This is an optimization exercise on Yosys and OpenROAD, whose aim is small area, not a production implementation.
RTL that was checked went through simulation tests only; none was proved equivalent to the original.
The series may have gaps, and a smaller design here may also do less where the tests do not look.
The RTL of run 3 was laid out without a check of its function.

### design/flow/run.sh
#!/bin/bash
# synth_recipe.tcl (not shown) runs the flow's synth.tcl, then flattens the netlist and writes it again
# the make line also repeats each setting of config.mk as NAME=value (left out here)
make -C /OpenROAD-flow-scripts/flow DESIGN_CONFIG=/design/flow/config.mk WORK_HOME=/design/flow/orfs CLKGATE_MAP_FILE= SYNTH_SCRIPT=/design/flow/synth_recipe.tcl finish
### design/flow/config.mk
export PLATFORM = sky130hd
export DESIGN_NAME = ELEVATOR_TOP
export DESIGN_NICKNAME = ELEVATOR_TOP
export VERILOG_FILES = /design/flow/design.v
export SDC_FILE = /design/flow/constraint.sdc
export NUM_CORES = 4
export LEC_CHECK = 0
export CAP_MARGIN = 20
export CORE_MARGIN = 2
export CORE_UTILIZATION = 40
export SLEW_MARGIN = 20
### design/flow/constraint.sdc
create_clock -name core_clock -period 25.0 [get_ports {CLK}]
set_input_delay 5.0000 -clock core_clock [delete_from_list [all_inputs] [get_ports {CLK}]]
set_output_delay 5.0000 -clock core_clock [all_outputs]
set_load 0.01 [all_outputs]
### design/flow/design.v
module debouncer (
    input  CLK,
    input  RST_N,
    input  btn_in,
    output reg btn_out
);
    reg [4:0] db_cnt;            
    reg btn_sync1, btn_sync2, btn_stable;
    wire diff = btn_sync2 ^ btn_stable;
    wire hit  = db_cnt[4] & db_cnt[1] & db_cnt[0];
    always @(posedge CLK or negedge RST_N) begin
        if (!RST_N) begin
            btn_sync1  <= 1'b0;
            btn_sync2  <= 1'b0;
            btn_stable <= 1'b0;
            db_cnt     <= 5'd0;
            btn_out    <= 1'b0;
        end else begin
            btn_sync1  <= btn_in;
            btn_sync2  <= btn_sync1;
            btn_stable <= btn_stable ^ (diff & hit);
            db_cnt     <= (diff & ~hit) ? db_cnt + 5'd1 : 5'd0;
            btn_out    <= btn_stable;
        end
    end
endmodule
module UART_RX (
    input        RX,
    input        CLK,
    input        RST_N,
    output [5:0] FLOOR,
    output       HALLup,
    output       HALLdown,
    output       CARcall,
    output       ERR
);
    localparam IDLE = 2'd0, START = 2'd1, DATA = 2'd2, STOP = 2'd3;
    localparam P_ST   = 4'd0,  P_C   = 4'd1,  P_C1  = 4'd2,  P_C2 = 4'd3,
               P_N1   = 4'd4,  P_N2  = 4'd5,  P_U   = 4'd6,  P_UP = 4'd7,
               P_D    = 4'd8,  P_DO  = 4'd9,  P_DOW = 4'd10, P_DOWN = 4'd11,
               P_BAD  = 4'd12;
    reg [1:0] rx_state;
    reg [2:0] clk_cnt;
    reg [8:0] sr;
    reg       rdy1, rdy2;
    reg [3:0] ps;
    reg [5:0] val;
    wire       rx_done = (rx_state == IDLE) && (clk_cnt == 3'd0) && sr[0];
    wire [7:0] b       = sr[8:1];
    wire       is_dig  = (b[7:4] == 4'h3) && (b[3:0] <= 4'd9);
    wire       is_C    = (b == 8'h43);
    wire       is_U    = (b == 8'h55);
    wire       is_P    = (b == 8'h50);
    wire       is_D    = (b == 8'h44);
    wire       is_O    = (b == 8'h4F);
    wire       is_W    = (b == 8'h57);
    wire       is_N    = (b == 8'h4E);
    wire       is_CR   = (b == 8'h0D);
    reg [3:0] ps_n;
    always @(*) begin
        ps_n = P_BAD;
        case (ps)
            P_ST:   if (is_C) ps_n = P_C; else if (is_dig) ps_n = P_N1;
            P_C:    if (is_dig) ps_n = P_C1;
            P_C1:   if (is_dig) ps_n = P_C2;
            P_N1:   if (is_dig) ps_n = P_N2; else if (is_U) ps_n = P_U; else if (is_D) ps_n = P_D;
            P_N2:   if (is_U) ps_n = P_U; else if (is_D) ps_n = P_D;
            P_U:    if (is_P) ps_n = P_UP;
            P_D:    if (is_O) ps_n = P_DO;
            P_DO:   if (is_W) ps_n = P_DOW;
            P_DOW:  if (is_N) ps_n = P_DOWN;
            default: ps_n = P_BAD;
        endcase
    end
    wire first_dig = (ps == P_ST) || (ps == P_C);
    wire [5:0] val10 = {val[2:0], 3'b000} + {val[4:0], 1'b0} + {2'b00, b[3:0]};
    always @(posedge CLK or negedge RST_N) begin
        if (!RST_N) begin
            rx_state <= IDLE;
            clk_cnt  <= 3'd1;
            rdy1     <= 1'b0;
            rdy2     <= 1'b0;
            ps       <= P_ST;
        end else begin
            rdy1 <= rx_done & is_CR;
            rdy2 <= rdy1;
            case (rx_state)
                IDLE: begin
                    if (RX == 1'b0) begin
                        rx_state <= START;
                        clk_cnt  <= 3'd0;
                    end else
                        clk_cnt  <= 3'd1;
                end
                START: begin
                    if (clk_cnt == 3'd4) begin
                        if (RX == 1'b0) begin
                            rx_state <= DATA;
                            clk_cnt  <= 3'd0;
                        end else
                            rx_state <= IDLE;
                    end else
                        clk_cnt <= clk_cnt + 3'd1;
                end
                DATA: begin
                    if (clk_cnt == 3'd7) begin
                        if (sr[1]) rx_state <= STOP;
                    end
                    clk_cnt <= clk_cnt + 3'd1;
                end
                STOP: begin
                    if (clk_cnt == 3'd7) rx_state <= IDLE;
                    clk_cnt <= clk_cnt + 3'd1;
                end
            endcase
            if (rdy2)
                ps <= P_ST;
            else if (rx_done && !is_CR)
                ps <= ps_n;
        end
    end
    always @(posedge CLK) begin
        if (rx_state == START && clk_cnt == 3'd4)
            sr <= 9'h100;
        else if (rx_state == DATA && clk_cnt == 3'd7)
            sr <= {RX, sr[8:1]};
        else if (rx_state == STOP && clk_cnt == 3'd7)
            sr[0] <= RX;
        if (rx_done && is_dig)
            val <= first_dig ? {2'b00, b[3:0]} : val10;
    end
    wire vok = (val[5] ? (val[4:0] == 5'd0) : (val[4:0] != 5'd0));
    wire c_ok  = (ps == P_C1) || (ps == P_C2);
    wire up_ok = (ps == P_UP);
    wire dn_ok = (ps == P_DOWN);
    assign FLOOR    = val;
    assign CARcall  = rdy2 & vok & c_ok;
    assign HALLup   = rdy2 & vok & up_ok;
    assign HALLdown = rdy2 & vok & dn_ok;
    assign ERR      = rdy2 & ~(vok & (c_ok | up_ok | dn_ok));
endmodule
module UART_TX (
    output reg  TX,
    input [4:0] FLOOR,       
    input       UP,          
    input       DN,          
    input       ERR,
    input       CLK,
    input       RST_N,
    input       TX_temp_stop
);
    reg [10:0] sec;
    wire sec_wrap = &{sec[10:6], sec[3:0]};           
    wire one_sec_tick = (sec == 11'd0);
    wire tick = (sec[2:0] == 3'd0);
    always @(posedge CLK or negedge RST_N) begin
        if (!RST_N) sec <= 11'h7FF;
        else if (sec_wrap) sec <= {10'd0, sec[4]};
        else sec <= sec + 11'd1;
    end
    reg [1:0] mt;
    reg [4:0] mf;
    reg [3:0] msg_idx;
    reg [3:0] bit_idx;
    reg tx_busy;
    reg abort_req;
    function [7:0] digit_tens;
        input [4:0] f;
        begin
            if (f >= 5'd29) digit_tens = "3";
            else if (f >= 5'd19) digit_tens = "2";
            else if (f >= 5'd9) digit_tens = "1";
            else digit_tens = "0";
        end
    endfunction
    function [7:0] digit_ones;
        input [4:0] f;
        reg [5:0] n;
        begin
            n = f + 6'd1;
            if (n >= 6'd30) n = n - 6'd30;
            else if (n >= 6'd20) n = n - 6'd20;
            else if (n >= 6'd10) n = n - 6'd10;
            digit_ones = {4'h3, n[3:0]};
        end
    endfunction
    reg [7:0] ch;
    always @(*) begin
        if (mt == 2'b11) begin
            case (msg_idx)
                4'd0: ch = "E";
                4'd1: ch = "R";
                4'd2: ch = "R";
                4'd3: ch = ":";
                4'd4: ch = "C";
                4'd5: ch = "M";
                4'd6: ch = "D";
                4'd7: ch = 8'h0D;
                default: ch = 8'h0A;
            endcase
        end else begin
            case (msg_idx)
                4'd0: ch = "F";
                4'd1: ch = ":";
                4'd2: ch = digit_tens(mf);
                4'd3: ch = digit_ones(mf);
                4'd4: ch = ",";
                4'd5: ch = "D";
                4'd6: ch = "I";
                4'd7: ch = "R";
                4'd8: ch = ":";
                4'd9: ch = (mt == 2'b00) ? "U" : (mt == 2'b01) ? "S" : "D";
                4'd10: ch = (mt == 2'b00) ? "P" : (mt == 2'b01) ? "T" : "O";
                4'd11: ch = (mt == 2'b00) ? 8'h0D : (mt == 2'b01) ? "O" : "W";
                4'd12: ch = (mt == 2'b00) ? 8'h0A : (mt == 2'b01) ? "P" : "N";
                4'd13: ch = 8'h0D;
                default: ch = 8'h0A;
            endcase
        end
    end
    wire last = (mt == 2'b11) ? (msg_idx == 4'd8) :
                (mt == 2'b00) ? (msg_idx == 4'd12) : (msg_idx == 4'd14);
    always @(posedge CLK or negedge RST_N) begin
        if (!RST_N) begin
            TX        <= 1'b1;
            tx_busy   <= 1'b0;
            abort_req <= 1'b0;
        end else begin
            if (TX_temp_stop && tx_busy)
                abort_req <= 1'b1;
            if ((ERR || one_sec_tick) && !tx_busy && !TX_temp_stop)
                tx_busy <= 1'b1;
            if (tick) begin
                if (tx_busy) begin
                    case (bit_idx)
                        4'd0: TX <= 1'b0;
                        4'd1, 4'd2, 4'd3, 4'd4, 4'd5, 4'd6, 4'd7, 4'd8:
                              TX <= ch[bit_idx - 4'd1];
                        default: TX <= 1'b1;
                    endcase
                    if (bit_idx == 4'd9) begin
                        if (abort_req) begin
                            tx_busy   <= 1'b0;
                            abort_req <= 1'b0;
                        end else if (last)
                            tx_busy <= 1'b0;
                    end
                end else begin
                    TX <= 1'b1;
                    if (!TX_temp_stop)
                        abort_req <= 1'b0;
                end
            end
        end
    end
    always @(posedge CLK) begin
        if ((ERR || one_sec_tick) && !tx_busy && !TX_temp_stop) begin
            mt      <= ERR ? 2'b11 : {DN, ~UP & ~DN};
            mf      <= FLOOR;
            msg_idx <= 4'd0;
            bit_idx <= 4'd0;
        end else if (tick && tx_busy) begin
            if (bit_idx == 4'd9) begin
                bit_idx <= 4'd0;
                if (!abort_req && !last)
                    msg_idx <= msg_idx + 4'd1;
            end else
                bit_idx <= bit_idx + 4'd1;
        end
    end
endmodule
module elevator_controller (
    input        CLK,
    input        RST_N,
    input        BTN_OPEN_db,
    input        BTN_CLOSE_db,
    input        EMG_STOP,
    input        UART_RX,
    input        TX_temp_stop_db,
    output       UART_TX,
    output       MOTOR_UP,
    output       MOTOR_DN,
    output       DOOR_OPEN_DRV,
    output       DOOR_CLOSE_DRV,
    output [4:0] o_floor,        
    output       o_up,
    output       o_dn
);
    localparam S_IDLE = 3'd0, S_MU = 3'd1, S_MD = 3'd2, S_DC = 3'd3,
               S_DO   = 3'd4, S_DW = 3'd5;
    localparam M_NORM = 2'd0, M_EMG = 2'd1, M_RES = 2'd2;
    localparam D_UP = 2'b00, D_STOP = 2'b01, D_DOWN = 2'b10;
    reg [2:0]  st;
    reg [1:0]  mode;
    reg [1:0]  dir;
    reg [4:0]  f;
    reg [12:0] timer;
    reg        close_req;
    reg        tx_err_req;
    reg [31:0] hu, hd, cc;      
    wire [5:0] rx_floor;
    wire rx_hall_up, rx_hall_down, rx_car_call, rx_err_pulse;
    UART_RX i_uart_rx (
        .CLK(CLK), .RST_N(RST_N), .RX(UART_RX),
        .FLOOR(rx_floor), .HALLup(rx_hall_up), .HALLdown(rx_hall_down),
        .CARcall(rx_car_call), .ERR(rx_err_pulse)
    );
    wire norm = (mode == M_NORM);
    wire res  = (mode == M_RES);
    wire emg  = EMG_STOP;
    assign MOTOR_UP       = norm & (st == S_MU);
    assign MOTOR_DN       = norm & (st == S_MD);
    assign DOOR_OPEN_DRV  = norm & ((st == S_DO) | (st == S_DW));
    assign DOOR_CLOSE_DRV = norm & (st == S_DC);
    assign o_floor = f;
    assign o_up    = MOTOR_UP;
    assign o_dn    = MOTOR_DN;
    UART_TX i_uart_tx (
        .CLK(CLK), .RST_N(RST_N), .FLOOR(f), .UP(o_up), .DN(o_dn),
        .ERR(tx_err_req), .TX(UART_TX), .TX_temp_stop(TX_temp_stop_db)
    );
    wire [31:0] anyc = hu | hd | cc;
    reg  [31:0] above_m, below_m;
    integer i;
    always @(*) begin
        for (i = 0; i < 32; i = i + 1) begin
            above_m[i] = (i > f);
            below_m[i] = (i < f);
        end
    end
    wire [31:0] A = anyc & above_m;
    wire [31:0] B = anyc & below_m;
    wire any_above = |A;
    wire any_below = |B;
    function [4:0] lowest;
        input [31:0] x;
        integer k;
        begin
            lowest = 5'd0;
            for (k = 31; k >= 0; k = k - 1) if (x[k]) lowest = k;
        end
    endfunction
    function [4:0] highest;
        input [31:0] x;
        integer k;
        begin
            highest = 5'd0;
            for (k = 0; k < 32; k = k + 1) if (x[k]) highest = k;
        end
    endfunction
    wire [4:0] ca = lowest(A);
    wire [4:0] cb = highest(B);
    wire at_up = hu[f];
    wire at_dn = hd[f];
    wire at_cc = cc[f];
    wire at_any = at_up | at_dn | at_cc;
    wire d_up = (dir == D_UP);
    wire d_dn = dir[1];
    wire d_st = dir[0];
    wire stop_here = at_cc | (at_up & ~d_dn) | (at_dn & ~d_up) |
                     (d_up & at_any & ~any_above) | (d_dn & at_any & ~any_below);
    wire [5:0] sum_ab = ca + cb;
    wire [5:0] two_f  = {f, 1'b0};
    wire up_le = (sum_ab <= two_f);
    wire up_lt = (sum_ab <  two_f);
    wire t_door  = &{timer[10:6], timer[3:0]};                
    wire t_move  = &{timer[11:7], timer[4:0]};                
    wire t_dwell = timer[12] & timer[10] & timer[9] & timer[8] &
                   timer[6] & timer[5] & timer[3] & timer[2] & timer[1] & timer[0];  
    reg [2:0] nst;
    reg [1:0] ndir;
    always @(*) begin
        nst  = st;
        ndir = dir;
        case (st)
            S_IDLE: begin
                if (stop_here)
                    nst = S_DO;
                else if (d_up) begin
                    if (any_above) nst = S_MU;
                    else if (any_below) begin nst = S_MD; ndir = D_DOWN; end
                    else ndir = D_STOP;
                end else if (d_dn) begin
                    if (any_below) nst = S_MD;
                    else if (any_above) begin nst = S_MU; ndir = D_UP; end
                    else ndir = D_STOP;
                end else begin
                    if (any_above && (!any_below || up_le)) begin nst = S_MU; ndir = D_UP; end
                    else if (any_below) begin nst = S_MD; ndir = D_DOWN; end
                end
            end
            S_MU: begin
                ndir = D_UP;
                if (f == 5'd31 || t_move) nst = S_IDLE;
            end
            S_MD: begin
                ndir = D_DOWN;
                if (f == 5'd0 || t_move) nst = S_IDLE;
            end
            S_DO: begin
                if (t_door) nst = (close_req || BTN_CLOSE_db) ? S_DC : S_DW;
            end
            S_DW: begin
                if (BTN_OPEN_db) nst = S_DO;
                else if (BTN_CLOSE_db || close_req || t_dwell) nst = S_DC;
            end
            S_DC: begin
                if (BTN_OPEN_db) nst = S_DO;
                else if (t_door) nst = S_IDLE;
            end
            default: ;
        endcase
    end
    wire open_ev = ~emg & ((norm & (nst == S_DO) & (st != S_DO)) | (res & (st == S_DO)));
    wire clr_up = at_up & (~at_dn | d_up | (d_dn & ~any_below) |
                  (d_st & ((any_above & ~any_below) | (any_above & any_below & up_lt) | (~any_above & ~any_below))));
    wire clr_dn = at_dn & (~at_up | d_dn | (d_up & ~any_above) |
                  (d_st & ((~any_above & any_below) | (any_above & any_below & ~up_lt) | (~any_above & ~any_below))));
    wire [31:0] f_hot = 32'd1 << f;
    wire [31:0] rx_hot = 32'd1 << (rx_floor[4:0] - 5'd1);
    always @(posedge CLK or negedge RST_N) begin
        if (!RST_N) begin
            st         <= S_IDLE;
            mode       <= M_NORM;
            dir        <= D_STOP;
            f          <= 5'd0;
            close_req  <= 1'b0;
            tx_err_req <= 1'b0;
            hu         <= 32'd0;
            hd         <= 32'd0;
            cc         <= 32'd0;
        end else if (emg) begin
            mode      <= M_EMG;
            if (res) st <= S_IDLE;
            dir       <= D_STOP;
            close_req <= 1'b0;
        end else begin
            case (mode)
                M_NORM: begin
                    st  <= nst;
                    dir <= ndir;
                end
                M_EMG: begin
                    mode <= (st == S_IDLE) ? M_NORM : M_RES;
                    dir  <= D_STOP;
                end
                default: begin
                    mode <= M_NORM;
                    dir  <= (st == S_MU) ? D_UP : (st == S_MD) ? D_DOWN : D_STOP;
                end
            endcase
            if (norm) begin
                if (st == S_DO || st == S_DW) begin
                    if (BTN_OPEN_db)       close_req <= 1'b0;
                    else if (BTN_CLOSE_db) close_req <= 1'b1;
                end
                if (nst == S_DC) close_req <= 1'b0;
                if (st == S_MU && t_move && f != 5'd31) f <= f + 5'd1;
                if (st == S_MD && t_move && f != 5'd0)  f <= f - 5'd1;
            end
            tx_err_req <= rx_err_pulse;
            hu <= (hu | (rx_hall_up   ? rx_hot : 32'd0)) & ~((open_ev & clr_up) ? f_hot : 32'd0);
            hd <= (hd | (rx_hall_down ? rx_hot : 32'd0)) & ~((open_ev & clr_dn) ? f_hot : 32'd0);
            cc <= (cc | (rx_car_call  ? rx_hot : 32'd0)) & ~(open_ev ? f_hot : 32'd0);
        end
    end
    always @(posedge CLK) begin
        if (!emg) begin
            if (norm)
                timer <= (nst != st) ? 13'd0 : timer + 13'd1;
            else if (res && (st == S_DO || st == S_DC))
                timer <= 13'd0;
        end
    end
endmodule
module elevator_display_controller (
    input  [4:0] floor_idx,      
    input        up,
    input        dn,
    output [6:0] HEX7_O,
    output [6:0] HEX6_O,
    output [6:0] HEX5_O,
    output [6:0] HEX4_O,
    output [6:0] HEX3_O,
    output [6:0] HEX2_O,
    output [6:0] HEX1_O,
    output [6:0] HEX0_O
);
    localparam SEG_U = 7'b1000001;
    localparam SEG_P = 7'b0001100;
    localparam SEG_D = 7'b0100001;
    localparam SEG_O = 7'b1000000;
    localparam SEG_W = 7'b0010101;
    localparam SEG_N = 7'b0101011;
    localparam SEG_S = 7'b0010010;
    localparam SEG_T = 7'b0000111;
    localparam SEG_BLANK = 7'b1111111;
    function [6:0] seg;
        input [3:0] d;
        begin
            case (d)
                4'd0: seg = 7'b1000000;
                4'd1: seg = 7'b1111001;
                4'd2: seg = 7'b0100100;
                4'd3: seg = 7'b0110000;
                4'd4: seg = 7'b0011001;
                4'd5: seg = 7'b0010010;
                4'd6: seg = 7'b0000010;
                4'd7: seg = 7'b1111000;
                4'd8: seg = 7'b0000000;
                default: seg = 7'b0010000;
            endcase
        end
    endfunction
    wire [5:0] n = floor_idx + 6'd1;
    wire [1:0] tens = (n >= 6'd30) ? 2'd3 : (n >= 6'd20) ? 2'd2 : (n >= 6'd10) ? 2'd1 : 2'd0;
    wire [5:0] ones = n - tens * 6'd10;
    assign HEX5_O = seg({2'b00, tens});
    assign HEX4_O = seg(ones[3:0]);
    assign HEX7_O = up ? SEG_U : SEG_BLANK;
    assign HEX6_O = up ? SEG_P : SEG_BLANK;
    assign HEX3_O = up ? SEG_BLANK : dn ? SEG_D : SEG_S;
    assign HEX2_O = up ? SEG_BLANK : dn ? SEG_O : SEG_T;
    assign HEX1_O = up ? SEG_BLANK : dn ? SEG_W : SEG_O;
    assign HEX0_O = up ? SEG_BLANK : dn ? SEG_N : SEG_P;
endmodule
module ELEVATOR_TOP (
    input CLK,
    input RST_N,
    input BTN_OPEN,
    input BTN_CLOSE,
    input EMG_STOP,
    input UART_RXD,
    input BTN_TX_STOP,
    output UART_TXD,
    output [6:0] HEX0,
    output [6:0] HEX1,
    output [6:0] HEX2,
    output [6:0] HEX3,
    output [6:0] HEX4,
    output [6:0] HEX5,
    output [6:0] HEX6,
    output [6:0] HEX7,
    output MOTOR_UP,
    output MOTOR_DN,
    output DOOR_OPEN_DRV,
    output DOOR_CLOSE_DRV
);
    wire [4:0] floor_w;
    wire up_w, dn_w;
    wire btn_open_db, btn_close_db, btn_emg_db, tx_stop_db;
    debouncer db_open   (.CLK(CLK), .RST_N(RST_N), .btn_in(~BTN_OPEN),    .btn_out(btn_open_db));
    debouncer db_close  (.CLK(CLK), .RST_N(RST_N), .btn_in(~BTN_CLOSE),   .btn_out(btn_close_db));
    debouncer db_emg    (.CLK(CLK), .RST_N(RST_N), .btn_in(~EMG_STOP),    .btn_out(btn_emg_db));
    debouncer db_txstop (.CLK(CLK), .RST_N(RST_N), .btn_in(~BTN_TX_STOP), .btn_out(tx_stop_db));
    elevator_controller i_controller (
        .CLK(CLK), .RST_N(RST_N),
        .BTN_OPEN_db(btn_open_db), .BTN_CLOSE_db(btn_close_db), .EMG_STOP(btn_emg_db),
        .UART_RX(UART_RXD), .TX_temp_stop_db(tx_stop_db), .UART_TX(UART_TXD),
        .MOTOR_UP(MOTOR_UP), .MOTOR_DN(MOTOR_DN),
        .DOOR_OPEN_DRV(DOOR_OPEN_DRV), .DOOR_CLOSE_DRV(DOOR_CLOSE_DRV),
        .o_floor(floor_w), .o_up(up_w), .o_dn(dn_w)
    );
    elevator_display_controller i_display (
        .floor_idx(floor_w), .up(up_w), .dn(dn_w),
        .HEX7_O(HEX7), .HEX6_O(HEX6), .HEX5_O(HEX5), .HEX4_O(HEX4),
        .HEX3_O(HEX3), .HEX2_O(HEX2), .HEX1_O(HEX1), .HEX0_O(HEX0)
    );
endmodule
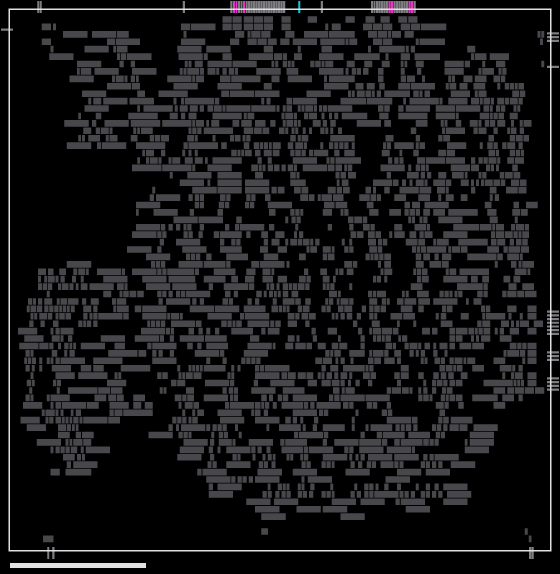
run_1/pinout.png
The bar under the picture is 50 um long. Pins as bars across the die edge, other pins in grey.
| colour | port | pins | direction | edge |
|---|---|---|---|---|
| magenta | HEX3 | 7 | output | top |
| cyan | DOOR_OPEN_DRV | 1 | output | top |
all pins by edge: 45 top, 18 right, 4 bottom, 1 left
I/O Buffers: 61
Die Span Y: 198 um
DIE WIDTH: 198 um

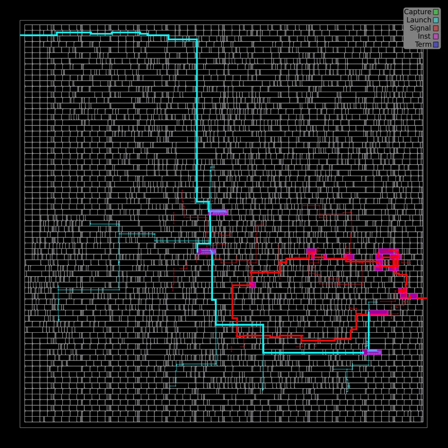
run_1/critical_path.png
final std cells w/o fill: 2256
setup TNS after final layout: 0 ns
slack of the critical path: 14.60 ns

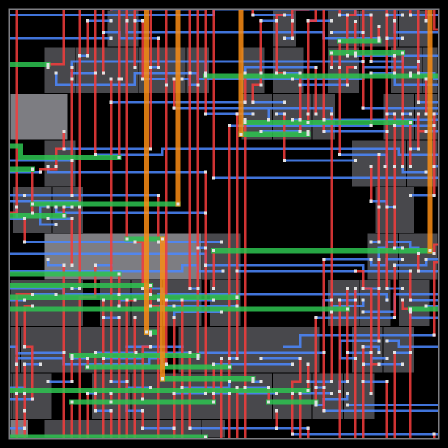
run_1/closeup.png
Region (136, 37) to (161, 62) um. Cells in grey, sequential cells in the stronger grey; small squares are vias.
| colour | layer |
|---|---|
| orange | M4 |
| red | M2 |
| blue | M1 |
| green | M3 |
cells with their middle in the window: 46
most frequent: a21oi_1 (14), nor3_1 (5)
sequential cells in the window: 1
netlist names of flops here include: i_controller.hd (1)

==> notes.md, run 1 <==
well-tap cell count 511; setup violators final 0; Worst R2R Path Depth 24; Max Clock Freq 0.0962 GHz; Post-CTS Setup Inserts 0; drt wl/cell 19.3 um; HPWL Detailed 30900 um; register area share after synthesis 0.369; EDFF count, synth 26; Placed Cells 2203; CP endpoint HEX4[4]; main combinational cell family by area after synthesis compound AO/OA/AOI/OAI gates; Most used DFF post-synth dfrtp_1; GR Layer Usage met3 0.0399; share of layout cells above drive strength 1 0.0779; FF+latch area 0.00556 mm2; Synth area leaders dfrtp_1 26%, a21oi_1 8.6%, nor2_1 5.3%, edfxtp_1 5.2%, ha_1 5.2%; antenna cell count 0; post-CTS sizing 0; Top Ports 68; CP max stage cell dfrtp_2; CP endpoint kind output port; unique cell type count in the Yosys netlist 91; CTS Buf Count 27; DR WL met3 3700 um; number of fill cells 3654; CLK BUF 41; worst r2r src i_controller.f[0]$_DFFE_PN0P_; DRT Pass-1 Iters 6; min Tclk post-route 10.40 ns; Syn Std Cell Area 0.0150 mm2; global route overflow 0; hold endpoint db_close.btn_sync2$_DFF_PN0_; Root Driver clkbuf_16; largest net degree at the start of global routing 107; multi-input logic area 0.00857 mm2; post-synthesis xor/xnor area fraction 0.0372; NumNets Final 1798; slew at the pin closest to its max-slew limit 1.02 ns; Worst Hold Launch db_close.btn_sync1$_DFF_PN0_; first-pass GRT wire length 69400 um; Placer Congestion 0.961; worst hold stages 0; Crit path required time 20.00 ns; CP Cell Sequence buf_4, ha_1, nand2_1, nor2_1, ha_1, a21boi_0, o311a_1, nor2_1, ha_1, inv_1, fa_1, xnor2_1, xnor2_1, nor2_1, a21oi_1, o22a_1, clkdlybuf4s50_1; fraction of synthesized area in multiplexers 0.0511; detailed-route DRC error count 0; sequential cell area share 0.334; multi-input gate share of total cell area 0.515; uppermost routed layer met4; worst reg-to-reg setup slack 17.59 ns; relative slew slack 0.316; CP max stage delay 0.71 ns; Post-Route WL 43600 um; Global Route met1 Usage 0.307; unrepaired setup endpoints after global routing false; most frequent cell after synthesis a21oi_1; Final ANT Viol Nets 0; status complete, no violations; Iter 0 DRT Violations 1370; worst reg2reg endpoint i_controller.timer[7]$_SDFFCE_PP0P_; antenna violations before repair 0; vias per cell 5.94; simple-gate share of the synthesized area 0.202; Non-CTS buffers 82; Rows 71; routed metal-1 wire length 18600 um; FFs w/ async S/R, synth 0.774; DIE AREA 0.0392 mm2; commonest non-fill, non-tap cells in the layout 259 x a21oi_1, 212 x nor2_1, 155 x dfrtp_1; Slew Limit Fails 0; largest fanout on the critical path 40; CP Launch Point i_controller.f[0]$_DFFE_PN0P_; Layout Cell Area excl Fill 0.0166 mm2; Placed Area 0.0157 mm2; Yosys warnings 5; vias 13400; routed wl met2 19900 um; leading area contributor after synthesis dfrtp_1; Synth Area in Compound Gates 0.219; clk slew on worst S/H paths 0.06 ns; most common cell after layout, fill and taps aside a21oi_1; Yosys top cell area share 0.261; Non-clock buffer share 0.0485; GRT busiest layer met2; Final period util 0.416; GR Util All Layers 0.221; final hold slack 0.349 ns; vias in the first global route 12600; hold buffer count at CTS 0; CTS max path bufs 3; Yosys reg bits 221; MaxCap Viol Count 0; clock latency (worst-skew pair) 0.53 ns; Critical path buffers and inverters 3; Initial Util 0.402; post-synthesis adder-cell area fraction 0.0582; Setup CP Type register to output port; Mapped Cells 1751; Multi-Input Combinational 1333; Synth top cells by count 259 x a21oi_1, 212 x nor2_1, 157 x dfrtp_1; core outline area 0.0374 mm2; # H-tree levels 1; clock-cell share of area 0.0497
run_1/util_map.png
20 x 20 tiles, from dark blue (low) to red (high), 0 to 100% covered.
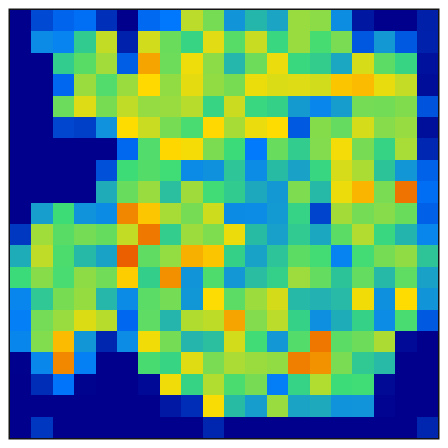

==> inputs of run 2 (changes only) <==
--- a/design/flow/config.mk
+++ b/design/flow/config.mk
@@ -7,5 +7,6 @@
 export LEC_CHECK = 0
 export CAP_MARGIN = 20
 export CORE_MARGIN = 2
-export CORE_UTILIZATION = 40
+export CORE_UTILIZATION = 60
+export CTS_BUF_LIST = sky130_fd_sc_hd__clkbuf_4
 export SLEW_MARGIN = 20
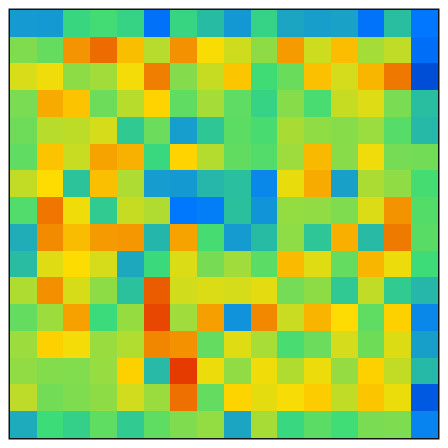
run_2/util_map.png
16 x 16 tiles, from dark blue (low) to red (high), 0 to 100% covered.
mean over tiles: 60%
fullest tile: 94%
tiles over 75% full: 20%
Core Util, Final: 0.666
Initial Util: 0.615
core outline area: 0.0245 mm2

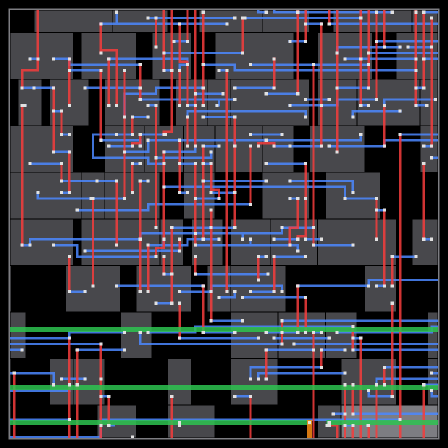
run_2/closeup.png
Region (109, 28) to (134, 53) um. Cells in grey, sequential cells in the stronger grey; small squares are vias.
| colour | layer |
|---|---|
| orange | M4 |
| blue | M1 |
| red | M2 |
| green | M3 |
sequential cells in the window: 1
cells with their middle in the window: 54
netlist names of flops here include: i_controller.i_uart_tx.msg_idx (1)
most frequent: ha_1 (8), inv_1 (5), o21ai_0 (5)

==> notes.md, run 2 <==
largest fanout on the critical path 63; Most used DFF post-synth dfrtp_1; CP Launch Point i_controller.f[2]$_DFFE_PN0P_; met2 usage 0.485; Worst R2R Path Depth 26; post-synthesis adder-cell area fraction 0.0582; Non-clock buffer share 0.0458; post-CTS sizing 0; area grow syn2layout 8.31%; Placed Area 0.0155 mm2; MaxCap Viol Count 0; most common cell after layout, fill and taps aside a21oi_1; min Tclk post-route 10.29 ns; unrepaired setup endpoints after global routing false; TritonCTS clock tree built; largest net degree at the start of global routing 99; Global Route met1 Usage 0.464; fraction of synthesized area in multiplexers 0.0511; seq_cells 221; Placed Cells 2017; vias 13900; Final period util 0.412; Multi-Input Combinational 1333; Synth Area in Compound Gates 0.219; commonest non-fill, non-tap cells in the layout 259 x a21oi_1, 212 x nor2_1, 155 x dfrtp_1; Die Span Y 162 um; Layout Cell Area excl Fill 0.0163 mm2; Post-CTS Setup Inserts 0; Top Ports 68; DIE WIDTH 162 um; hold endpoint db_open.btn_sync2$_DFF_PN0_; CP max stage cell buf_4; leading area contributor after synthesis dfrtp_1; Placer Congestion 0.990; vias in the first global route 12900; clock latency (worst-skew pair) 0.73 ns; worst hold stages 0; Root Driver clkbuf_4; crit start category register; Max Clock Freq 0.0972 GHz; relative slew slack 0.244; DR WL met3 4520 um; CLK BUF 91; register area share after synthesis 0.369; CP endpoint HEX4[4]; # H-tree levels 2; main combinational cell family by area after synthesis compound AO/OA/AOI/OAI gates; CP endpoint kind output port; most frequent cell after synthesis a21oi_1; Yosys reg bits 221; FF+latch area 0.00556 mm2; antenna cell count 1; Yosys warnings 5; slew at the pin closest to its max-slew limit 1.12 ns; setup violators final 0; CTS max path bufs 3; slack of the critical path 14.71 ns; Non-CTS buffers 79; post-synthesis xor/xnor area fraction 0.0372; GR Layer Usage met3 0.0802; Crit path required time 20.00 ns; CP max stage delay 0.58 ns; Hold Violations, Final 0; uppermost routed layer met4; routed wl met2 18600 um; Post-Route WL 42700 um; CP Cell Sequence buf_4, inv_1, ha_1, o311a_1, nor2_1, ha_1, inv_1, fa_1, xnor2_1, xnor2_1, nor2_1, a21oi_1, o22a_1, clkdlybuf4s50_1; Iter 0 DRT Violations 1734; Setup CP Type register to output port; Area-dominant class multi-input gates; status complete, no violations; multi-input gate share of total cell area 0.526; final std cells w/o fill 2132; HPWL Detailed 29600 um; worst reg-to-reg setup slack 17.50 ns; Worst Hold Launch db_open.btn_sync1$_DFF_PN0_; GRT busiest layer met2; Mapped Cells 1751; I/O Buffers 61; worst r2r src i_controller.f[1]$_DFFE_PN0P_; first-pass GRT wire length 68000 um; final hold slack 0.346 ns; EDFF count, synth 26; Slew Limit Fails 0; detailed-route DRC error count 0; sequential cell area share 0.341; setup TNS after final layout 0 ns; Mean Syn Cell Area 8.59 um2; routed metal-1 wire length 18400 um; number of fill cells 2067; antenna violations before repair 1; Rows 57; multi-input logic area 0.00857 mm2; worst reg2reg endpoint i_controller.hu[7]$_DFFE_PN0N_; GR Util All Layers 0.323; NumNets Final 1828; DIE AREA 0.0264 mm2; Final ANT Viol Nets 0; unique cell type count in the Yosys netlist 91; hold buffer count at CTS 0; DRT Pass-1 Iters 6; Largest regs i_controller.cc (32), i_controller.hd (32), i_controller.hu (32); share of layout cells above drive strength 1 0.108; Critical path buffers and inverters 4; data arrival time of the critical path 5.29 ns; pre-CTS setup slack 15.49 ns; CTS Buf Count 60; Synth top cells by count 259 x a21oi_1, 212 x nor2_1, 157 x dfrtp_1; FFs w/ async S/R, synth 0.774; global route overflow 0; clk slew on worst S/H paths 0.06 ns; Yosys top cell area share 0.261; Synth area leaders dfrtp_1 26%, a21oi_1 8.6%, nor2_1 5.3%, edfxtp_1 5.2%, ha_1 5.2%; Worst path top cell family by delay buffers and inverters; simple-gate share of the synthesized area 0.202; inverter count 60; Clock Skew 0.0542 ns; well-tap cell count 324; Hold Crit Class register to register; clock-cell share of area 0.0481; critical path depth 14; drt wl/cell 20.0 um; Num Clock Sinks 221; vias per cell 6.50; Syn Std Cell Area 0.0150 mm2
run_2/m2.png
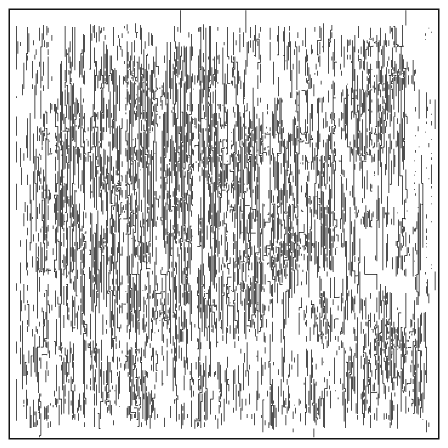

==> inputs of run 3 (changes only) <==
--- a/design/flow/design.v
+++ b/design/flow/design.v
@@ -4,10 +4,11 @@
     input  btn_in,
     output reg btn_out
 );
-    reg [4:0] db_cnt;            
+    reg [4:0] db_cnt;
     reg btn_sync1, btn_sync2, btn_stable;
     wire diff = btn_sync2 ^ btn_stable;
-    wire hit  = db_cnt[4] & db_cnt[1] & db_cnt[0];
+    wire hit  = db_cnt[4] & ~db_cnt[2] & ~db_cnt[0];
+    wire run  = diff & ~hit;
     always @(posedge CLK or negedge RST_N) begin
         if (!RST_N) begin
             btn_sync1  <= 1'b0;
@@ -19,7 +20,7 @@
             btn_sync1  <= btn_in;
             btn_sync2  <= btn_sync1;
             btn_stable <= btn_stable ^ (diff & hit);
-            db_cnt     <= (diff & ~hit) ? db_cnt + 5'd1 : 5'd0;
+            db_cnt     <= run ? {db_cnt[3:0], ~(db_cnt[4] ^ db_cnt[0])} : 5'd0;
             btn_out    <= btn_stable;
         end
     end
@@ -141,9 +142,10 @@
 endmodule
 module UART_TX (
     output reg  TX,
-    input [4:0] FLOOR,       
-    input       UP,          
-    input       DN,          
+    input [1:0] TENS,
+    input [3:0] ONES,
+    input       UP,
+    input       DN,
     input       ERR,
     input       CLK,
     input       RST_N,
@@ -159,67 +161,36 @@
         else sec <= sec + 11'd1;
     end
     reg [1:0] mt;
-    reg [4:0] mf;
+    reg [1:0] mtens;
+    reg [3:0] mones;
     reg [3:0] msg_idx;
-    reg [3:0] bit_idx;
+    reg [3:0] bc;           
     reg tx_busy;
     reg abort_req;
-    function [7:0] digit_tens;
-        input [4:0] f;
-        begin
-            if (f >= 5'd29) digit_tens = "3";
-            else if (f >= 5'd19) digit_tens = "2";
-            else if (f >= 5'd9) digit_tens = "1";
-            else digit_tens = "0";
-        end
-    endfunction
-    function [7:0] digit_ones;
-        input [4:0] f;
-        reg [5:0] n;
-        begin
-            n = f + 6'd1;
-            if (n >= 6'd30) n = n - 6'd30;
-            else if (n >= 6'd20) n = n - 6'd20;
-            else if (n >= 6'd10) n = n - 6'd10;
-            digit_ones = {4'h3, n[3:0]};
-        end
-    endfunction
+    wire err = (mt == 2'b11);
     reg [7:0] ch;
     always @(*) begin
-        if (mt == 2'b11) begin
-            case (msg_idx)
-                4'd0: ch = "E";
-                4'd1: ch = "R";
-                4'd2: ch = "R";
-                4'd3: ch = ":";
-                4'd4: ch = "C";
-                4'd5: ch = "M";
-                4'd6: ch = "D";
-                4'd7: ch = 8'h0D;
-                default: ch = 8'h0A;
-            endcase
-        end else begin
-            case (msg_idx)
-                4'd0: ch = "F";
-                4'd1: ch = ":";
-                4'd2: ch = digit_tens(mf);
-                4'd3: ch = digit_ones(mf);
-                4'd4: ch = ",";
-                4'd5: ch = "D";
-                4'd6: ch = "I";
-                4'd7: ch = "R";
-                4'd8: ch = ":";
-                4'd9: ch = (mt == 2'b00) ? "U" : (mt == 2'b01) ? "S" : "D";
-                4'd10: ch = (mt == 2'b00) ? "P" : (mt == 2'b01) ? "T" : "O";
-                4'd11: ch = (mt == 2'b00) ? 8'h0D : (mt == 2'b01) ? "O" : "W";
-                4'd12: ch = (mt == 2'b00) ? 8'h0A : (mt == 2'b01) ? "P" : "N";
-                4'd13: ch = 8'h0D;
-                default: ch = 8'h0A;
-            endcase
-        end
+        case (msg_idx)
+            4'd0:  ch = "F";
+            4'd1:  ch = ":";
+            4'd2:  ch = {6'b001100, mtens};
+            4'd3:  ch = {4'h3, mones};
+            4'd4:  ch = ",";
+            4'd5:  ch = "D";
+            4'd6:  ch = err ? "E" : "I";
+            4'd7:  ch = "R";
+            4'd8:  ch = err ? "R" : ":";
+            4'd9:  ch = err ? ":" : (mt == 2'b00) ? "U" : (mt == 2'b01) ? "S" : "D";
+            4'd10: ch = err ? "C" : (mt == 2'b00) ? "P" : (mt == 2'b01) ? "T" : "O";
+            4'd11: ch = err ? "M" : (mt == 2'b00) ? 8'h0D : (mt == 2'b01) ? "O" : "W";
+            4'd12: ch = err ? "D" : (mt == 2'b00) ? 8'h0A : (mt == 2'b01) ? "P" : "N";
+            4'd13: ch = 8'h0D;
+            default: ch = 8'h0A;
+        endcase
     end
-    wire last = (mt == 2'b11) ? (msg_idx == 4'd8) :
-                (mt == 2'b00) ? (msg_idx == 4'd12) : (msg_idx == 4'd14);
+    wire last = (msg_idx == 4'd14) | ((mt == 2'b00) & (msg_idx == 4'd12));
+    wire load = (ERR || one_sec_tick) && !tx_busy && !TX_temp_stop;
+    wire cend = (bc == 4'd8);
     always @(posedge CLK or negedge RST_N) begin
         if (!RST_N) begin
             TX        <= 1'b1;
@@ -228,17 +199,12 @@
         end else begin
             if (TX_temp_stop && tx_busy)
                 abort_req <= 1'b1;
-            if ((ERR || one_sec_tick) && !tx_busy && !TX_temp_stop)
+            if (load)
                 tx_busy <= 1'b1;
             if (tick) begin
                 if (tx_busy) begin
-                    case (bit_idx)
-                        4'd0: TX <= 1'b0;
-                        4'd1, 4'd2, 4'd3, 4'd4, 4'd5, 4'd6, 4'd7, 4'd8:
-                              TX <= ch[bit_idx - 4'd1];
-                        default: TX <= 1'b1;
-                    endcase
-                    if (bit_idx == 4'd9) begin
+                    TX <= bc[3] ? ~bc[0] : ch[bc[2:0]];
+                    if (cend) begin
                         if (abort_req) begin
                             tx_busy   <= 1'b0;
                             abort_req <= 1'b0;
@@ -254,18 +220,19 @@
         end
     end
     always @(posedge CLK) begin
-        if ((ERR || one_sec_tick) && !tx_busy && !TX_temp_stop) begin
+        if (load) begin
             mt      <= ERR ? 2'b11 : {DN, ~UP & ~DN};
-            mf      <= FLOOR;
-            msg_idx <= 4'd0;
-            bit_idx <= 4'd0;
+            mtens   <= TENS;
+            mones   <= ONES;
+            msg_idx <= ERR ? 4'd6 : 4'd0;
+            bc      <= 4'd15;
         end else if (tick && tx_busy) begin
-            if (bit_idx == 4'd9) begin
-                bit_idx <= 4'd0;
+            if (cend) begin
+                bc <= 4'd15;
                 if (!abort_req && !last)
                     msg_idx <= msg_idx + 4'd1;
             end else
-                bit_idx <= bit_idx + 4'd1;
+                bc <= bc + 4'd1;
         end
     end
 endmodule
@@ -284,7 +251,9 @@
     output       DOOR_CLOSE_DRV,
     output [4:0] o_floor,        
     output       o_up,
-    output       o_dn
+    output       o_dn,
+    input  [1:0] i_tens,
+    input  [3:0] i_ones
 );
     localparam S_IDLE = 3'd0, S_MU = 3'd1, S_MD = 3'd2, S_DC = 3'd3,
                S_DO   = 3'd4, S_DW = 3'd5;
@@ -316,7 +285,7 @@
     assign o_up    = MOTOR_UP;
     assign o_dn    = MOTOR_DN;
     UART_TX i_uart_tx (
-        .CLK(CLK), .RST_N(RST_N), .FLOOR(f), .UP(o_up), .DN(o_dn),
+        .CLK(CLK), .RST_N(RST_N), .TENS(i_tens), .ONES(i_ones), .UP(o_up), .DN(o_dn),
         .ERR(tx_err_req), .TX(UART_TX), .TX_temp_stop(TX_temp_stop_db)
     );
     wire [31:0] anyc = hu | hd | cc;
@@ -477,6 +446,8 @@
     input  [4:0] floor_idx,      
     input        up,
     input        dn,
+    output [1:0] tens_o,
+    output [3:0] ones_o,
     output [6:0] HEX7_O,
     output [6:0] HEX6_O,
     output [6:0] HEX5_O,
@@ -515,6 +486,8 @@
     wire [5:0] n = floor_idx + 6'd1;
     wire [1:0] tens = (n >= 6'd30) ? 2'd3 : (n >= 6'd20) ? 2'd2 : (n >= 6'd10) ? 2'd1 : 2'd0;
     wire [5:0] ones = n - tens * 6'd10;
+    assign tens_o = tens;
+    assign ones_o = ones[3:0];
     assign HEX5_O = seg({2'b00, tens});
     assign HEX4_O = seg(ones[3:0]);
     assign HEX7_O = up ? SEG_U : SEG_BLANK;
@@ -548,6 +521,8 @@
 );
     wire [4:0] floor_w;
     wire up_w, dn_w;
+    wire [1:0] tens_w;
+    wire [3:0] ones_w;
     wire btn_open_db, btn_close_db, btn_emg_db, tx_stop_db;
     debouncer db_open   (.CLK(CLK), .RST_N(RST_N), .btn_in(~BTN_OPEN),    .btn_out(btn_open_db));
     debouncer db_close  (.CLK(CLK), .RST_N(RST_N), .btn_in(~BTN_CLOSE),   .btn_out(btn_close_db));
@@ -559,10 +534,12 @@
         .UART_RX(UART_RXD), .TX_temp_stop_db(tx_stop_db), .UART_TX(UART_TXD),
         .MOTOR_UP(MOTOR_UP), .MOTOR_DN(MOTOR_DN),
         .DOOR_OPEN_DRV(DOOR_OPEN_DRV), .DOOR_CLOSE_DRV(DOOR_CLOSE_DRV),
-        .o_floor(floor_w), .o_up(up_w), .o_dn(dn_w)
+        .o_floor(floor_w), .o_up(up_w), .o_dn(dn_w),
+        .i_tens(tens_w), .i_ones(ones_w)
     );
     elevator_display_controller i_display (
         .floor_idx(floor_w), .up(up_w), .dn(dn_w),
+        .tens_o(tens_w), .ones_o(ones_w),
         .HEX7_O(HEX7), .HEX6_O(HEX6), .HEX5_O(HEX5), .HEX4_O(HEX4),
         .HEX3_O(HEX3), .HEX2_O(HEX2), .HEX1_O(HEX1), .HEX0_O(HEX0)
     );
==> design/flow/flow/run.sh (new file) <==
#!/bin/bash
# Own layout flow: the standard synthesis, then an area-oriented re-map of
# the combinational logic (registers untouched), then the standard layout
# with the port buffers made from the smallest buffer cell.
set -euo pipefail
HERE=$(pwd)
R=$HERE/orfs/results/$FLOW_PLATFORM/ELEVATOR_TOP/base
YOSYS=yosys
[[ -x $FLOW_HOME/../tools/install/yosys/bin/yosys ]] && YOSYS=$FLOW_HOME/../tools/install/yosys/bin/yosys

bash standard.sh synth > $HERE/log_1_standard_synth.log 2>&1

cp $R/1_2_yosys.v $HERE/1_2_yosys_standard.v
export REMAP_LIB=$FLOW_HOME/platforms/sky130hd/lib/sky130_fd_sc_hd__tt_025C_1v80.lib
export REMAP_DONT_USE="$(make -s -C $FLOW_HOME DESIGN_CONFIG=$HERE/config.mk WORK_HOME=$HERE/orfs print-DONT_USE_CELLS 2>/dev/null | tail -1 | sed 's/^DONT_USE_CELLS: //')"
export REMAP_IN=$HERE/1_2_yosys_standard.v
export REMAP_OUT=$HERE/1_2_yosys_remap.v
export REMAP_STAT=$HERE/remap_stat.txt
export REMAP_SCRIPT=$HERE/flow/remap.abc
$YOSYS -c $HERE/flow/remap.tcl > $HERE/log_2_remap.log 2>&1
cp $REMAP_OUT $R/1_2_yosys.v
touch $R/1_2_yosys.v

export BUFFER_PORTS_ARGS="-buffer_cell sky130_fd_sc_hd__buf_1"
bash standard.sh finish > $HERE/log_3_standard_layout.log 2>&1
==> design/flow/flow/remap.abc (new file) <==
strash
ifraig
scorr
dc2
strash
&get -n
&st
&dch -f
&nf -a -R 1000
&put
topo
==> design/flow/flow/remap.tcl (new file) <==
# Re-map the combinational logic of the standard synthesis netlist for area.
# Flip-flops and tie cells are kept as they are (same instances, names and
# cell types); only the gates between them are re-mapped by ABC.
yosys -import
set lib $::env(REMAP_LIB)
set dont_use {}
foreach c $::env(REMAP_DONT_USE) { lappend dont_use -dont_use $c }
read_liberty -ignore_miss_func $lib
read_verilog $::env(REMAP_IN)
hierarchy -top $::env(FLOW_TOP)
setattr -mod -set keep_hierarchy 1 sky130_fd_sc_hd__df* sky130_fd_sc_hd__edf* sky130_fd_sc_hd__sdf* sky130_fd_sc_hd__dl* sky130_fd_sc_hd__conb_1
flatten
opt_clean
select $::env(FLOW_TOP)
abc -liberty $lib {*}$dont_use -script $::env(REMAP_SCRIPT)
splitnets
opt_clean -purge
hilomap -singleton -hicell sky130_fd_sc_hd__conb_1 HI -locell sky130_fd_sc_hd__conb_1 LO
insbuf -buf sky130_fd_sc_hd__buf_1 A X
opt_clean -purge
tee -o $::env(REMAP_STAT) stat -liberty $lib
write_verilog -noattr -nohex -nodec -selected $::env(REMAP_OUT)
==> design/flow/standard.sh (new file) <==
#!/bin/bash
# synth_recipe.tcl (not shown) runs the flow's synth.tcl, then flattens the netlist and writes it again
# the make line also repeats each setting of config.mk as NAME=value (left out here)
make -C /OpenROAD-flow-scripts/flow DESIGN_CONFIG=/design/flow/config.mk WORK_HOME=/design/flow/orfs CLKGATE_MAP_FILE= SYNTH_SCRIPT=/design/flow/synth_recipe.tcl "${@:-finish}"
--- a/design/flow/config.mk
+++ b/design/flow/config.mk
@@ -7,6 +7,5 @@
 export LEC_CHECK = 0
 export CAP_MARGIN = 20
 export CORE_MARGIN = 2
-export CORE_UTILIZATION = 60
-export CTS_BUF_LIST = sky130_fd_sc_hd__clkbuf_4
+export CORE_UTILIZATION = 40
 export SLEW_MARGIN = 20
removed: design/flow/run.sh
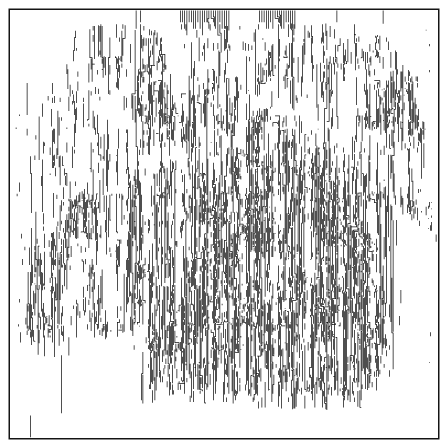
run_3/m2.png
longest straight run: 63.2 um
main direction: vertical
wire length on this layer: 17800 um
nets with wire on the layer: 1276
Post-Route WL: 40600 um
met2 usage: 0.382
vias: 12000

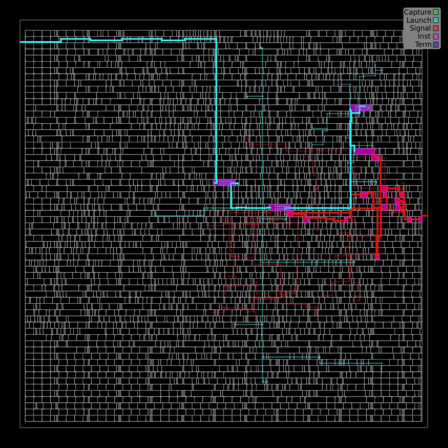
run_3/critical_path.png
final std cells w/o fill: 1957
Core Util, Final: 0.467
slack of the critical path: 14.68 ns
min Tclk post-route: 10.32 ns

==> notes.md, run 3 <==
crit start category register; sequential cell area share 0.394; Yosys warnings 5; Num Clock Sinks 215; data arrival time of the critical path 5.32 ns; HPWL Detailed 28000 um; DR WL met3 3580 um; setup TNS after final layout 0 ns; setup violators final 0; global route overflow 0; unrepaired setup endpoints after global routing false; routed metal-1 wire length 17600 um; TritonCTS clock tree built; GR Util All Layers 0.256; Crit path required time 20.00 ns; Syn Std Cell Area 0.0122 mm2; uppermost routed layer met4; worst reg-to-reg setup slack 16.28 ns; CLK BUF 36; Largest regs i_controller.cc (32), i_controller.hd (32), i_controller.hu (32); Top Ports 68; CP max stage delay 0.87 ns; Root Driver clkbuf_16; clock latency (worst-skew pair) 0.55 ns; Hold Violations, Final 0; hold endpoint db_txstop.btn_sync2$_DFF_PN0_; CTS max path bufs 3; Non-clock buffer share 0.0323; largest fanout on the critical path 24; MaxCap Viol Count 0; Global Route met1 Usage 0.368; most common cell after layout, fill and taps aside a21oi_1; worst reg2reg endpoint i_controller.hd[16]$_DFFE_PN0N_; Initial Util 0.409; hold buffer count at CTS 0; commonest non-fill, non-tap cells in the layout 226 x a21oi_1, 208 x nor2_1, 157 x dfrtp_1; Placed Cells 1910; Rows 63; multi-input gate share of total cell area 0.467; status complete, no violations; I/O Buffers 61; critical path depth 14; Hold Crit Class register to register; Final period util 0.413; Slew Limit Fails 0; routed wl met2 17800 um; worst r2r src i_controller.f[0]$_DFFE_PN0P_; pre-CTS setup slack 15.12 ns; final hold slack 0.349 ns; Setup CP Type register to output port; antenna violations before repair 1; CTS Buf Count 26; GRT busiest layer met2; # H-tree levels 1; DRT Pass-1 Iters 6; CP endpoint kind output port; Iter 0 DRT Violations 1476; first-pass GRT wire length 64200 um; CP Launch Point i_controller.f[0]$_DFFE_PN0P_; Die Span Y 179 um; largest net degree at the start of global routing 67; Clock Skew 0.0143 ns; inverter count 30; vias per cell 6.15; FF+latch area 0.00549 mm2; Worst R2R Path Depth 31; share of layout cells above drive strength 1 0.0613; area grow syn2layout 14.2%; Post-CTS Setup Inserts 0; multi-input logic area 0.00650 mm2; CP dominant cell by count clkinv_1; clk slew on worst S/H paths 0.06 ns; worst hold stages 0; Mean Syn Cell Area 8.31 um2; Placer Congestion 0.992; GR Layer Usage met3 0.0460; DIE AREA 0.0319 mm2; Critical path buffers and inverters 5; Placed Area 0.0130 mm2; Final ANT Viol Nets 0; DIE WIDTH 179 um; vias in the first global route 11300; Max Clock Freq 0.0969 GHz; CP Cell Sequence buf_4, clkinv_1, nor2_2, or2_0, nand2_1, a221oi_1, or2_0, clkinv_1, xnor2_1, clkinv_1, a21oi_1, o21ai_0, nor2_1, buf_1; Mapped Cells 1468; seq_cells 215; Layout Cell Area excl Fill 0.0139 mm2; Non-CTS buffers 90; number of fill cells 2928; relative slew slack 0.227; Multi-Input Combinational 1186; post-CTS sizing 0; CP max stage cell nor2_2; Worst path top cell family by delay simple AND/OR/NAND/NOR gates; clock-cell share of area 0.0636; Worst Hold Launch db_txstop.btn_sync1$_DFF_PN0_; NumNets Final 1556; well-tap cell count 390; drt wl/cell 20.7 um; antenna cell count 0; core outline area 0.0298 mm2; CP endpoint HEX4[3]; slew at the pin closest to its max-slew limit 1.15 ns; Area-dominant class multi-input gates; detailed-route DRC error count 0
run_3/closeup.png
Region (121, 32) to (146, 57) um. Cells in grey, sequential cells in the stronger grey; small squares are vias.
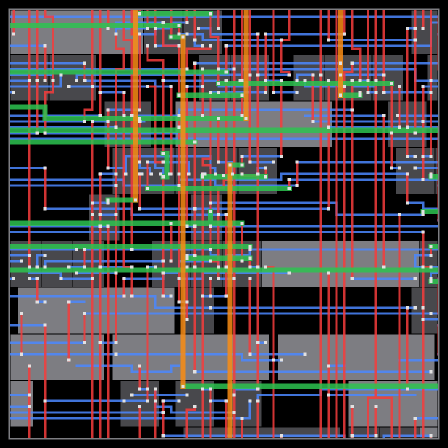

==> inputs of run 4 (changes only) <==
--- a/design/flow/design.v
+++ b/design/flow/design.v
@@ -317,8 +317,17 @@
             for (k = 0; k < 32; k = k + 1) if (x[k]) highest = k;
         end
     endfunction
-    wire [4:0] ca = lowest(A);
-    wire [4:0] cb = highest(B);
+    wire [15:0] a1v = A[31:16] | A[15:0];
+    wire [4:0] ca, cb;
+    wire [31:0] Br;
+    genvar gi;
+    generate for (gi = 0; gi < 32; gi = gi + 1) begin : rv
+        assign Br[gi] = B[31-gi];
+    end endgenerate
+    wire [4:0] cbr;
+    penc32 pa (.x(A), .idx(ca));
+    penc32 pb (.x(Br), .idx(cbr));
+    assign cb = ~cbr;
     wire at_up = hu[f];
     wire at_dn = hd[f];
     wire at_cc = cc[f];
@@ -442,6 +451,38 @@
         end
     end
 endmodule
+module penc2 (input [1:0] x, output v, output idx);
+    assign v = x[0] | x[1];
+    assign idx = ~x[0];
+endmodule
+module penc32 (input [31:0] x, output [4:0] idx);
+    wire [15:0] v1; wire [15:0] i1;
+    genvar k;
+    generate for (k = 0; k < 16; k = k + 1) begin : l1
+        assign v1[k] = x[2*k] | x[2*k+1];
+        assign i1[k] = ~x[2*k];
+    end endgenerate
+    wire [7:0] v2; wire [15:0] i2;
+    generate for (k = 0; k < 8; k = k + 1) begin : l2
+        assign v2[k] = v1[2*k] | v1[2*k+1];
+        assign i2[2*k+1] = ~v1[2*k];
+        assign i2[2*k]   = v1[2*k] ? i1[2*k] : i1[2*k+1];
+    end endgenerate
+    wire [3:0] v3; wire [11:0] i3;
+    generate for (k = 0; k < 4; k = k + 1) begin : l3
+        assign v3[k] = v2[2*k] | v2[2*k+1];
+        assign i3[3*k+2] = ~v2[2*k];
+        assign i3[3*k+1 -: 2] = v2[2*k] ? i2[4*k+1 -: 2] : i2[4*k+3 -: 2];
+    end endgenerate
+    wire [1:0] v4; wire [7:0] i4;
+    generate for (k = 0; k < 2; k = k + 1) begin : l4
+        assign v4[k] = v3[2*k] | v3[2*k+1];
+        assign i4[4*k+3] = ~v3[2*k];
+        assign i4[4*k+2 -: 3] = v3[2*k] ? i3[6*k+2 -: 3] : i3[6*k+5 -: 3];
+    end endgenerate
+    assign idx[4] = ~v4[0];
+    assign idx[3:0] = v4[0] ? i4[3:0] : i4[7:4];
+endmodule
 module elevator_display_controller (
     input  [4:0] floor_idx,      
     input        up,
--- a/design/flow/flow/run.sh
+++ b/design/flow/flow/run.sh
@@ -22,4 +22,6 @@
 touch $R/1_2_yosys.v
 
 export BUFFER_PORTS_ARGS="-buffer_cell sky130_fd_sc_hd__buf_1"
+# clock tree: small clock buffers, larger sink clusters, no dummy loads
+export CTS_ARGS="$(cat $HERE/flow/cts_args.txt)"
 bash standard.sh finish > $HERE/log_3_standard_layout.log 2>&1
==> design/flow/flow/cts_args.txt (new file) <==
-sink_clustering_enable -repair_clock_nets -dont_use_dummy_load -buf_list sky130_fd_sc_hd__clkbuf_4 -sink_clustering_size 10 -sink_clustering_max_diameter 60
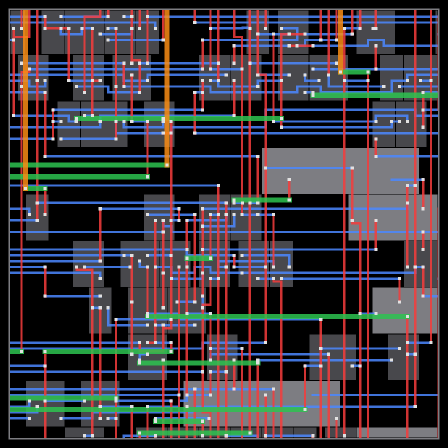
run_4/closeup.png
Region (121, 32) to (146, 57) um. Cells in grey, sequential cells in the stronger grey; small squares are vias.
| colour | layer |
|---|---|
| blue | M1 |
| red | M2 |
| orange | M4 |
| green | M3 |
sequential cells in the window: 3
most frequent: a21oi_1 (8), nor2_1 (7), o22ai_1 (7)
cells with their middle in the window: 44
netlist names of flops here include: i_controller.hd (2), i_controller.hu (1)

==> notes.md, run 4 <==
detailed-route DRC error count 0; CP Launch Point i_controller.f[0]$_DFFE_PN0P_; final hold slack 0.356 ns; Initial Util 0.406; routed wl met2 16300 um; Mean Syn Cell Area 8.12 um2; inverter count 33; first-pass GRT wire length 60200 um; # H-tree levels 1; area grow syn2layout 7.91%; CP max stage delay 0.66 ns; Worst path top cell family by delay simple AND/OR/NAND/NOR gates; TritonCTS clock tree built; clk slew on worst S/H paths 0.11 ns; CLK BUF 27; relative slew slack 0.316; NumNets Final 1559; Hold Violations, Final 0; worst r2r src i_controller.f[0]$_DFFE_PN0P_; slack of the critical path 15.15 ns; Syn Std Cell Area 0.0120 mm2; MaxCap Viol Count 0; Core Util, Final 0.439; final std cells w/o fill 1941; DR WL met3 3250 um; Area-dominant class multi-input gates; DIE AREA 0.0315 mm2; number of fill cells 3029; share of layout cells above drive strength 1 0.0419; seq_cells 215; CTS max path bufs 3; multi-input logic area 0.00635 mm2; crit start category register; largest fanout on the critical path 44; Iter 0 DRT Violations 1206; clock-cell share of area 0.0156; Post-CTS Setup Inserts 0; Placed Cells 1913; clock latency (worst-skew pair) 0.71 ns; well-tap cell count 390; Yosys warnings 5; Placed Area 0.0128 mm2; Layout Cell Area excl Fill 0.0130 mm2; Final ANT Viol Nets 0; Rows 63; critical path depth 13; commonest non-fill, non-tap cells in the layout 247 x a21oi_1, 236 x nor2_1, 157 x dfrtp_1; min Tclk post-route 9.85 ns; vias in the first global route 10800; Worst Hold Launch db_close.btn_sync1$_DFF_PN0_; unrepaired setup endpoints after global routing false; CP Cell Sequence buf_4, clkinv_1, nor2_1, a21oi_1, nand2b_1, a211oi_1, or3_1, and2_0, clkinv_1, a21oi_1, nand2_1, nor2_1, buf_1; core outline area 0.0296 mm2; post-CTS sizing 0; antenna violations before repair 2; Max Clock Freq 0.101 GHz; multi-input gate share of total cell area 0.489; vias per cell 6.03; GRT busiest layer met2; CTS Buf Count 27; Top Ports 68; Non-clock buffer share 0.0266; worst reg-to-reg setup slack 17.24 ns; Multi-Input Combinational 1199; antenna cell count 1; hold endpoint db_close.btn_sync2$_DFF_PN0_; Mapped Cells 1484; sequential cell area share 0.422; Final period util 0.394; drt wl/cell 19.4 um; CP max stage cell nor2_1; Slew Limit Fails 0; Num Clock Sinks 215; global route overflow 0; worst reg2reg endpoint i_controller.hd[13]$_DFFE_PN0N_; Die Span Y 178 um; FF+latch area 0.00549 mm2; status complete, no violations; Worst R2R Path Depth 34; uppermost routed layer met5
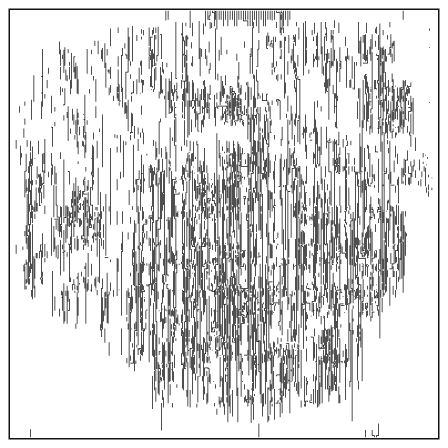
run_4/m2.png
main direction: vertical
wire length on this layer: 16300 um
vias: 11700
Post-Route WL: 37600 um
met2 usage: 0.356

run_4/util_map.png
18 x 18 tiles, from dark blue (low) to red (high), 0 to 100% covered.
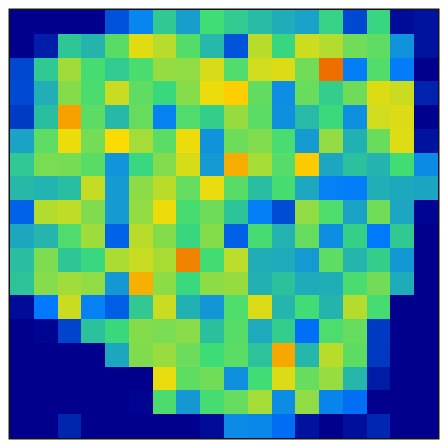

==> inputs of run 5 (changes only) <==
==> design/flow/flow/cts_args.txt (replaced) <==
-sink_clustering_enable -repair_clock_nets -dont_use_dummy_load -buf_list sky130_fd_sc_hd__clkbuf_8 -sink_clustering_size 16 -sink_clustering_max_diameter 80
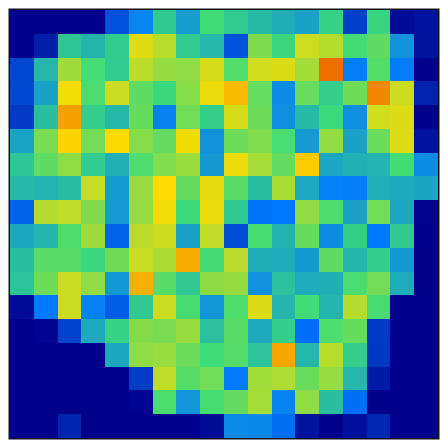
run_5/util_map.png
18 x 18 tiles, from dark blue (low) to red (high), 0 to 100% covered.
nearly empty tiles: 15%
mean over tiles: 40%
tiles over 75% full: 2.8%
emptiest ninth of the die: bottom left
fullest tile: 87%
Core Util, Final: 0.440
Initial Util: 0.406
core outline area: 0.0296 mm2

==> notes.md, run 5 <==
Layout Cell Area excl Fill 0.0130 mm2; worst hold stages 0; largest net degree at the start of global routing 64; vias in the first global route 10700; antenna cell count 0; Placed Area 0.0128 mm2; Clock Skew 0.0756 ns; Rows 63; Top Ports 68; clock latency (worst-skew pair) 0.54 ns; DIE WIDTH 178 um; HPWL Detailed 26800 um; CP Launch Point i_controller.f[0]$_DFFE_PN0P_; hold buffer count at CTS 0; seq_cells 215; Root Driver clkbuf_8; share of layout cells above drive strength 1 0.0363; CP endpoint kind output port; post-CTS sizing 0; relative slew slack 0.316; Crit path required time 20.00 ns; Die Span Y 178 um; inverter count 33; Hold Violations, Final 0; GR Layer Usage met3 0.0386; critical path depth 13; GR Util All Layers 0.238; met2 usage 0.356; most common cell after layout, fill and taps aside a21oi_1; DR WL met3 3190 um; status complete, no violations; Critical path buffers and inverters 4; vias per cell 6.03; unrepaired setup endpoints after global routing false; Placer Congestion 0.978; setup TNS after final layout 0 ns; worst reg-to-reg setup slack 17.18 ns; Non-clock buffer share 0.0265; number of fill cells 3024; crit start category register; Worst path top cell family by delay simple AND/OR/NAND/NOR gates; GRT busiest layer met2; first-pass GRT wire length 60000 um; Final ANT Viol Nets 0; Final period util 0.388; drt wl/cell 19.5 um; largest fanout on the critical path 44; NumNets Final 1550; final std cells w/o fill 1931; multi-input gate share of total cell area 0.487; Post-Route WL 37600 um; Worst Hold Launch i_controller.i_uart_rx.rdy1$_DFF_PN0_; # H-tree levels 1; pre-CTS setup slack 15.94 ns
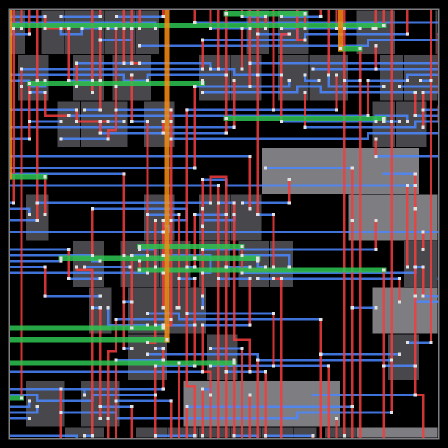
run_5/closeup.png
Region (121, 32) to (146, 57) um. Cells in grey, sequential cells in the stronger grey; small squares are vias.
| colour | layer |
|---|---|
| blue | M1 |
| red | M2 |
| orange | M4 |
| green | M3 |
cells with their middle in the window: 43
sequential cells in the window: 3
most frequent: a21oi_1 (8), nor2_1 (7), o22ai_1 (7)
netlist names of flops here include: i_controller.hd (2), i_controller.hu (1)

run_5/m2.png
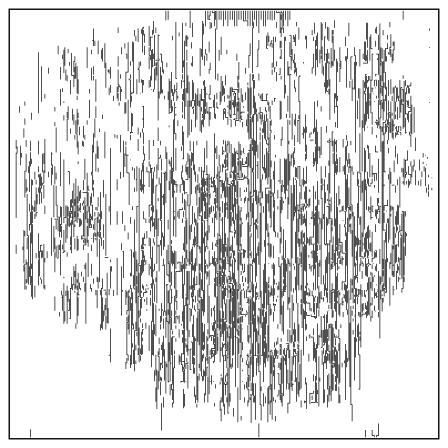

==> inputs of run 6 (changes only) <==
==> design/flow/flow/remap.abc (replaced) <==
strash
&get -n
&deepsyn -I 1 -J 10 -S 1
&put
strash
&get -n
&st
&dch -f
&nf -a -R 1000
&put
strash
&get -n
&st
&dch -f
&nf -a -R 1000
&put
strash
&get -n
&st
&dch -f
&nf -a -R 1000
&put
strash
&get -n
&st
&dch -f
&nf -a -R 1000
&put
topo
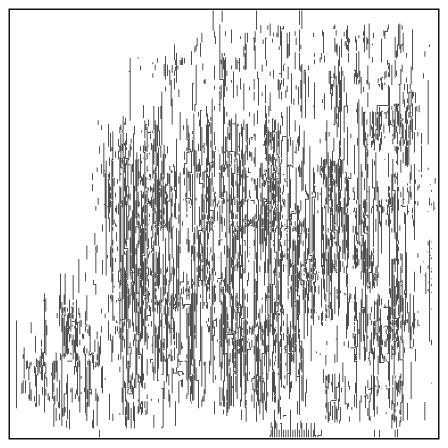
run_6/m2.png
nets with wire on the layer: 1199
longest straight run: 58.5 um
share of all routed wire: 44%
wire length on this layer: 16100 um
Post-Route WL: 37100 um
met2 usage: 0.367
vias: 10900

==> notes.md, run 6 <==
clock latency (worst-skew pair) 0.54 ns; GR Layer Usage met3 0.0345; vias in the first global route 9971; Placed Cells 1758; Layout Cell Area excl Fill 0.0124 mm2; setup TNS after final layout 0 ns; CP Launch Point i_controller.f[4]$_DFFE_PN0P_; vias per cell 6.11; well-tap cell count 378; Largest regs i_controller.cc (32), i_controller.hd (32), i_controller.hu (32); drt wl/cell 20.9 um; Clock Skew 0.0408 ns; DIE AREA 0.0299 mm2; Worst R2R Path Depth 32; relative slew slack 0.203; # H-tree levels 1; largest fanout on the critical path 26; CP Cell Sequence nor2b_1, nand2_1, nand2_1, clkinv_1, nor2_1, nor2_1, xnor2_1, and3_1, buf_1; Mapped Cells 1344; Non-clock buffer share 0.0283; worst reg2reg endpoint i_controller.hu[17]$_DFFE_PN0N_; GRT busiest layer met2; CP max stage delay 0.91 ns; MaxCap Viol Count 0; Final ANT Viol Nets 0; CTS Buf Count 18; Iter 0 DRT Violations 1341; CTS max path bufs 3; share of layout cells above drive strength 1 0.0357; hold endpoint db_emg.btn_sync2$_DFF_PN0_; Non-CTS buffers 74; final std cells w/o fill 1777; final hold slack 0.317 ns; sequential cell area share 0.443; DRT Pass-1 Iters 6; Max Clock Freq 0.110 GHz; worst reg-to-reg setup slack 16.76 ns; seq_cells 215; post-CTS sizing 0; critical path depth 9; CLK BUF 18; FF+latch area 0.00549 mm2; unrepaired setup endpoints after global routing false; Rows 61; TritonCTS clock tree built; setup violators final 0; Placer Congestion 1.01; Hold Violations, Final 0; Setup CP Type register to output port; slew at the pin closest to its max-slew limit 1.19 ns; area grow syn2layout 8.33%; clk slew on worst S/H paths 0.09 ns; clock-cell share of area 0.0200; min Tclk post-route 9.08 ns; first-pass GRT wire length 57600 um; Worst path top cell family by delay simple AND/OR/NAND/NOR gates; data arrival time of the critical path 4.08 ns; Global Route met1 Usage 0.348; CP max stage cell dfrtp_1; Area-dominant class multi-input gates; antenna violations before repair 0; Final period util 0.363; Hold Crit Class register to register; Root Driver clkbuf_8; multi-input logic area 0.00571 mm2; DIE WIDTH 173 um; Yosys warnings 5; Top Ports 68; Critical path buffers and inverters 2; crit start category register; detailed-route DRC error count 0; number of fill cells 2850; commonest non-fill, non-tap cells in the layout 267 x a21oi_1, 178 x nor2_1, 157 x dfrtp_1; Die Span Y 173 um; uppermost routed layer met4; Num Clock Sinks 215; DR WL met3 3280 um; routed metal-1 wire length 16400 um; I/O Buffers 61; hold buffer count at CTS 0; Mean Syn Cell Area 8.50 um2; status complete, no violations; antenna cell count 0; Syn Std Cell Area 0.0114 mm2
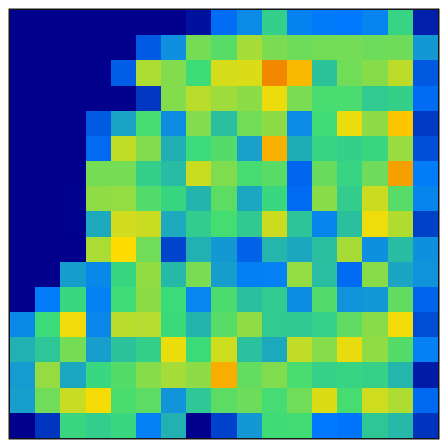
run_6/util_map.png
17 x 17 tiles, from dark blue (low) to red (high), 0 to 100% covered.
tiles over 75% full: 2.4%
mean over tiles: 40%
fullest tile: 85%
nearly empty tiles: 15%
emptiest ninth of the die: top left
Core Util, Final: 0.443
Initial Util: 0.409
core outline area: 0.0279 mm2

run_6/closeup.png
Region (117, 31) to (142, 56) um. Cells in grey, sequential cells in the stronger grey; small squares are vias.
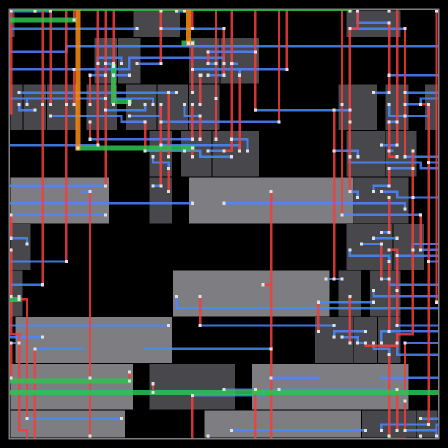

==> inputs of run 7 (changes only) <==
==> design/flow/config.mk (replaced) <==
export PLATFORM = sky130hd
export DESIGN_NAME = ELEVATOR_TOP
export DESIGN_NICKNAME = ELEVATOR_TOP
export VERILOG_FILES = /design/flow/design.v
export SDC_FILE = /design/flow/constraint.sdc
export NUM_CORES = 4
export LEC_CHECK = 0
export CAP_MARGIN = 0
export CORE_MARGIN = 2
export CORE_UTILIZATION = 60
export SLEW_MARGIN = 0
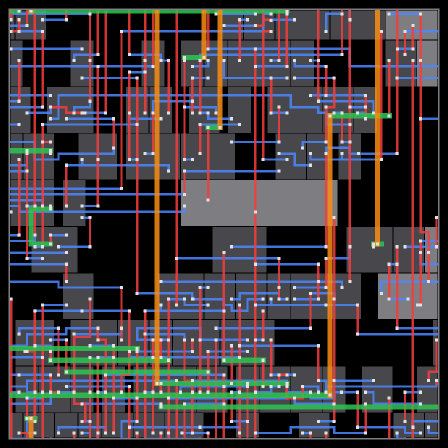
run_7/closeup.png
Region (94, 23) to (119, 48) um. Cells in grey, sequential cells in the stronger grey; small squares are vias.
| colour | layer |
|---|---|
| orange | M4 |
| red | M2 |
| blue | M1 |
| green | M3 |
most frequent: nor2_1 (15), a21oi_1 (8)
netlist names of flops here include: db_close.btn_out (1)
sequential cells in the window: 1
cells with their middle in the window: 69

==> notes.md, run 7 <==
vias in the first global route 9845; Multi-Input Combinational 1063; status complete, no violations; most common cell after layout, fill and taps aside a21oi_1; Setup CP Type register to output port; well-tap cell count 234; hold endpoint i_controller.i_uart_rx.rdy2$_DFF_PN0_; Slew Limit Fails 0; worst hold stages 0; Hold Violations, Final 0; DR WL met3 4000 um; Final ANT Viol Nets 0; Rows 50; Worst path top cell family by delay simple AND/OR/NAND/NOR gates; commonest non-fill, non-tap cells in the layout 267 x a21oi_1, 178 x nor2_1, 157 x dfrtp_1; largest net degree at the start of global routing 68; HPWL Detailed 25200 um; Critical path buffers and inverters 2; first-pass GRT wire length 54100 um; number of fill cells 1597; Area-dominant class multi-input gates; CTS Buf Count 17; Final period util 0.360; data arrival time of the critical path 3.99 ns; final std cells w/o fill 1628; global route overflow 0; routed metal-1 wire length 14500 um; GRT busiest layer met2; crit start category register; critical path depth 9; inverter count 29; Post-CTS Setup Inserts 0; min Tclk post-route 8.99 ns; FF+latch area 0.00549 mm2; sequential cell area share 0.452; DIE AREA 0.0202 mm2; Core Util, Final 0.649; Placed Area 0.0119 mm2; CP Launch Point i_controller.f[4]$_DFFE_PN0P_; NumNets Final 1403; worst reg-to-reg setup slack 16.72 ns; seq_cells 215; worst reg2reg endpoint i_controller.hu[27]$_DFFE_PN0N_; hold buffer count at CTS 0; Syn Std Cell Area 0.0114 mm2; I/O Buffers 61; GR Layer Usage met3 0.0915; worst r2r src i_controller.f[4]$_DFFE_PN0P_; routed wl met2 14600 um; Layout Cell Area excl Fill 0.0121 mm2; multi-input logic area 0.00571 mm2; Mean Syn Cell Area 8.50 um2; clock-cell share of area 0.0193; Top Ports 68; GR Util All Layers 0.343; drt wl/cell 21.4 um; Max Clock Freq 0.111 GHz; vias per cell 6.70; final hold slack 0.356 ns; # H-tree levels 1; Placed Cells 1611; Largest regs i_controller.cc (32), i_controller.hd (32), i_controller.hu (32); Die Span Y 142 um; Worst R2R Path Depth 32; Mapped Cells 1344; Clock Skew 0.0626 ns; Hold Crit Class register to register; Non-CTS buffers 70; DIE WIDTH 142 um; CP endpoint HEX4[2]; unrepaired setup endpoints after global routing false; MaxCap Viol Count 0; Initial Util 0.611; CP max stage delay 0.83 ns; post-CTS sizing 0; DRT Pass-1 Iters 6; setup violators final 0; TritonCTS clock tree built; Global Route met1 Usage 0.488; CP max stage cell dfrtp_1; clock latency (worst-skew pair) 0.55 ns; Iter 0 DRT Violations 1457; slew at the pin closest to its max-slew limit 1.21 ns; slack of the critical path 16.01 ns; CTS max path bufs 3; Yosys warnings 5; detailed-route DRC error count 0; Num Clock Sinks 215; CP endpoint kind output port; Root Driver clkbuf_8; share of layout cells above drive strength 1 0.0323; CP Cell Sequence nor2b_1, nand2_1, nand2_1, clkinv_1, nor2_1, nor2_1, xnor2_1, and3_1, buf_1; antenna cell count 0; largest fanout on the critical path 26; uppermost routed layer met4; Non-clock buffer share 0.0247; area grow syn2layout 6.20%; setup TNS after final layout 0 ns; Placer Congestion 1.07; CLK BUF 17; pre-CTS setup slack 16.72 ns; Worst Hold Launch i_controller.i_uart_rx.rdy1$_DFF_PN0_; antenna violations before repair 0; Crit path required time 20.00 ns; multi-input gate share of total cell area 0.471; relative slew slack 0.192; clk slew on worst S/H paths 0.11 ns; core outline area 0.0187 mm2
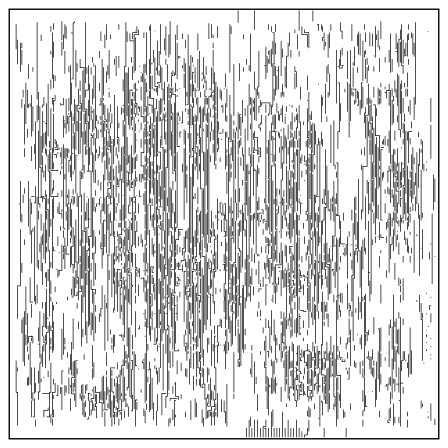
run_7/m2.png
longest straight run: 56.6 um
nets with wire on the layer: 1188
wire length on this layer: 14600 um
vias: 10900
met2 usage: 0.499
Post-Route WL: 34800 um

run_7/pinout.png
The bar under the picture is 50 um long. Pins as bars across the die edge, other pins in grey.
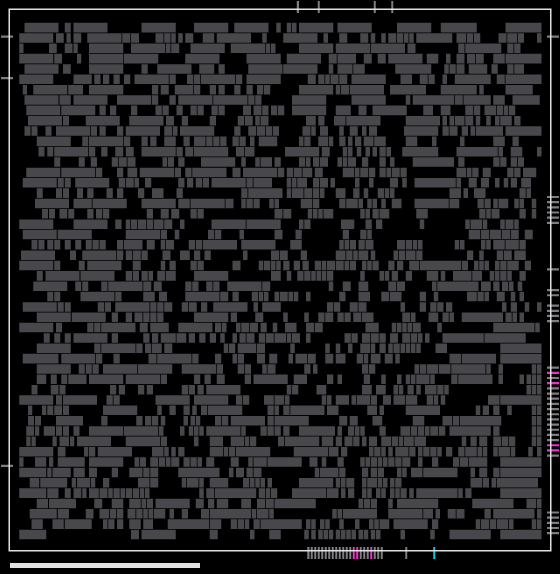

==> inputs of run 8 (changes only) <==
--- a/design/flow/design.v
+++ b/design/flow/design.v
@@ -151,14 +151,15 @@
     input       RST_N,
     input       TX_temp_stop
 );
-    reg [10:0] sec;
+    reg [10:0] secn;    
+    wire [10:0] sec = ~secn;
     wire sec_wrap = &{sec[10:6], sec[3:0]};           
     wire one_sec_tick = (sec == 11'd0);
     wire tick = (sec[2:0] == 3'd0);
     always @(posedge CLK or negedge RST_N) begin
-        if (!RST_N) sec <= 11'h7FF;
-        else if (sec_wrap) sec <= {10'd0, sec[4]};
-        else sec <= sec + 11'd1;
+        if (!RST_N) secn <= 11'd0;
+        else if (sec_wrap) secn <= ~{10'd0, sec[4]};
+        else secn <= secn - 11'd1;
     end
     reg [1:0] mt;
     reg [1:0] mtens;
@@ -404,9 +405,6 @@
             f          <= 5'd0;
             close_req  <= 1'b0;
             tx_err_req <= 1'b0;
-            hu         <= 32'd0;
-            hd         <= 32'd0;
-            cc         <= 32'd0;
         end else if (emg) begin
             mode      <= M_EMG;
             if (res) st <= S_IDLE;
@@ -437,9 +435,23 @@
                 if (st == S_MD && t_move && f != 5'd0)  f <= f - 5'd1;
             end
             tx_err_req <= rx_err_pulse;
-            hu <= (hu | (rx_hall_up   ? rx_hot : 32'd0)) & ~((open_ev & clr_up) ? f_hot : 32'd0);
-            hd <= (hd | (rx_hall_down ? rx_hot : 32'd0)) & ~((open_ev & clr_dn) ? f_hot : 32'd0);
-            cc <= (cc | (rx_car_call  ? rx_hot : 32'd0)) & ~(open_ev ? f_hot : 32'd0);
+        end
+    end
+    wire [31:0] set_hu = (~emg & rx_hall_up)   ? rx_hot : 32'd0;
+    wire [31:0] set_hd = (~emg & rx_hall_down) ? rx_hot : 32'd0;
+    wire [31:0] set_cc = (~emg & rx_car_call)  ? rx_hot : 32'd0;
+    wire [31:0] clr_hu = (open_ev & clr_up) ? f_hot : 32'd0;
+    wire [31:0] clr_hd = (open_ev & clr_dn) ? f_hot : 32'd0;
+    wire [31:0] clr_cc = open_ev ? f_hot : 32'd0;
+    always @(posedge CLK or negedge RST_N) begin
+        if (!RST_N) begin
+            hu <= 32'd0;
+            hd <= 32'd0;
+            cc <= 32'd0;
+        end else begin
+            hu <= (hu | set_hu) & ~clr_hu;
+            hd <= (hd | set_hd) & ~clr_hd;
+            cc <= (cc | set_cc) & ~clr_cc;
         end
     end
     always @(posedge CLK) begin
--- a/design/flow/flow/remap.abc
+++ b/design/flow/flow/remap.abc
@@ -26,4 +26,28 @@
 &dch -f
 &nf -a -R 1000
 &put
+strash
+&get -n
+&st
+&dch -f
+&nf -a -R 1000
+&put
+strash
+&get -n
+&st
+&dch -f
+&nf -a -R 1000
+&put
+strash
+&get -n
+&st
+&dch -f
+&nf -a -R 1000
+&put
+strash
+&get -n
+&st
+&dch -f
+&nf -a -R 1000
+&put
 topo
--- a/design/flow/config.mk
+++ b/design/flow/config.mk
@@ -5,7 +5,7 @@
 export SDC_FILE = /design/flow/constraint.sdc
 export NUM_CORES = 4
 export LEC_CHECK = 0
-export CAP_MARGIN = 0
+export CAP_MARGIN = 20
 export CORE_MARGIN = 2
 export CORE_UTILIZATION = 60
-export SLEW_MARGIN = 0
+export SLEW_MARGIN = 20
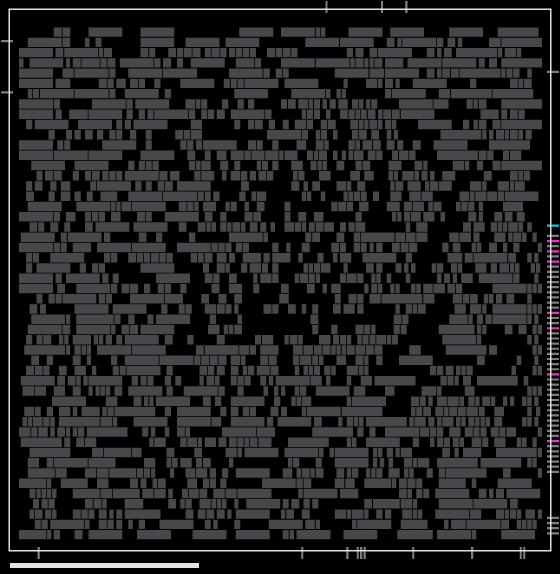
run_8/pinout.png
The bar under the picture is 50 um long. Pins as bars across the die edge, other pins in grey.
| colour | port | pins | direction | edge |
|---|---|---|---|---|
| magenta | HEX3 | 7 | output | right |
| cyan | DOOR_OPEN_DRV | 1 | output | right |
DIE WIDTH: 143 um
Die Span Y: 143 um

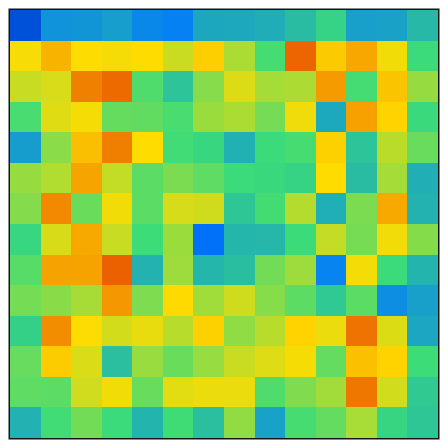
run_8/util_map.png
14 x 14 tiles, from dark blue (low) to red (high), 0 to 100% covered.
tiles over 75% full: 16%
fullest tile: 89%
mean over tiles: 59%
core outline area: 0.0189 mm2
Initial Util: 0.616
Core Util, Final: 0.659

==> notes.md, run 8 <==
vias in the first global route 10400; Global Route met1 Usage 0.512; Slew Limit Fails 0; drt wl/cell 21.5 um; crit start category register; multi-input logic area 0.00593 mm2; area grow syn2layout 7.13%; data arrival time of the critical path 4.36 ns; CP max stage delay 0.95 ns; worst r2r src i_controller.f[1]$_DFFE_PN0P_; Placer Congestion 1.01; vias 11300; Max Clock Freq 0.107 GHz; met2 usage 0.546; hold buffer count at CTS 0; I/O Buffers 61; critical path depth 9; largest fanout on the critical path 26; Num Clock Sinks 215; detailed-route DRC error count 0; Area-dominant class multi-input gates; CP dominant cell by count nor2_1; antenna violations before repair 0; most common cell after layout, fill and taps aside a21oi_1; Post-CTS Setup Inserts 0; Syn Std Cell Area 0.0116 mm2; sequential cell area share 0.439; uppermost routed layer met4; Placed Cells 1656; Mean Syn Cell Area 8.59 um2; routed metal-1 wire length 14800 um; multi-input gate share of total cell area 0.476; relative slew slack 0.202; CLK BUF 17; hold endpoint db_open.btn_sync2$_DFF_PN0_; routed wl met2 15800 um; global route overflow 0; setup TNS after final layout 0 ns; commonest non-fill, non-tap cells in the layout 220 x a21oi_1, 168 x dfrtp_1, 163 x nor2_1; Hold Crit Class register to register; CP Cell Sequence nand2_1, a21boi_0, clkinv_1, nor2_1, nor2_1, xnor2_1, nor2_1, a311oi_1, buf_1; GR Layer Usage met3 0.0718; status complete, no violations; worst reg2reg endpoint i_controller.hd[17]$_DFF_PN0_; CP max stage cell dfrtp_1; Layout Cell Area excl Fill 0.0125 mm2; DIE AREA 0.0205 mm2; post-CTS sizing 0; Setup CP Type register to output port; slack of the critical path 15.64 ns; Rows 50; CP endpoint kind output port; number of fill cells 1658; seq_cells 215; Non-clock buffer share 0.0317; Largest regs i_controller.cc (32), i_controller.hd (32), i_controller.hu (32); share of layout cells above drive strength 1 0.0304; Multi-Input Combinational 1075; unrepaired setup endpoints after global routing false; Yosys warnings 5
run_8/m2.png
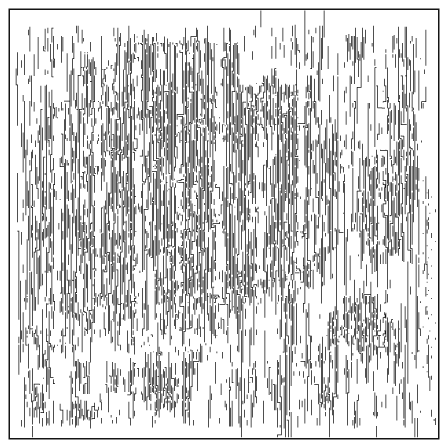

==> inputs of run 9 (changes only) <==
==> design/flow/flow/cts_args.txt (replaced) <==
-sink_clustering_enable -repair_clock_nets -dont_use_dummy_load -buf_list sky130_fd_sc_hd__clkbuf_4 -sink_clustering_size 10 -sink_clustering_max_diameter 40
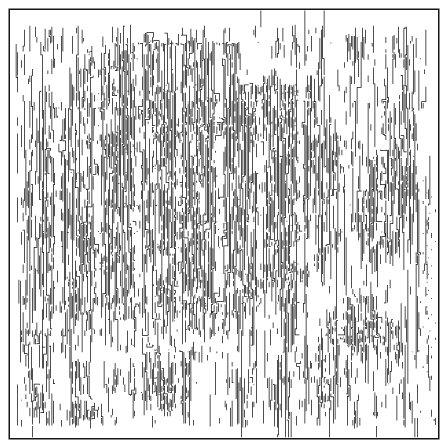
run_9/m2.png
longest straight run: 51.7 um
nets with wire on the layer: 1224
vias: 11300
met2 usage: 0.546
Post-Route WL: 36100 um

==> notes.md, run 9 <==
status complete, no violations; # H-tree levels 1; Worst path top cell family by delay simple AND/OR/NAND/NOR gates; Max Clock Freq 0.105 GHz; sequential cell area share 0.439; DIE WIDTH 143 um; multi-input logic area 0.00593 mm2; Largest regs i_controller.cc (32), i_controller.hd (32), i_controller.hu (32); vias per cell 6.70; Iter 0 DRT Violations 1474; hold endpoint db_open.btn_sync2$_DFF_PN0_; slew at the pin closest to its max-slew limit 1.17 ns; post-CTS sizing 0; vias in the first global route 10400; CP Launch Point i_controller.f[1]$_DFFE_PN0P_; CTS Buf Count 30; min Tclk post-route 9.51 ns; Layout Cell Area excl Fill 0.0125 mm2; HPWL Detailed 25700 um; Setup CP Type register to output port; CP endpoint kind output port; Placed Area 0.0122 mm2; CP dominant cell by count nor2_1; Top Ports 68; number of fill cells 1655; hold buffer count at CTS 0; seq_cells 215; GR Layer Usage met3 0.0788; Non-clock buffer share 0.0323; Hold Crit Class register to register; CTS max path bufs 3; CP endpoint HEX4[5]; setup violators final 0; FF+latch area 0.00547 mm2; share of layout cells above drive strength 1 0.0392; CP max stage cell dfrtp_1; Syn Std Cell Area 0.0116 mm2; Global Route met1 Usage 0.506; Placer Congestion 1.01; pre-CTS setup slack 16.31 ns; data arrival time of the critical path 4.51 ns; Die Span Y 143 um; drt wl/cell 21.3 um; well-tap cell count 260; critical path depth 9; Multi-Input Combinational 1075; Post-CTS Setup Inserts 0; multi-input gate share of total cell area 0.476; inverter count 27; DRT Pass-1 Iters 8; Area-dominant class multi-input gates; antenna cell count 1; MaxCap Viol Count 0; Crit path required time 20.00 ns; worst r2r src i_controller.f[1]$_DFFE_PN0P_; Placed Cells 1656; commonest non-fill, non-tap cells in the layout 220 x a21oi_1, 168 x dfrtp_1, 164 x nor2_1; DR WL met3 4240 um; GR Util All Layers 0.356; Core Util, Final 0.659; unrepaired setup endpoints after global routing false; Worst Hold Launch db_open.btn_sync1$_DFF_PN0_; uppermost routed layer met4; I/O Buffers 61; final hold slack 0.358 ns; clk slew on worst S/H paths 0.10 ns; NumNets Final 1437; Hold Violations, Final 0; final std cells w/o fill 1689; CP max stage delay 0.97 ns; CLK BUF 30; largest fanout on the critical path 26; TritonCTS clock tree built; Mapped Cells 1354; CP Cell Sequence nand2_1, a21boi_0, clkinv_1, nor2_1, nor2_1, xnor2_1, nor2_1, a311oi_1, buf_1; DIE AREA 0.0205 mm2; routed metal-1 wire length 14700 um; most common cell after layout, fill and taps aside a21oi_1; Num Clock Sinks 215; Yosys warnings 5; global route overflow 0; worst hold stages 0; slack of the critical path 15.49 ns; Final period util 0.380; Clock Skew 0.159 ns; GRT busiest layer met2; worst reg2reg endpoint i_controller.hd[17]$_DFF_PN0_; antenna violations before repair 1; detailed-route DRC error count 0; worst reg-to-reg setup slack 18.35 ns; Root Driver clkbuf_4; core outline area 0.0189 mm2; crit start category register; Final ANT Viol Nets 0; Slew Limit Fails 0; Rows 50; setup TNS after final layout 0 ns; Mean Syn Cell Area 8.59 um2; relative slew slack 0.215; Initial Util 0.616; Worst R2R Path Depth 22; clock latency (worst-skew pair) 0.76 ns; first-pass GRT wire length 57000 um; clock-cell share of area 0.0181; Critical path buffers and inverters 2; area grow syn2layout 7.12%; routed wl met2 15600 um; largest net degree at the start of global routing 82; Non-CTS buffers 81
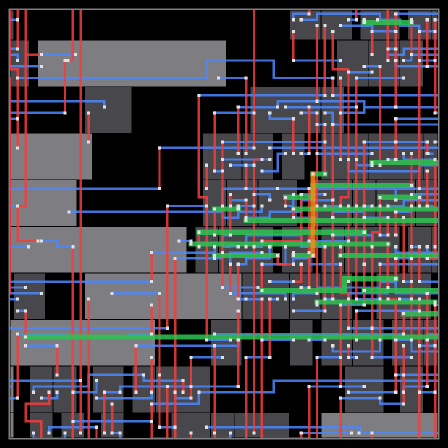
run_9/closeup.png
Region (95, 23) to (120, 48) um. Cells in grey, sequential cells in the stronger grey; small squares are vias.
| colour | layer |
|---|---|
| blue | M1 |
| red | M2 |
| green | M3 |
| orange | M4 |
sequential cells in the window: 6
cells with their middle in the window: 59
most frequent: nor2_1 (11), nand2_1 (8), nor3_1 (6)

run_9/pinout.png
The bar under the picture is 50 um long. Pins as bars across the die edge, other pins in grey.
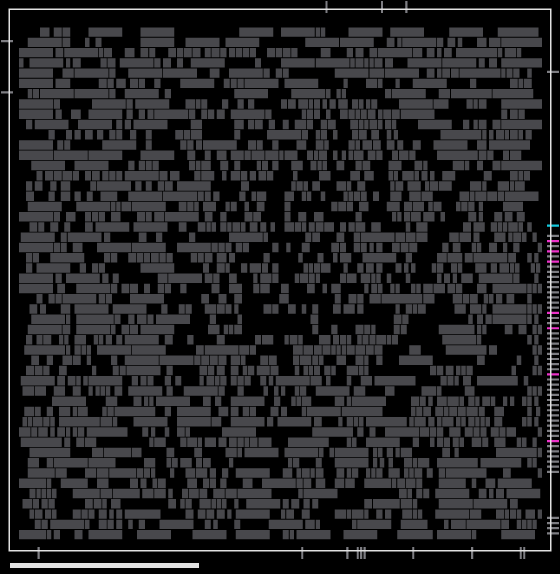

==> inputs of run 10 (changes only) <==
--- a/design/flow/flow/run.sh
+++ b/design/flow/flow/run.sh
@@ -14,11 +14,21 @@
 export REMAP_LIB=$FLOW_HOME/platforms/sky130hd/lib/sky130_fd_sc_hd__tt_025C_1v80.lib
 export REMAP_DONT_USE="$(make -s -C $FLOW_HOME DESIGN_CONFIG=$HERE/config.mk WORK_HOME=$HERE/orfs print-DONT_USE_CELLS 2>/dev/null | tail -1 | sed 's/^DONT_USE_CELLS: //')"
 export REMAP_IN=$HERE/1_2_yosys_standard.v
-export REMAP_OUT=$HERE/1_2_yosys_remap.v
-export REMAP_STAT=$HERE/remap_stat.txt
-export REMAP_SCRIPT=$HERE/flow/remap.abc
-$YOSYS -c $HERE/flow/remap.tcl > $HERE/log_2_remap.log 2>&1
-cp $REMAP_OUT $R/1_2_yosys.v
+# several ABC runs (different deepsyn seeds) in parallel; keep the smallest netlist
+for s in 1 2 3 4; do
+  ( REMAP_OUT=$HERE/1_2_yosys_remap_$s.v REMAP_STAT=$HERE/remap_stat_$s.txt REMAP_SCRIPT=$HERE/flow/remap_$s.abc \
+    $YOSYS -c $HERE/flow/remap.tcl > $HERE/log_2_remap_$s.log 2>&1 ) &
+done
+wait
+best=""; besta=""
+for s in 1 2 3 4; do
+  a=$(grep "Chip area for module" $HERE/remap_stat_$s.txt 2>/dev/null | tail -1 | awk '{print $NF}')
+  [[ -n "$a" && -s $HERE/1_2_yosys_remap_$s.v ]] || continue
+  if [[ -z "$best" ]] || awk -v a="$a" -v b="$besta" 'BEGIN{exit !(a<b)}'; then best=$s; besta=$a; fi
+done
+[[ -n "$best" ]]
+echo "remap: kept run $best, area $besta" > $HERE/remap_choice.txt
+cp $HERE/1_2_yosys_remap_$best.v $R/1_2_yosys.v
 touch $R/1_2_yosys.v
 
 export BUFFER_PORTS_ARGS="-buffer_cell sky130_fd_sc_hd__buf_1"
==> design/flow/flow/cts_args.txt (replaced) <==
-sink_clustering_enable -repair_clock_nets -dont_use_dummy_load -buf_list sky130_fd_sc_hd__clkbuf_8 -sink_clustering_size 16 -sink_clustering_max_diameter 80
==> design/flow/flow/remap_1.abc (new file) <==
strash
&get -n
&deepsyn -I 1 -J 10 -S 1
&put
strash
&get -n
&st
&dch -f
&nf -a -R 1000
&put
strash
&get -n
&st
&dch -f
&nf -a -R 1000
&put
strash
&get -n
&st
&dch -f
&nf -a -R 1000
&put
strash
&get -n
&st
&dch -f
&nf -a -R 1000
&put
strash
&get -n
&st
&dch -f
&nf -a -R 1000
&put
strash
&get -n
&st
&dch -f
&nf -a -R 1000
&put
strash
&get -n
&st
&dch -f
&nf -a -R 1000
&put
strash
&get -n
&st
&dch -f
&nf -a -R 1000
&put
topo
==> design/flow/flow/remap_2.abc (new file) <==
strash
&get -n
&deepsyn -I 1 -J 10 -S 2
&put
strash
&get -n
&st
&dch -f
&nf -a -R 1000
&put
strash
&get -n
&st
&dch -f
&nf -a -R 1000
&put
strash
&get -n
&st
&dch -f
&nf -a -R 1000
&put
strash
&get -n
&st
&dch -f
&nf -a -R 1000
&put
strash
&get -n
&st
&dch -f
&nf -a -R 1000
&put
strash
&get -n
&st
&dch -f
&nf -a -R 1000
&put
strash
&get -n
&st
&dch -f
&nf -a -R 1000
&put
strash
&get -n
&st
&dch -f
&nf -a -R 1000
&put
topo
==> design/flow/flow/remap_3.abc (new file) <==
strash
&get -n
&deepsyn -I 1 -J 10 -S 3
&put
strash
&get -n
&st
&dch -f
&nf -a -R 1000
&put
strash
&get -n
&st
&dch -f
&nf -a -R 1000
&put
strash
&get -n
&st
&dch -f
&nf -a -R 1000
&put
strash
&get -n
&st
&dch -f
&nf -a -R 1000
&put
strash
&get -n
&st
&dch -f
&nf -a -R 1000
&put
strash
&get -n
&st
&dch -f
&nf -a -R 1000
&put
strash
&get -n
&st
&dch -f
&nf -a -R 1000
&put
strash
&get -n
&st
&dch -f
&nf -a -R 1000
&put
topo
==> design/flow/flow/remap_4.abc (new file) <==
strash
&get -n
&deepsyn -I 1 -J 10 -S 4
&put
strash
&get -n
&st
&dch -f
&nf -a -R 1000
&put
strash
&get -n
&st
&dch -f
&nf -a -R 1000
&put
strash
&get -n
&st
&dch -f
&nf -a -R 1000
&put
strash
&get -n
&st
&dch -f
&nf -a -R 1000
&put
strash
&get -n
&st
&dch -f
&nf -a -R 1000
&put
strash
&get -n
&st
&dch -f
&nf -a -R 1000
&put
strash
&get -n
&st
&dch -f
&nf -a -R 1000
&put
strash
&get -n
&st
&dch -f
&nf -a -R 1000
&put
topo
removed: design/flow/flow/remap.abc
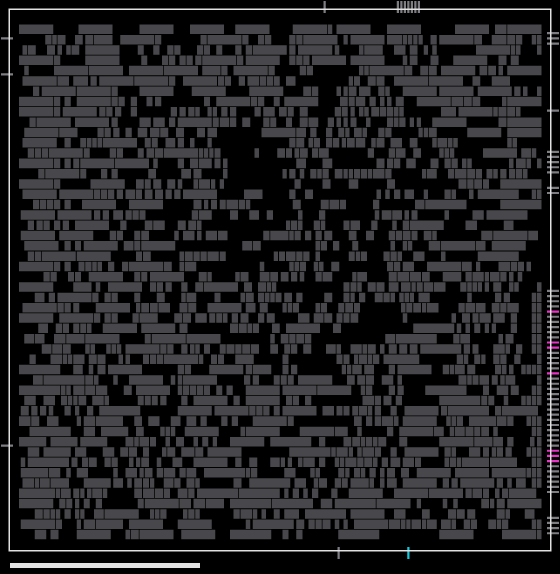
run_10/pinout.png
The bar under the picture is 50 um long. Pins as bars across the die edge, other pins in grey.
| colour | port | pins | direction | edge |
|---|---|---|---|---|
| magenta | HEX3 | 7 | output | right |
| cyan | DOOR_OPEN_DRV | 1 | output | bottom |
DIE WIDTH: 142 um
Die Span Y: 142 um

==> notes.md, run 10 <==
vias in the first global route 10400; routed metal-1 wire length 14700 um; Post-CTS Setup Inserts 0; uppermost routed layer met4; DIE AREA 0.0203 mm2; worst hold stages 0; I/O Buffers 61; hold endpoint i_controller.i_uart_rx.rdy2$_DFF_PN0_; largest net degree at the start of global routing 82; number of fill cells 1582; Placed Cells 1629; Largest regs i_controller.cc (32), i_controller.hd (32), i_controller.hu (32); Worst path top cell family by delay compound AO/OA/AOI/OAI gates; Setup CP Type register to output port; Non-CTS buffers 83; CP endpoint kind output port; slew at the pin closest to its max-slew limit 1.08 ns; CP max stage cell dfrtp_1; Post-Route WL 36200 um; Multi-Input Combinational 1067; relative slew slack 0.279; Placed Area 0.0121 mm2; antenna violations before repair 0; worst r2r src i_controller.f[4]$_DFFE_PN0P_; Global Route met1 Usage 0.501; DRT Pass-1 Iters 6; vias per cell 6.80; Yosys warnings 5; Non-clock buffer share 0.0325; TritonCTS clock tree built; largest fanout on the critical path 19; CLK BUF 17; Placer Congestion 1.04; clk slew on worst S/H paths 0.10 ns; routed wl met2 15900 um; Slew Limit Fails 0; unrepaired setup endpoints after global routing false; global route overflow 0; clock-cell share of area 0.0190; Final ANT Viol Nets 0; multi-input gate share of total cell area 0.470; CTS max path bufs 3; area grow syn2layout 6.91%; NumNets Final 1422; met2 usage 0.548; Initial Util 0.613; HPWL Detailed 26000 um; sequential cell area share 0.445; Hold Crit Class register to register; most common cell after layout, fill and taps aside a21oi_1; final hold slack 0.358 ns; MaxCap Viol Count 0; min Tclk post-route 9.51 ns; seq_cells 215; Mapped Cells 1350; Critical path buffers and inverters 3; share of layout cells above drive strength 1 0.0318; clock latency (worst-skew pair) 0.55 ns; CTS Buf Count 17; GR Layer Usage met3 0.0710; data arrival time of the critical path 4.51 ns; drt wl/cell 22.0 um; core outline area 0.0188 mm2; Core Util, Final 0.655; Mean Syn Cell Area 8.52 um2; status complete, no violations; Syn Std Cell Area 0.0115 mm2; Clock Skew 0.0352 ns; Area-dominant class multi-input gates; critical path depth 13; Num Clock Sinks 215; CP dominant cell by count nor2_1; Max Clock Freq 0.105 GHz; post-CTS sizing 0; worst reg2reg endpoint i_controller.hd[17]$_DFF_PN0_; setup TNS after final layout 0 ns; hold buffer count at CTS 0; Crit path required time 20.00 ns; GR Util All Layers 0.359; multi-input logic area 0.00578 mm2; GRT busiest layer met2; vias 11200; Worst R2R Path Depth 29; CP Launch Point i_controller.f[3]$_DFFE_PN0P_; Layout Cell Area excl Fill 0.0123 mm2; Worst Hold Launch i_controller.i_uart_rx.rdy1$_DFF_PN0_; FF+latch area 0.00547 mm2; inverter count 31; CP max stage delay 0.77 ns; worst reg-to-reg setup slack 17.30 ns; # H-tree levels 1; Root Driver clkbuf_8; well-tap cell count 234; antenna cell count 0; setup violators final 0; detailed-route DRC error count 0; pre-CTS setup slack 16.13 ns; crit start category register; DR WL met3 3850 um; Final period util 0.380; Iter 0 DRT Violations 1657; commonest non-fill, non-tap cells in the layout 259 x a21oi_1, 168 x dfrtp_1, 161 x nor2_1; Top Ports 68; Hold Violations, Final 0; first-pass GRT wire length 57100 um; CP endpoint HEX4[1]; CP Cell Sequence clkinv_1, a21boi_0, clkinv_1, a31oi_1, nor2_1, a21oi_1, nor2_1, nor4_1, o21ai_0, o21a_1, a21o_1, nor2_1, buf_1; Rows 50
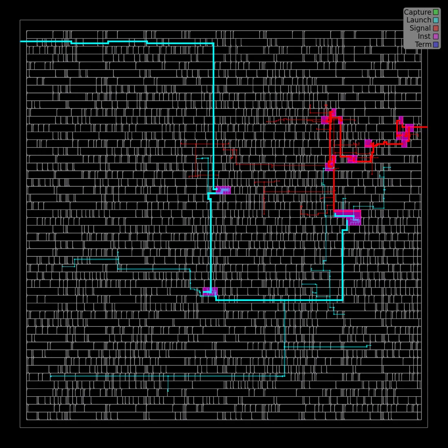
run_10/critical_path.png
final std cells w/o fill: 1647
slack of the critical path: 15.50 ns

run_10/util_map.png
14 x 14 tiles, from dark blue (low) to red (high), 0 to 100% covered.
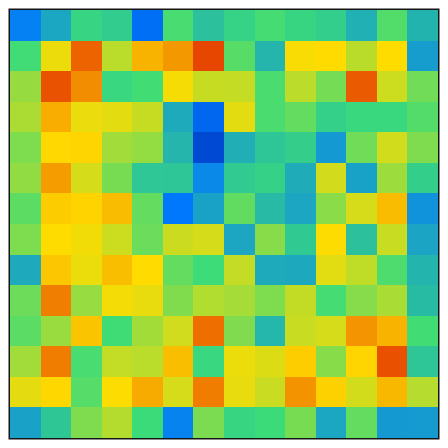

==> inputs of run 11 (changes only) <==
--- a/design/flow/design.v
+++ b/design/flow/design.v
@@ -151,15 +151,14 @@
     input       RST_N,
     input       TX_temp_stop
 );
-    reg [10:0] secn;    
-    wire [10:0] sec = ~secn;
+    reg [10:0] sec;
     wire sec_wrap = &{sec[10:6], sec[3:0]};           
     wire one_sec_tick = (sec == 11'd0);
     wire tick = (sec[2:0] == 3'd0);
     always @(posedge CLK or negedge RST_N) begin
-        if (!RST_N) secn <= 11'd0;
-        else if (sec_wrap) secn <= ~{10'd0, sec[4]};
-        else secn <= secn - 11'd1;
+        if (!RST_N) sec <= 11'h7FF;
+        else if (sec_wrap) sec <= {10'd0, sec[4]};
+        else sec <= sec + 11'd1;
     end
     reg [1:0] mt;
     reg [1:0] mtens;
@@ -405,6 +404,9 @@
             f          <= 5'd0;
             close_req  <= 1'b0;
             tx_err_req <= 1'b0;
+            hu         <= 32'd0;
+            hd         <= 32'd0;
+            cc         <= 32'd0;
         end else if (emg) begin
             mode      <= M_EMG;
             if (res) st <= S_IDLE;
@@ -435,23 +437,9 @@
                 if (st == S_MD && t_move && f != 5'd0)  f <= f - 5'd1;
             end
             tx_err_req <= rx_err_pulse;
-        end
-    end
-    wire [31:0] set_hu = (~emg & rx_hall_up)   ? rx_hot : 32'd0;
-    wire [31:0] set_hd = (~emg & rx_hall_down) ? rx_hot : 32'd0;
-    wire [31:0] set_cc = (~emg & rx_car_call)  ? rx_hot : 32'd0;
-    wire [31:0] clr_hu = (open_ev & clr_up) ? f_hot : 32'd0;
-    wire [31:0] clr_hd = (open_ev & clr_dn) ? f_hot : 32'd0;
-    wire [31:0] clr_cc = open_ev ? f_hot : 32'd0;
-    always @(posedge CLK or negedge RST_N) begin
-        if (!RST_N) begin
-            hu <= 32'd0;
-            hd <= 32'd0;
-            cc <= 32'd0;
-        end else begin
-            hu <= (hu | set_hu) & ~clr_hu;
-            hd <= (hd | set_hd) & ~clr_hd;
-            cc <= (cc | set_cc) & ~clr_cc;
+            hu <= (hu | (rx_hall_up   ? rx_hot : 32'd0)) & ~((open_ev & clr_up) ? f_hot : 32'd0);
+            hd <= (hd | (rx_hall_down ? rx_hot : 32'd0)) & ~((open_ev & clr_dn) ? f_hot : 32'd0);
+            cc <= (cc | (rx_car_call  ? rx_hot : 32'd0)) & ~(open_ev ? f_hot : 32'd0);
         end
     end
     always @(posedge CLK) begin
--- a/design/flow/flow/run.sh
+++ b/design/flow/flow/run.sh
@@ -14,14 +14,15 @@
 export REMAP_LIB=$FLOW_HOME/platforms/sky130hd/lib/sky130_fd_sc_hd__tt_025C_1v80.lib
 export REMAP_DONT_USE="$(make -s -C $FLOW_HOME DESIGN_CONFIG=$HERE/config.mk WORK_HOME=$HERE/orfs print-DONT_USE_CELLS 2>/dev/null | tail -1 | sed 's/^DONT_USE_CELLS: //')"
 export REMAP_IN=$HERE/1_2_yosys_standard.v
-# several ABC runs (different deepsyn seeds) in parallel; keep the smallest netlist
-for s in 1 2 3 4; do
+# eight ABC runs (different deepsyn seeds), four at a time; keep the smallest netlist
+for s in 1 2 3 4 5 6 7 8; do
+  if (( s == 5 )); then wait; fi
   ( REMAP_OUT=$HERE/1_2_yosys_remap_$s.v REMAP_STAT=$HERE/remap_stat_$s.txt REMAP_SCRIPT=$HERE/flow/remap_$s.abc \
     $YOSYS -c $HERE/flow/remap.tcl > $HERE/log_2_remap_$s.log 2>&1 ) &
 done
 wait
 best=""; besta=""
-for s in 1 2 3 4; do
+for s in 1 2 3 4 5 6 7 8; do
   a=$(grep "Chip area for module" $HERE/remap_stat_$s.txt 2>/dev/null | tail -1 | awk '{print $NF}')
   [[ -n "$a" && -s $HERE/1_2_yosys_remap_$s.v ]] || continue
   if [[ -z "$best" ]] || awk -v a="$a" -v b="$besta" 'BEGIN{exit !(a<b)}'; then best=$s; besta=$a; fi
==> design/flow/flow/remap_5.abc (new file) <==
strash
&get -n
&deepsyn -I 1 -J 10 -S 5
&put
strash
&get -n
&st
&dch -f
&nf -a -R 1000
&put
strash
&get -n
&st
&dch -f
&nf -a -R 1000
&put
strash
&get -n
&st
&dch -f
&nf -a -R 1000
&put
strash
&get -n
&st
&dch -f
&nf -a -R 1000
&put
strash
&get -n
&st
&dch -f
&nf -a -R 1000
&put
strash
&get -n
&st
&dch -f
&nf -a -R 1000
&put
strash
&get -n
&st
&dch -f
&nf -a -R 1000
&put
strash
&get -n
&st
&dch -f
&nf -a -R 1000
&put
topo
==> design/flow/flow/remap_6.abc (new file) <==
strash
&get -n
&deepsyn -I 1 -J 10 -S 6
&put
strash
&get -n
&st
&dch -f
&nf -a -R 1000
&put
strash
&get -n
&st
&dch -f
&nf -a -R 1000
&put
strash
&get -n
&st
&dch -f
&nf -a -R 1000
&put
strash
&get -n
&st
&dch -f
&nf -a -R 1000
&put
strash
&get -n
&st
&dch -f
&nf -a -R 1000
&put
strash
&get -n
&st
&dch -f
&nf -a -R 1000
&put
strash
&get -n
&st
&dch -f
&nf -a -R 1000
&put
strash
&get -n
&st
&dch -f
&nf -a -R 1000
&put
topo
==> design/flow/flow/remap_7.abc (new file) <==
strash
&get -n
&deepsyn -I 1 -J 10 -S 7
&put
strash
&get -n
&st
&dch -f
&nf -a -R 1000
&put
strash
&get -n
&st
&dch -f
&nf -a -R 1000
&put
strash
&get -n
&st
&dch -f
&nf -a -R 1000
&put
strash
&get -n
&st
&dch -f
&nf -a -R 1000
&put
strash
&get -n
&st
&dch -f
&nf -a -R 1000
&put
strash
&get -n
&st
&dch -f
&nf -a -R 1000
&put
strash
&get -n
&st
&dch -f
&nf -a -R 1000
&put
strash
&get -n
&st
&dch -f
&nf -a -R 1000
&put
topo
==> design/flow/flow/remap_8.abc (new file) <==
strash
&get -n
&deepsyn -I 1 -J 10 -S 8
&put
strash
&get -n
&st
&dch -f
&nf -a -R 1000
&put
strash
&get -n
&st
&dch -f
&nf -a -R 1000
&put
strash
&get -n
&st
&dch -f
&nf -a -R 1000
&put
strash
&get -n
&st
&dch -f
&nf -a -R 1000
&put
strash
&get -n
&st
&dch -f
&nf -a -R 1000
&put
strash
&get -n
&st
&dch -f
&nf -a -R 1000
&put
strash
&get -n
&st
&dch -f
&nf -a -R 1000
&put
strash
&get -n
&st
&dch -f
&nf -a -R 1000
&put
topo
--- a/design/flow/config.mk
+++ b/design/flow/config.mk
@@ -7,5 +7,6 @@
 export LEC_CHECK = 0
 export CAP_MARGIN = 20
 export CORE_MARGIN = 2
-export CORE_UTILIZATION = 60
+export CORE_UTILIZATION = 40
+export GPL_TIMING_DRIVEN = 0
 export SLEW_MARGIN = 20
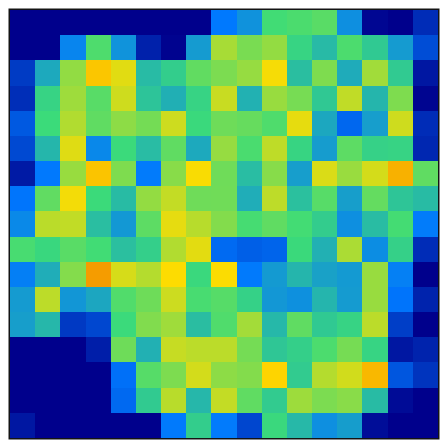
run_11/util_map.png
17 x 17 tiles, from dark blue (low) to red (high), 0 to 100% covered.
fullest tile: 82%
mean over tiles: 41%
emptiest ninth of the die: bottom left
tiles over 75% full: 2.1%
nearly empty tiles: 12%
Core Util, Final: 0.454
Initial Util: 0.408

==> notes.md, run 11 <==
worst r2r src i_controller.f[0]$_DFFE_PN0P_; status complete, no violations; Post-CTS Setup Inserts 0; GR Util All Layers 0.237; pre-CTS setup slack 16.45 ns; vias 10800; Crit path required time 20.00 ns; CP Launch Point i_controller.f[0]$_DFFE_PN0P_; share of layout cells above drive strength 1 0.0477; NumNets Final 1436; multi-input gate share of total cell area 0.450; data arrival time of the critical path 4.19 ns; number of fill cells 2749; multi-input logic area 0.00569 mm2; final hold slack 0.355 ns; CTS max path bufs 3; Mapped Cells 1324; Placed Area 0.0124 mm2; sequential cell area share 0.434; Top Ports 68; # H-tree levels 1; Hold Crit Class register to register; worst reg2reg endpoint i_controller.hu[25]$_DFFE_PN0N_; most common cell after layout, fill and taps aside a21oi_1; Critical path buffers and inverters 2; Final ANT Viol Nets 0; critical path depth 8; antenna violations before repair 0; DR WL met3 3460 um; Global Route met1 Usage 0.334; setup TNS after final layout 0 ns; min Tclk post-route 9.19 ns; Worst path top cell family by delay simple AND/OR/NAND/NOR gates; Iter 0 DRT Violations 1088; Placer Congestion 0.979; drt wl/cell 20.1 um; worst hold stages 0; HPWL Detailed 26300 um; DIE AREA 0.0298 mm2; GRT busiest layer met2; hold buffer count at CTS 0; Syn Std Cell Area 0.0114 mm2; CP dominant cell by count nor2_1; Setup CP Type register to output port; CTS Buf Count 18; slack of the critical path 15.81 ns; Placed Cells 1786; commonest non-fill, non-tap cells in the layout 274 x a21oi_1, 157 x dfrtp_1, 142 x nor2_1; Root Driver clkbuf_8; Non-clock buffer share 0.0493; Mean Syn Cell Area 8.59 um2; routed wl met2 15600 um; TritonCTS clock tree built; Hold Violations, Final 0; Largest regs i_controller.cc (32), i_controller.hd (32), i_controller.hu (32); largest net degree at the start of global routing 33; GR Layer Usage met3 0.0600; I/O Buffers 61; unrepaired setup endpoints after global routing false; clock-cell share of area 0.0196; global route overflow 0; CP Cell Sequence clkinv_1, nor2_1, a21o_1, nor2b_1, xnor2_1, nor2_1, nor3_1, buf_1; first-pass GRT wire length 57000 um; DRT Pass-1 Iters 7; relative slew slack 0.236; worst reg-to-reg setup slack 16.07 ns
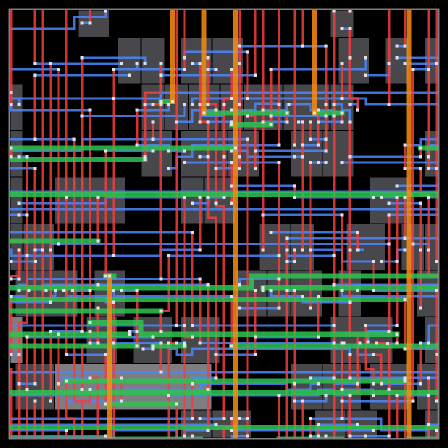
run_11/closeup.png
Region (117, 31) to (142, 56) um. Cells in grey, sequential cells in the stronger grey; small squares are vias.
| colour | layer |
|---|---|
| blue | M1 |
| red | M2 |
| green | M3 |
| orange | M4 |
netlist names of flops here include: i_controller.hu (1)
cells with their middle in the window: 53
most frequent: nand2_1 (10)
sequential cells in the window: 1

run_11/m2.png
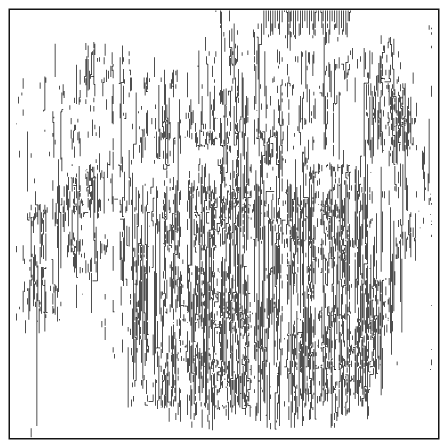

==> inputs of run 12 (changes only) <==
--- a/design/flow/config.mk
+++ b/design/flow/config.mk
@@ -7,6 +7,5 @@
 export LEC_CHECK = 0
 export CAP_MARGIN = 20
 export CORE_MARGIN = 2
-export CORE_UTILIZATION = 40
-export GPL_TIMING_DRIVEN = 0
+export CORE_UTILIZATION = 60
 export SLEW_MARGIN = 20
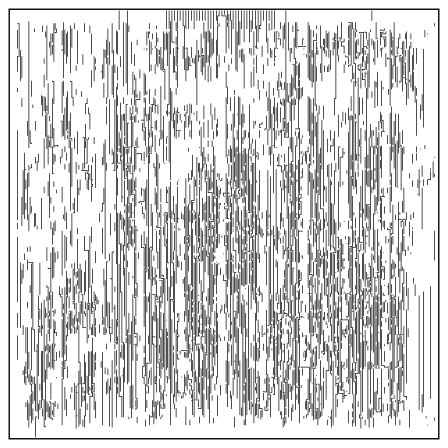
run_12/m2.png
main direction: vertical
longest straight run: 58.5 um
share of all routed wire: 44%
vias: 10900
Post-Route WL: 35800 um

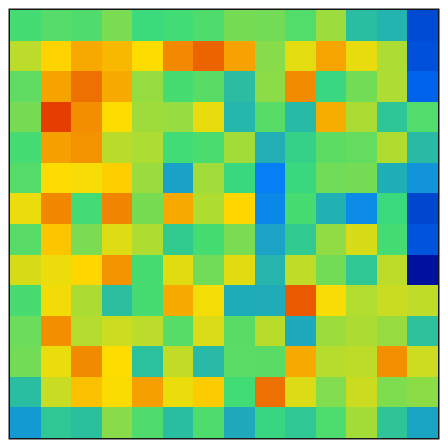
run_12/util_map.png
14 x 14 tiles, from dark blue (low) to red (high), 0 to 100% covered.
emptiest ninth of the die: right middle
mean over tiles: 59%
tiles over 75% full: 18%
fullest tile: 93%
core outline area: 0.0186 mm2
Core Util, Final: 0.653
Initial Util: 0.610

==> notes.md, run 12 <==
TritonCTS clock tree built; MaxCap Viol Count 0; Slew Limit Fails 0; min Tclk post-route 8.70 ns; CP max stage cell dfrtp_1; Placer Congestion 1.04; Global Route met1 Usage 0.498; FF+latch area 0.00549 mm2; inverter count 31; Worst Hold Launch i_controller.i_uart_rx.rdy1$_DFF_PN0_; Rows 50; Worst path top cell family by delay simple AND/OR/NAND/NOR gates; clk slew on worst S/H paths 0.09 ns; Post-CTS Setup Inserts 0; Critical path buffers and inverters 2; routed metal-1 wire length 14600 um; hold endpoint i_controller.i_uart_rx.rdy2$_DFF_PN0_; commonest non-fill, non-tap cells in the layout 274 x a21oi_1, 157 x dfrtp_1, 147 x nor2_1; # H-tree levels 1; Syn Std Cell Area 0.0114 mm2; share of layout cells above drive strength 1 0.0397; status complete, no violations; antenna cell count 0; first-pass GRT wire length 56000 um; Top Ports 68; HPWL Detailed 25700 um; clock-cell share of area 0.0192; CP max stage delay 0.69 ns; GR Layer Usage met3 0.0628; NumNets Final 1393; setup violators final 0; I/O Buffers 61; hold buffer count at CTS 0; slew at the pin closest to its max-slew limit 1.17 ns; Die Span Y 142 um; relative slew slack 0.217; DR WL met3 3580 um; CLK BUF 17; GRT busiest layer met2; Root Driver clkbuf_8; CTS Buf Count 17; Non-CTS buffers 80; Worst R2R Path Depth 25; seq_cells 215; Iter 0 DRT Violations 1339; DIE WIDTH 142 um; Setup CP Type register to output port; data arrival time of the critical path 3.70 ns; multi-input gate share of total cell area 0.464; DRT Pass-1 Iters 6; well-tap cell count 234; detailed-route DRC error count 0; Yosys warnings 5; unrepaired setup endpoints after global routing false; area grow syn2layout 7.07%; CP endpoint HEX4[2]; worst r2r src i_controller.f[0]$_DFFE_PN0P_; crit start category register; post-CTS sizing 0
run_12/closeup.png
Region (94, 23) to (119, 48) um. Cells in grey, sequential cells in the stronger grey; small squares are vias.
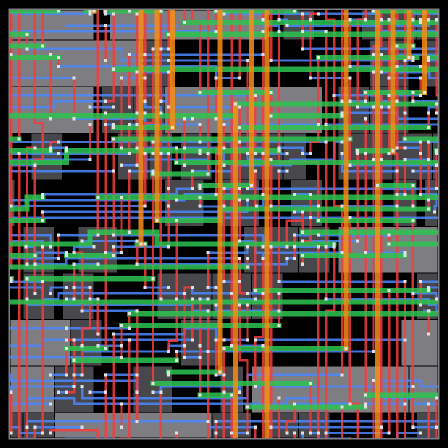

==> inputs of run 13 (changes only) <==
--- a/design/flow/config.mk
+++ b/design/flow/config.mk
@@ -5,7 +5,7 @@
 export SDC_FILE = /design/flow/constraint.sdc
 export NUM_CORES = 4
 export LEC_CHECK = 0
-export CAP_MARGIN = 20
+export CAP_MARGIN = 0
 export CORE_MARGIN = 2
 export CORE_UTILIZATION = 60
-export SLEW_MARGIN = 20
+export SLEW_MARGIN = 0
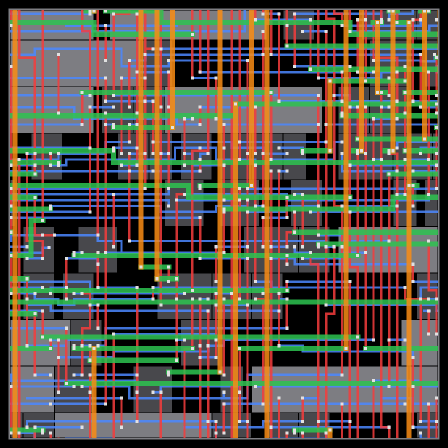
run_13/closeup.png
Region (94, 23) to (119, 48) um. Cells in grey, sequential cells in the stronger grey; small squares are vias.
| colour | layer |
|---|---|
| orange | M4 |
| blue | M1 |
| green | M3 |
| red | M2 |
netlist names of flops here include: i_controller.cc (4), i_controller.hd (4)
sequential cells in the window: 8
most frequent: a21oi_1 (14), dfrtp_1 (8)
cells with their middle in the window: 50

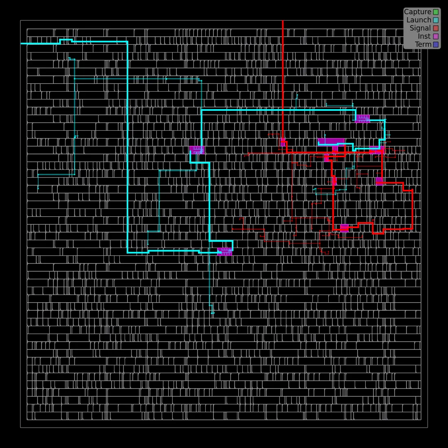
run_13/critical_path.png
min Tclk post-route: 8.68 ns
slack of the critical path: 16.32 ns

==> notes.md, run 13 <==
CP dominant cell by count nor2_1; Die Span Y 142 um; commonest non-fill, non-tap cells in the layout 274 x a21oi_1, 157 x dfrtp_1, 147 x nor2_1; Area-dominant class multi-input gates; setup TNS after final layout 0 ns; I/O Buffers 61; Multi-Input Combinational 1041; largest net degree at the start of global routing 80; vias 10900; first-pass GRT wire length 56000 um; Core Util, Final 0.652; clock latency (worst-skew pair) 0.54 ns; Critical path buffers and inverters 2; slew at the pin closest to its max-slew limit 1.13 ns; area grow syn2layout 6.83%; status complete, no violations; CTS max path bufs 3; Root Driver clkbuf_8; Placed Cells 1600; CTS Buf Count 17; Placer Congestion 1.04; core outline area 0.0186 mm2; Placed Area 0.0119 mm2; well-tap cell count 234; Max Clock Freq 0.115 GHz; share of layout cells above drive strength 1 0.0390; detailed-route DRC error count 0; Rows 50; seq_cells 215; CP Cell Sequence clkinv_1, nor2_1, a21o_1, nor2b_1, xnor2_1, nor2_1, nor3_1, buf_1; crit start category register; Crit path required time 20.00 ns; Non-clock buffer share 0.0303; Mapped Cells 1324; Initial Util 0.610; hold buffer count at CTS 0; relative slew slack 0.246; DR WL met3 3710 um; DRT Pass-1 Iters 8; Yosys warnings 5; worst reg-to-reg setup slack 17.31 ns; Post-CTS Setup Inserts 0; MaxCap Viol Count 0; # H-tree levels 1; Clock Skew 0.0423 ns; worst reg2reg endpoint i_controller.hu[8]$_DFFE_PN0N_; Top Ports 68; CP max stage cell dfrtp_1; uppermost routed layer met4; CP endpoint kind output port; critical path depth 8; worst r2r src i_controller.f[0]$_DFFE_PN0P_; Final ANT Viol Nets 0; Worst path top cell family by delay simple AND/OR/NAND/NOR gates; post-CTS sizing 0; Global Route met1 Usage 0.498; Worst R2R Path Depth 25; vias per cell 6.75; Final period util 0.347; setup violators final 0; multi-input logic area 0.00565 mm2; Syn Std Cell Area 0.0114 mm2; largest fanout on the critical path 16; GRT busiest layer met2; Non-CTS buffers 79; Layout Cell Area excl Fill 0.0122 mm2; final hold slack 0.356 ns; HPWL Detailed 25700 um; DIE WIDTH 142 um; antenna cell count 0; number of fill cells 1623; GR Layer Usage met3 0.0628; Largest regs i_controller.cc (32), i_controller.hd (32), i_controller.hu (32); CP max stage delay 0.70 ns; Slew Limit Fails 0; Setup CP Type register to output port; pre-CTS setup slack 16.96 ns; multi-input gate share of total cell area 0.465; Hold Violations, Final 0; met2 usage 0.533; global route overflow 0; sequential cell area share 0.452

## re-timing with driven ports
No port has a modelled driver above. Below, the same layouts with a new extraction and two added sets of constraints. Step 1 (the two cells are an assumption about what drives the block):
set clk [get_ports {CLK}]
set_driving_cell -lib_cell sky130_fd_sc_hd__clkbuf_16 $clk
set_driving_cell -lib_cell sky130_fd_sc_hd__buf_2 [delete_from_list [all_inputs] $clk]
Step 2 moves the port delays by t, midway between the first and last clock arrival at a register: inputs arrive t later, outputs are due t later. That takes back most of the time a late clock gives input paths. Slacks: ideal ports / drivers / drivers and shift; pairs: ideal ports / drivers.
run | t (ns) | setup slack, ns | worst setup path at the end | slew at the worst register clock pin (ns)
run 1 | 0.575 | 14.601 / 14.550 / 15.125 | register to output | 0.07 / 0.07
run 2 | 0.750 | 14.711 / 14.664 / 15.414 | register to output | 0.08 / 0.08
run 3 | 0.585 | 14.677 / 14.629 / 15.214 | register to output | 0.07 / 0.07
run 4 | 0.701 | 15.145 / 15.101 / 15.802 | register to output | 0.12 / 0.12
run 5 | 0.552 | 15.294 / 15.247 / 15.799 | register to output | 0.11 / 0.11
run 6 | 0.563 | 15.918 / 15.875 / 16.438 | register to output | 0.11 / 0.11
run 7 | 0.560 | 16.010 / 15.966 / 16.526 | register to output | 0.11 / 0.11
run 8 | 0.562 | 15.639 / 15.596 / 16.159 | register to output | 0.11 / 0.11
run 9 | 0.721 | 15.493 / 15.454 / 16.174 | register to output | 0.12 / 0.12
run 10 | 0.564 | 15.495 / 15.456 / 16.019 | register to output | 0.11 / 0.11
run 11 | 0.560 | 15.811 / 15.769 / 16.074 | register to register | 0.11 / 0.11
run 12 | 0.573 | 16.299 / 16.250 / 16.823 | register to output | 0.11 / 0.11
run 13 | 0.568 | 16.318 / 16.270 / 16.838 | register to output | 0.11 / 0.11
After both steps every run listed still meets setup and hold.
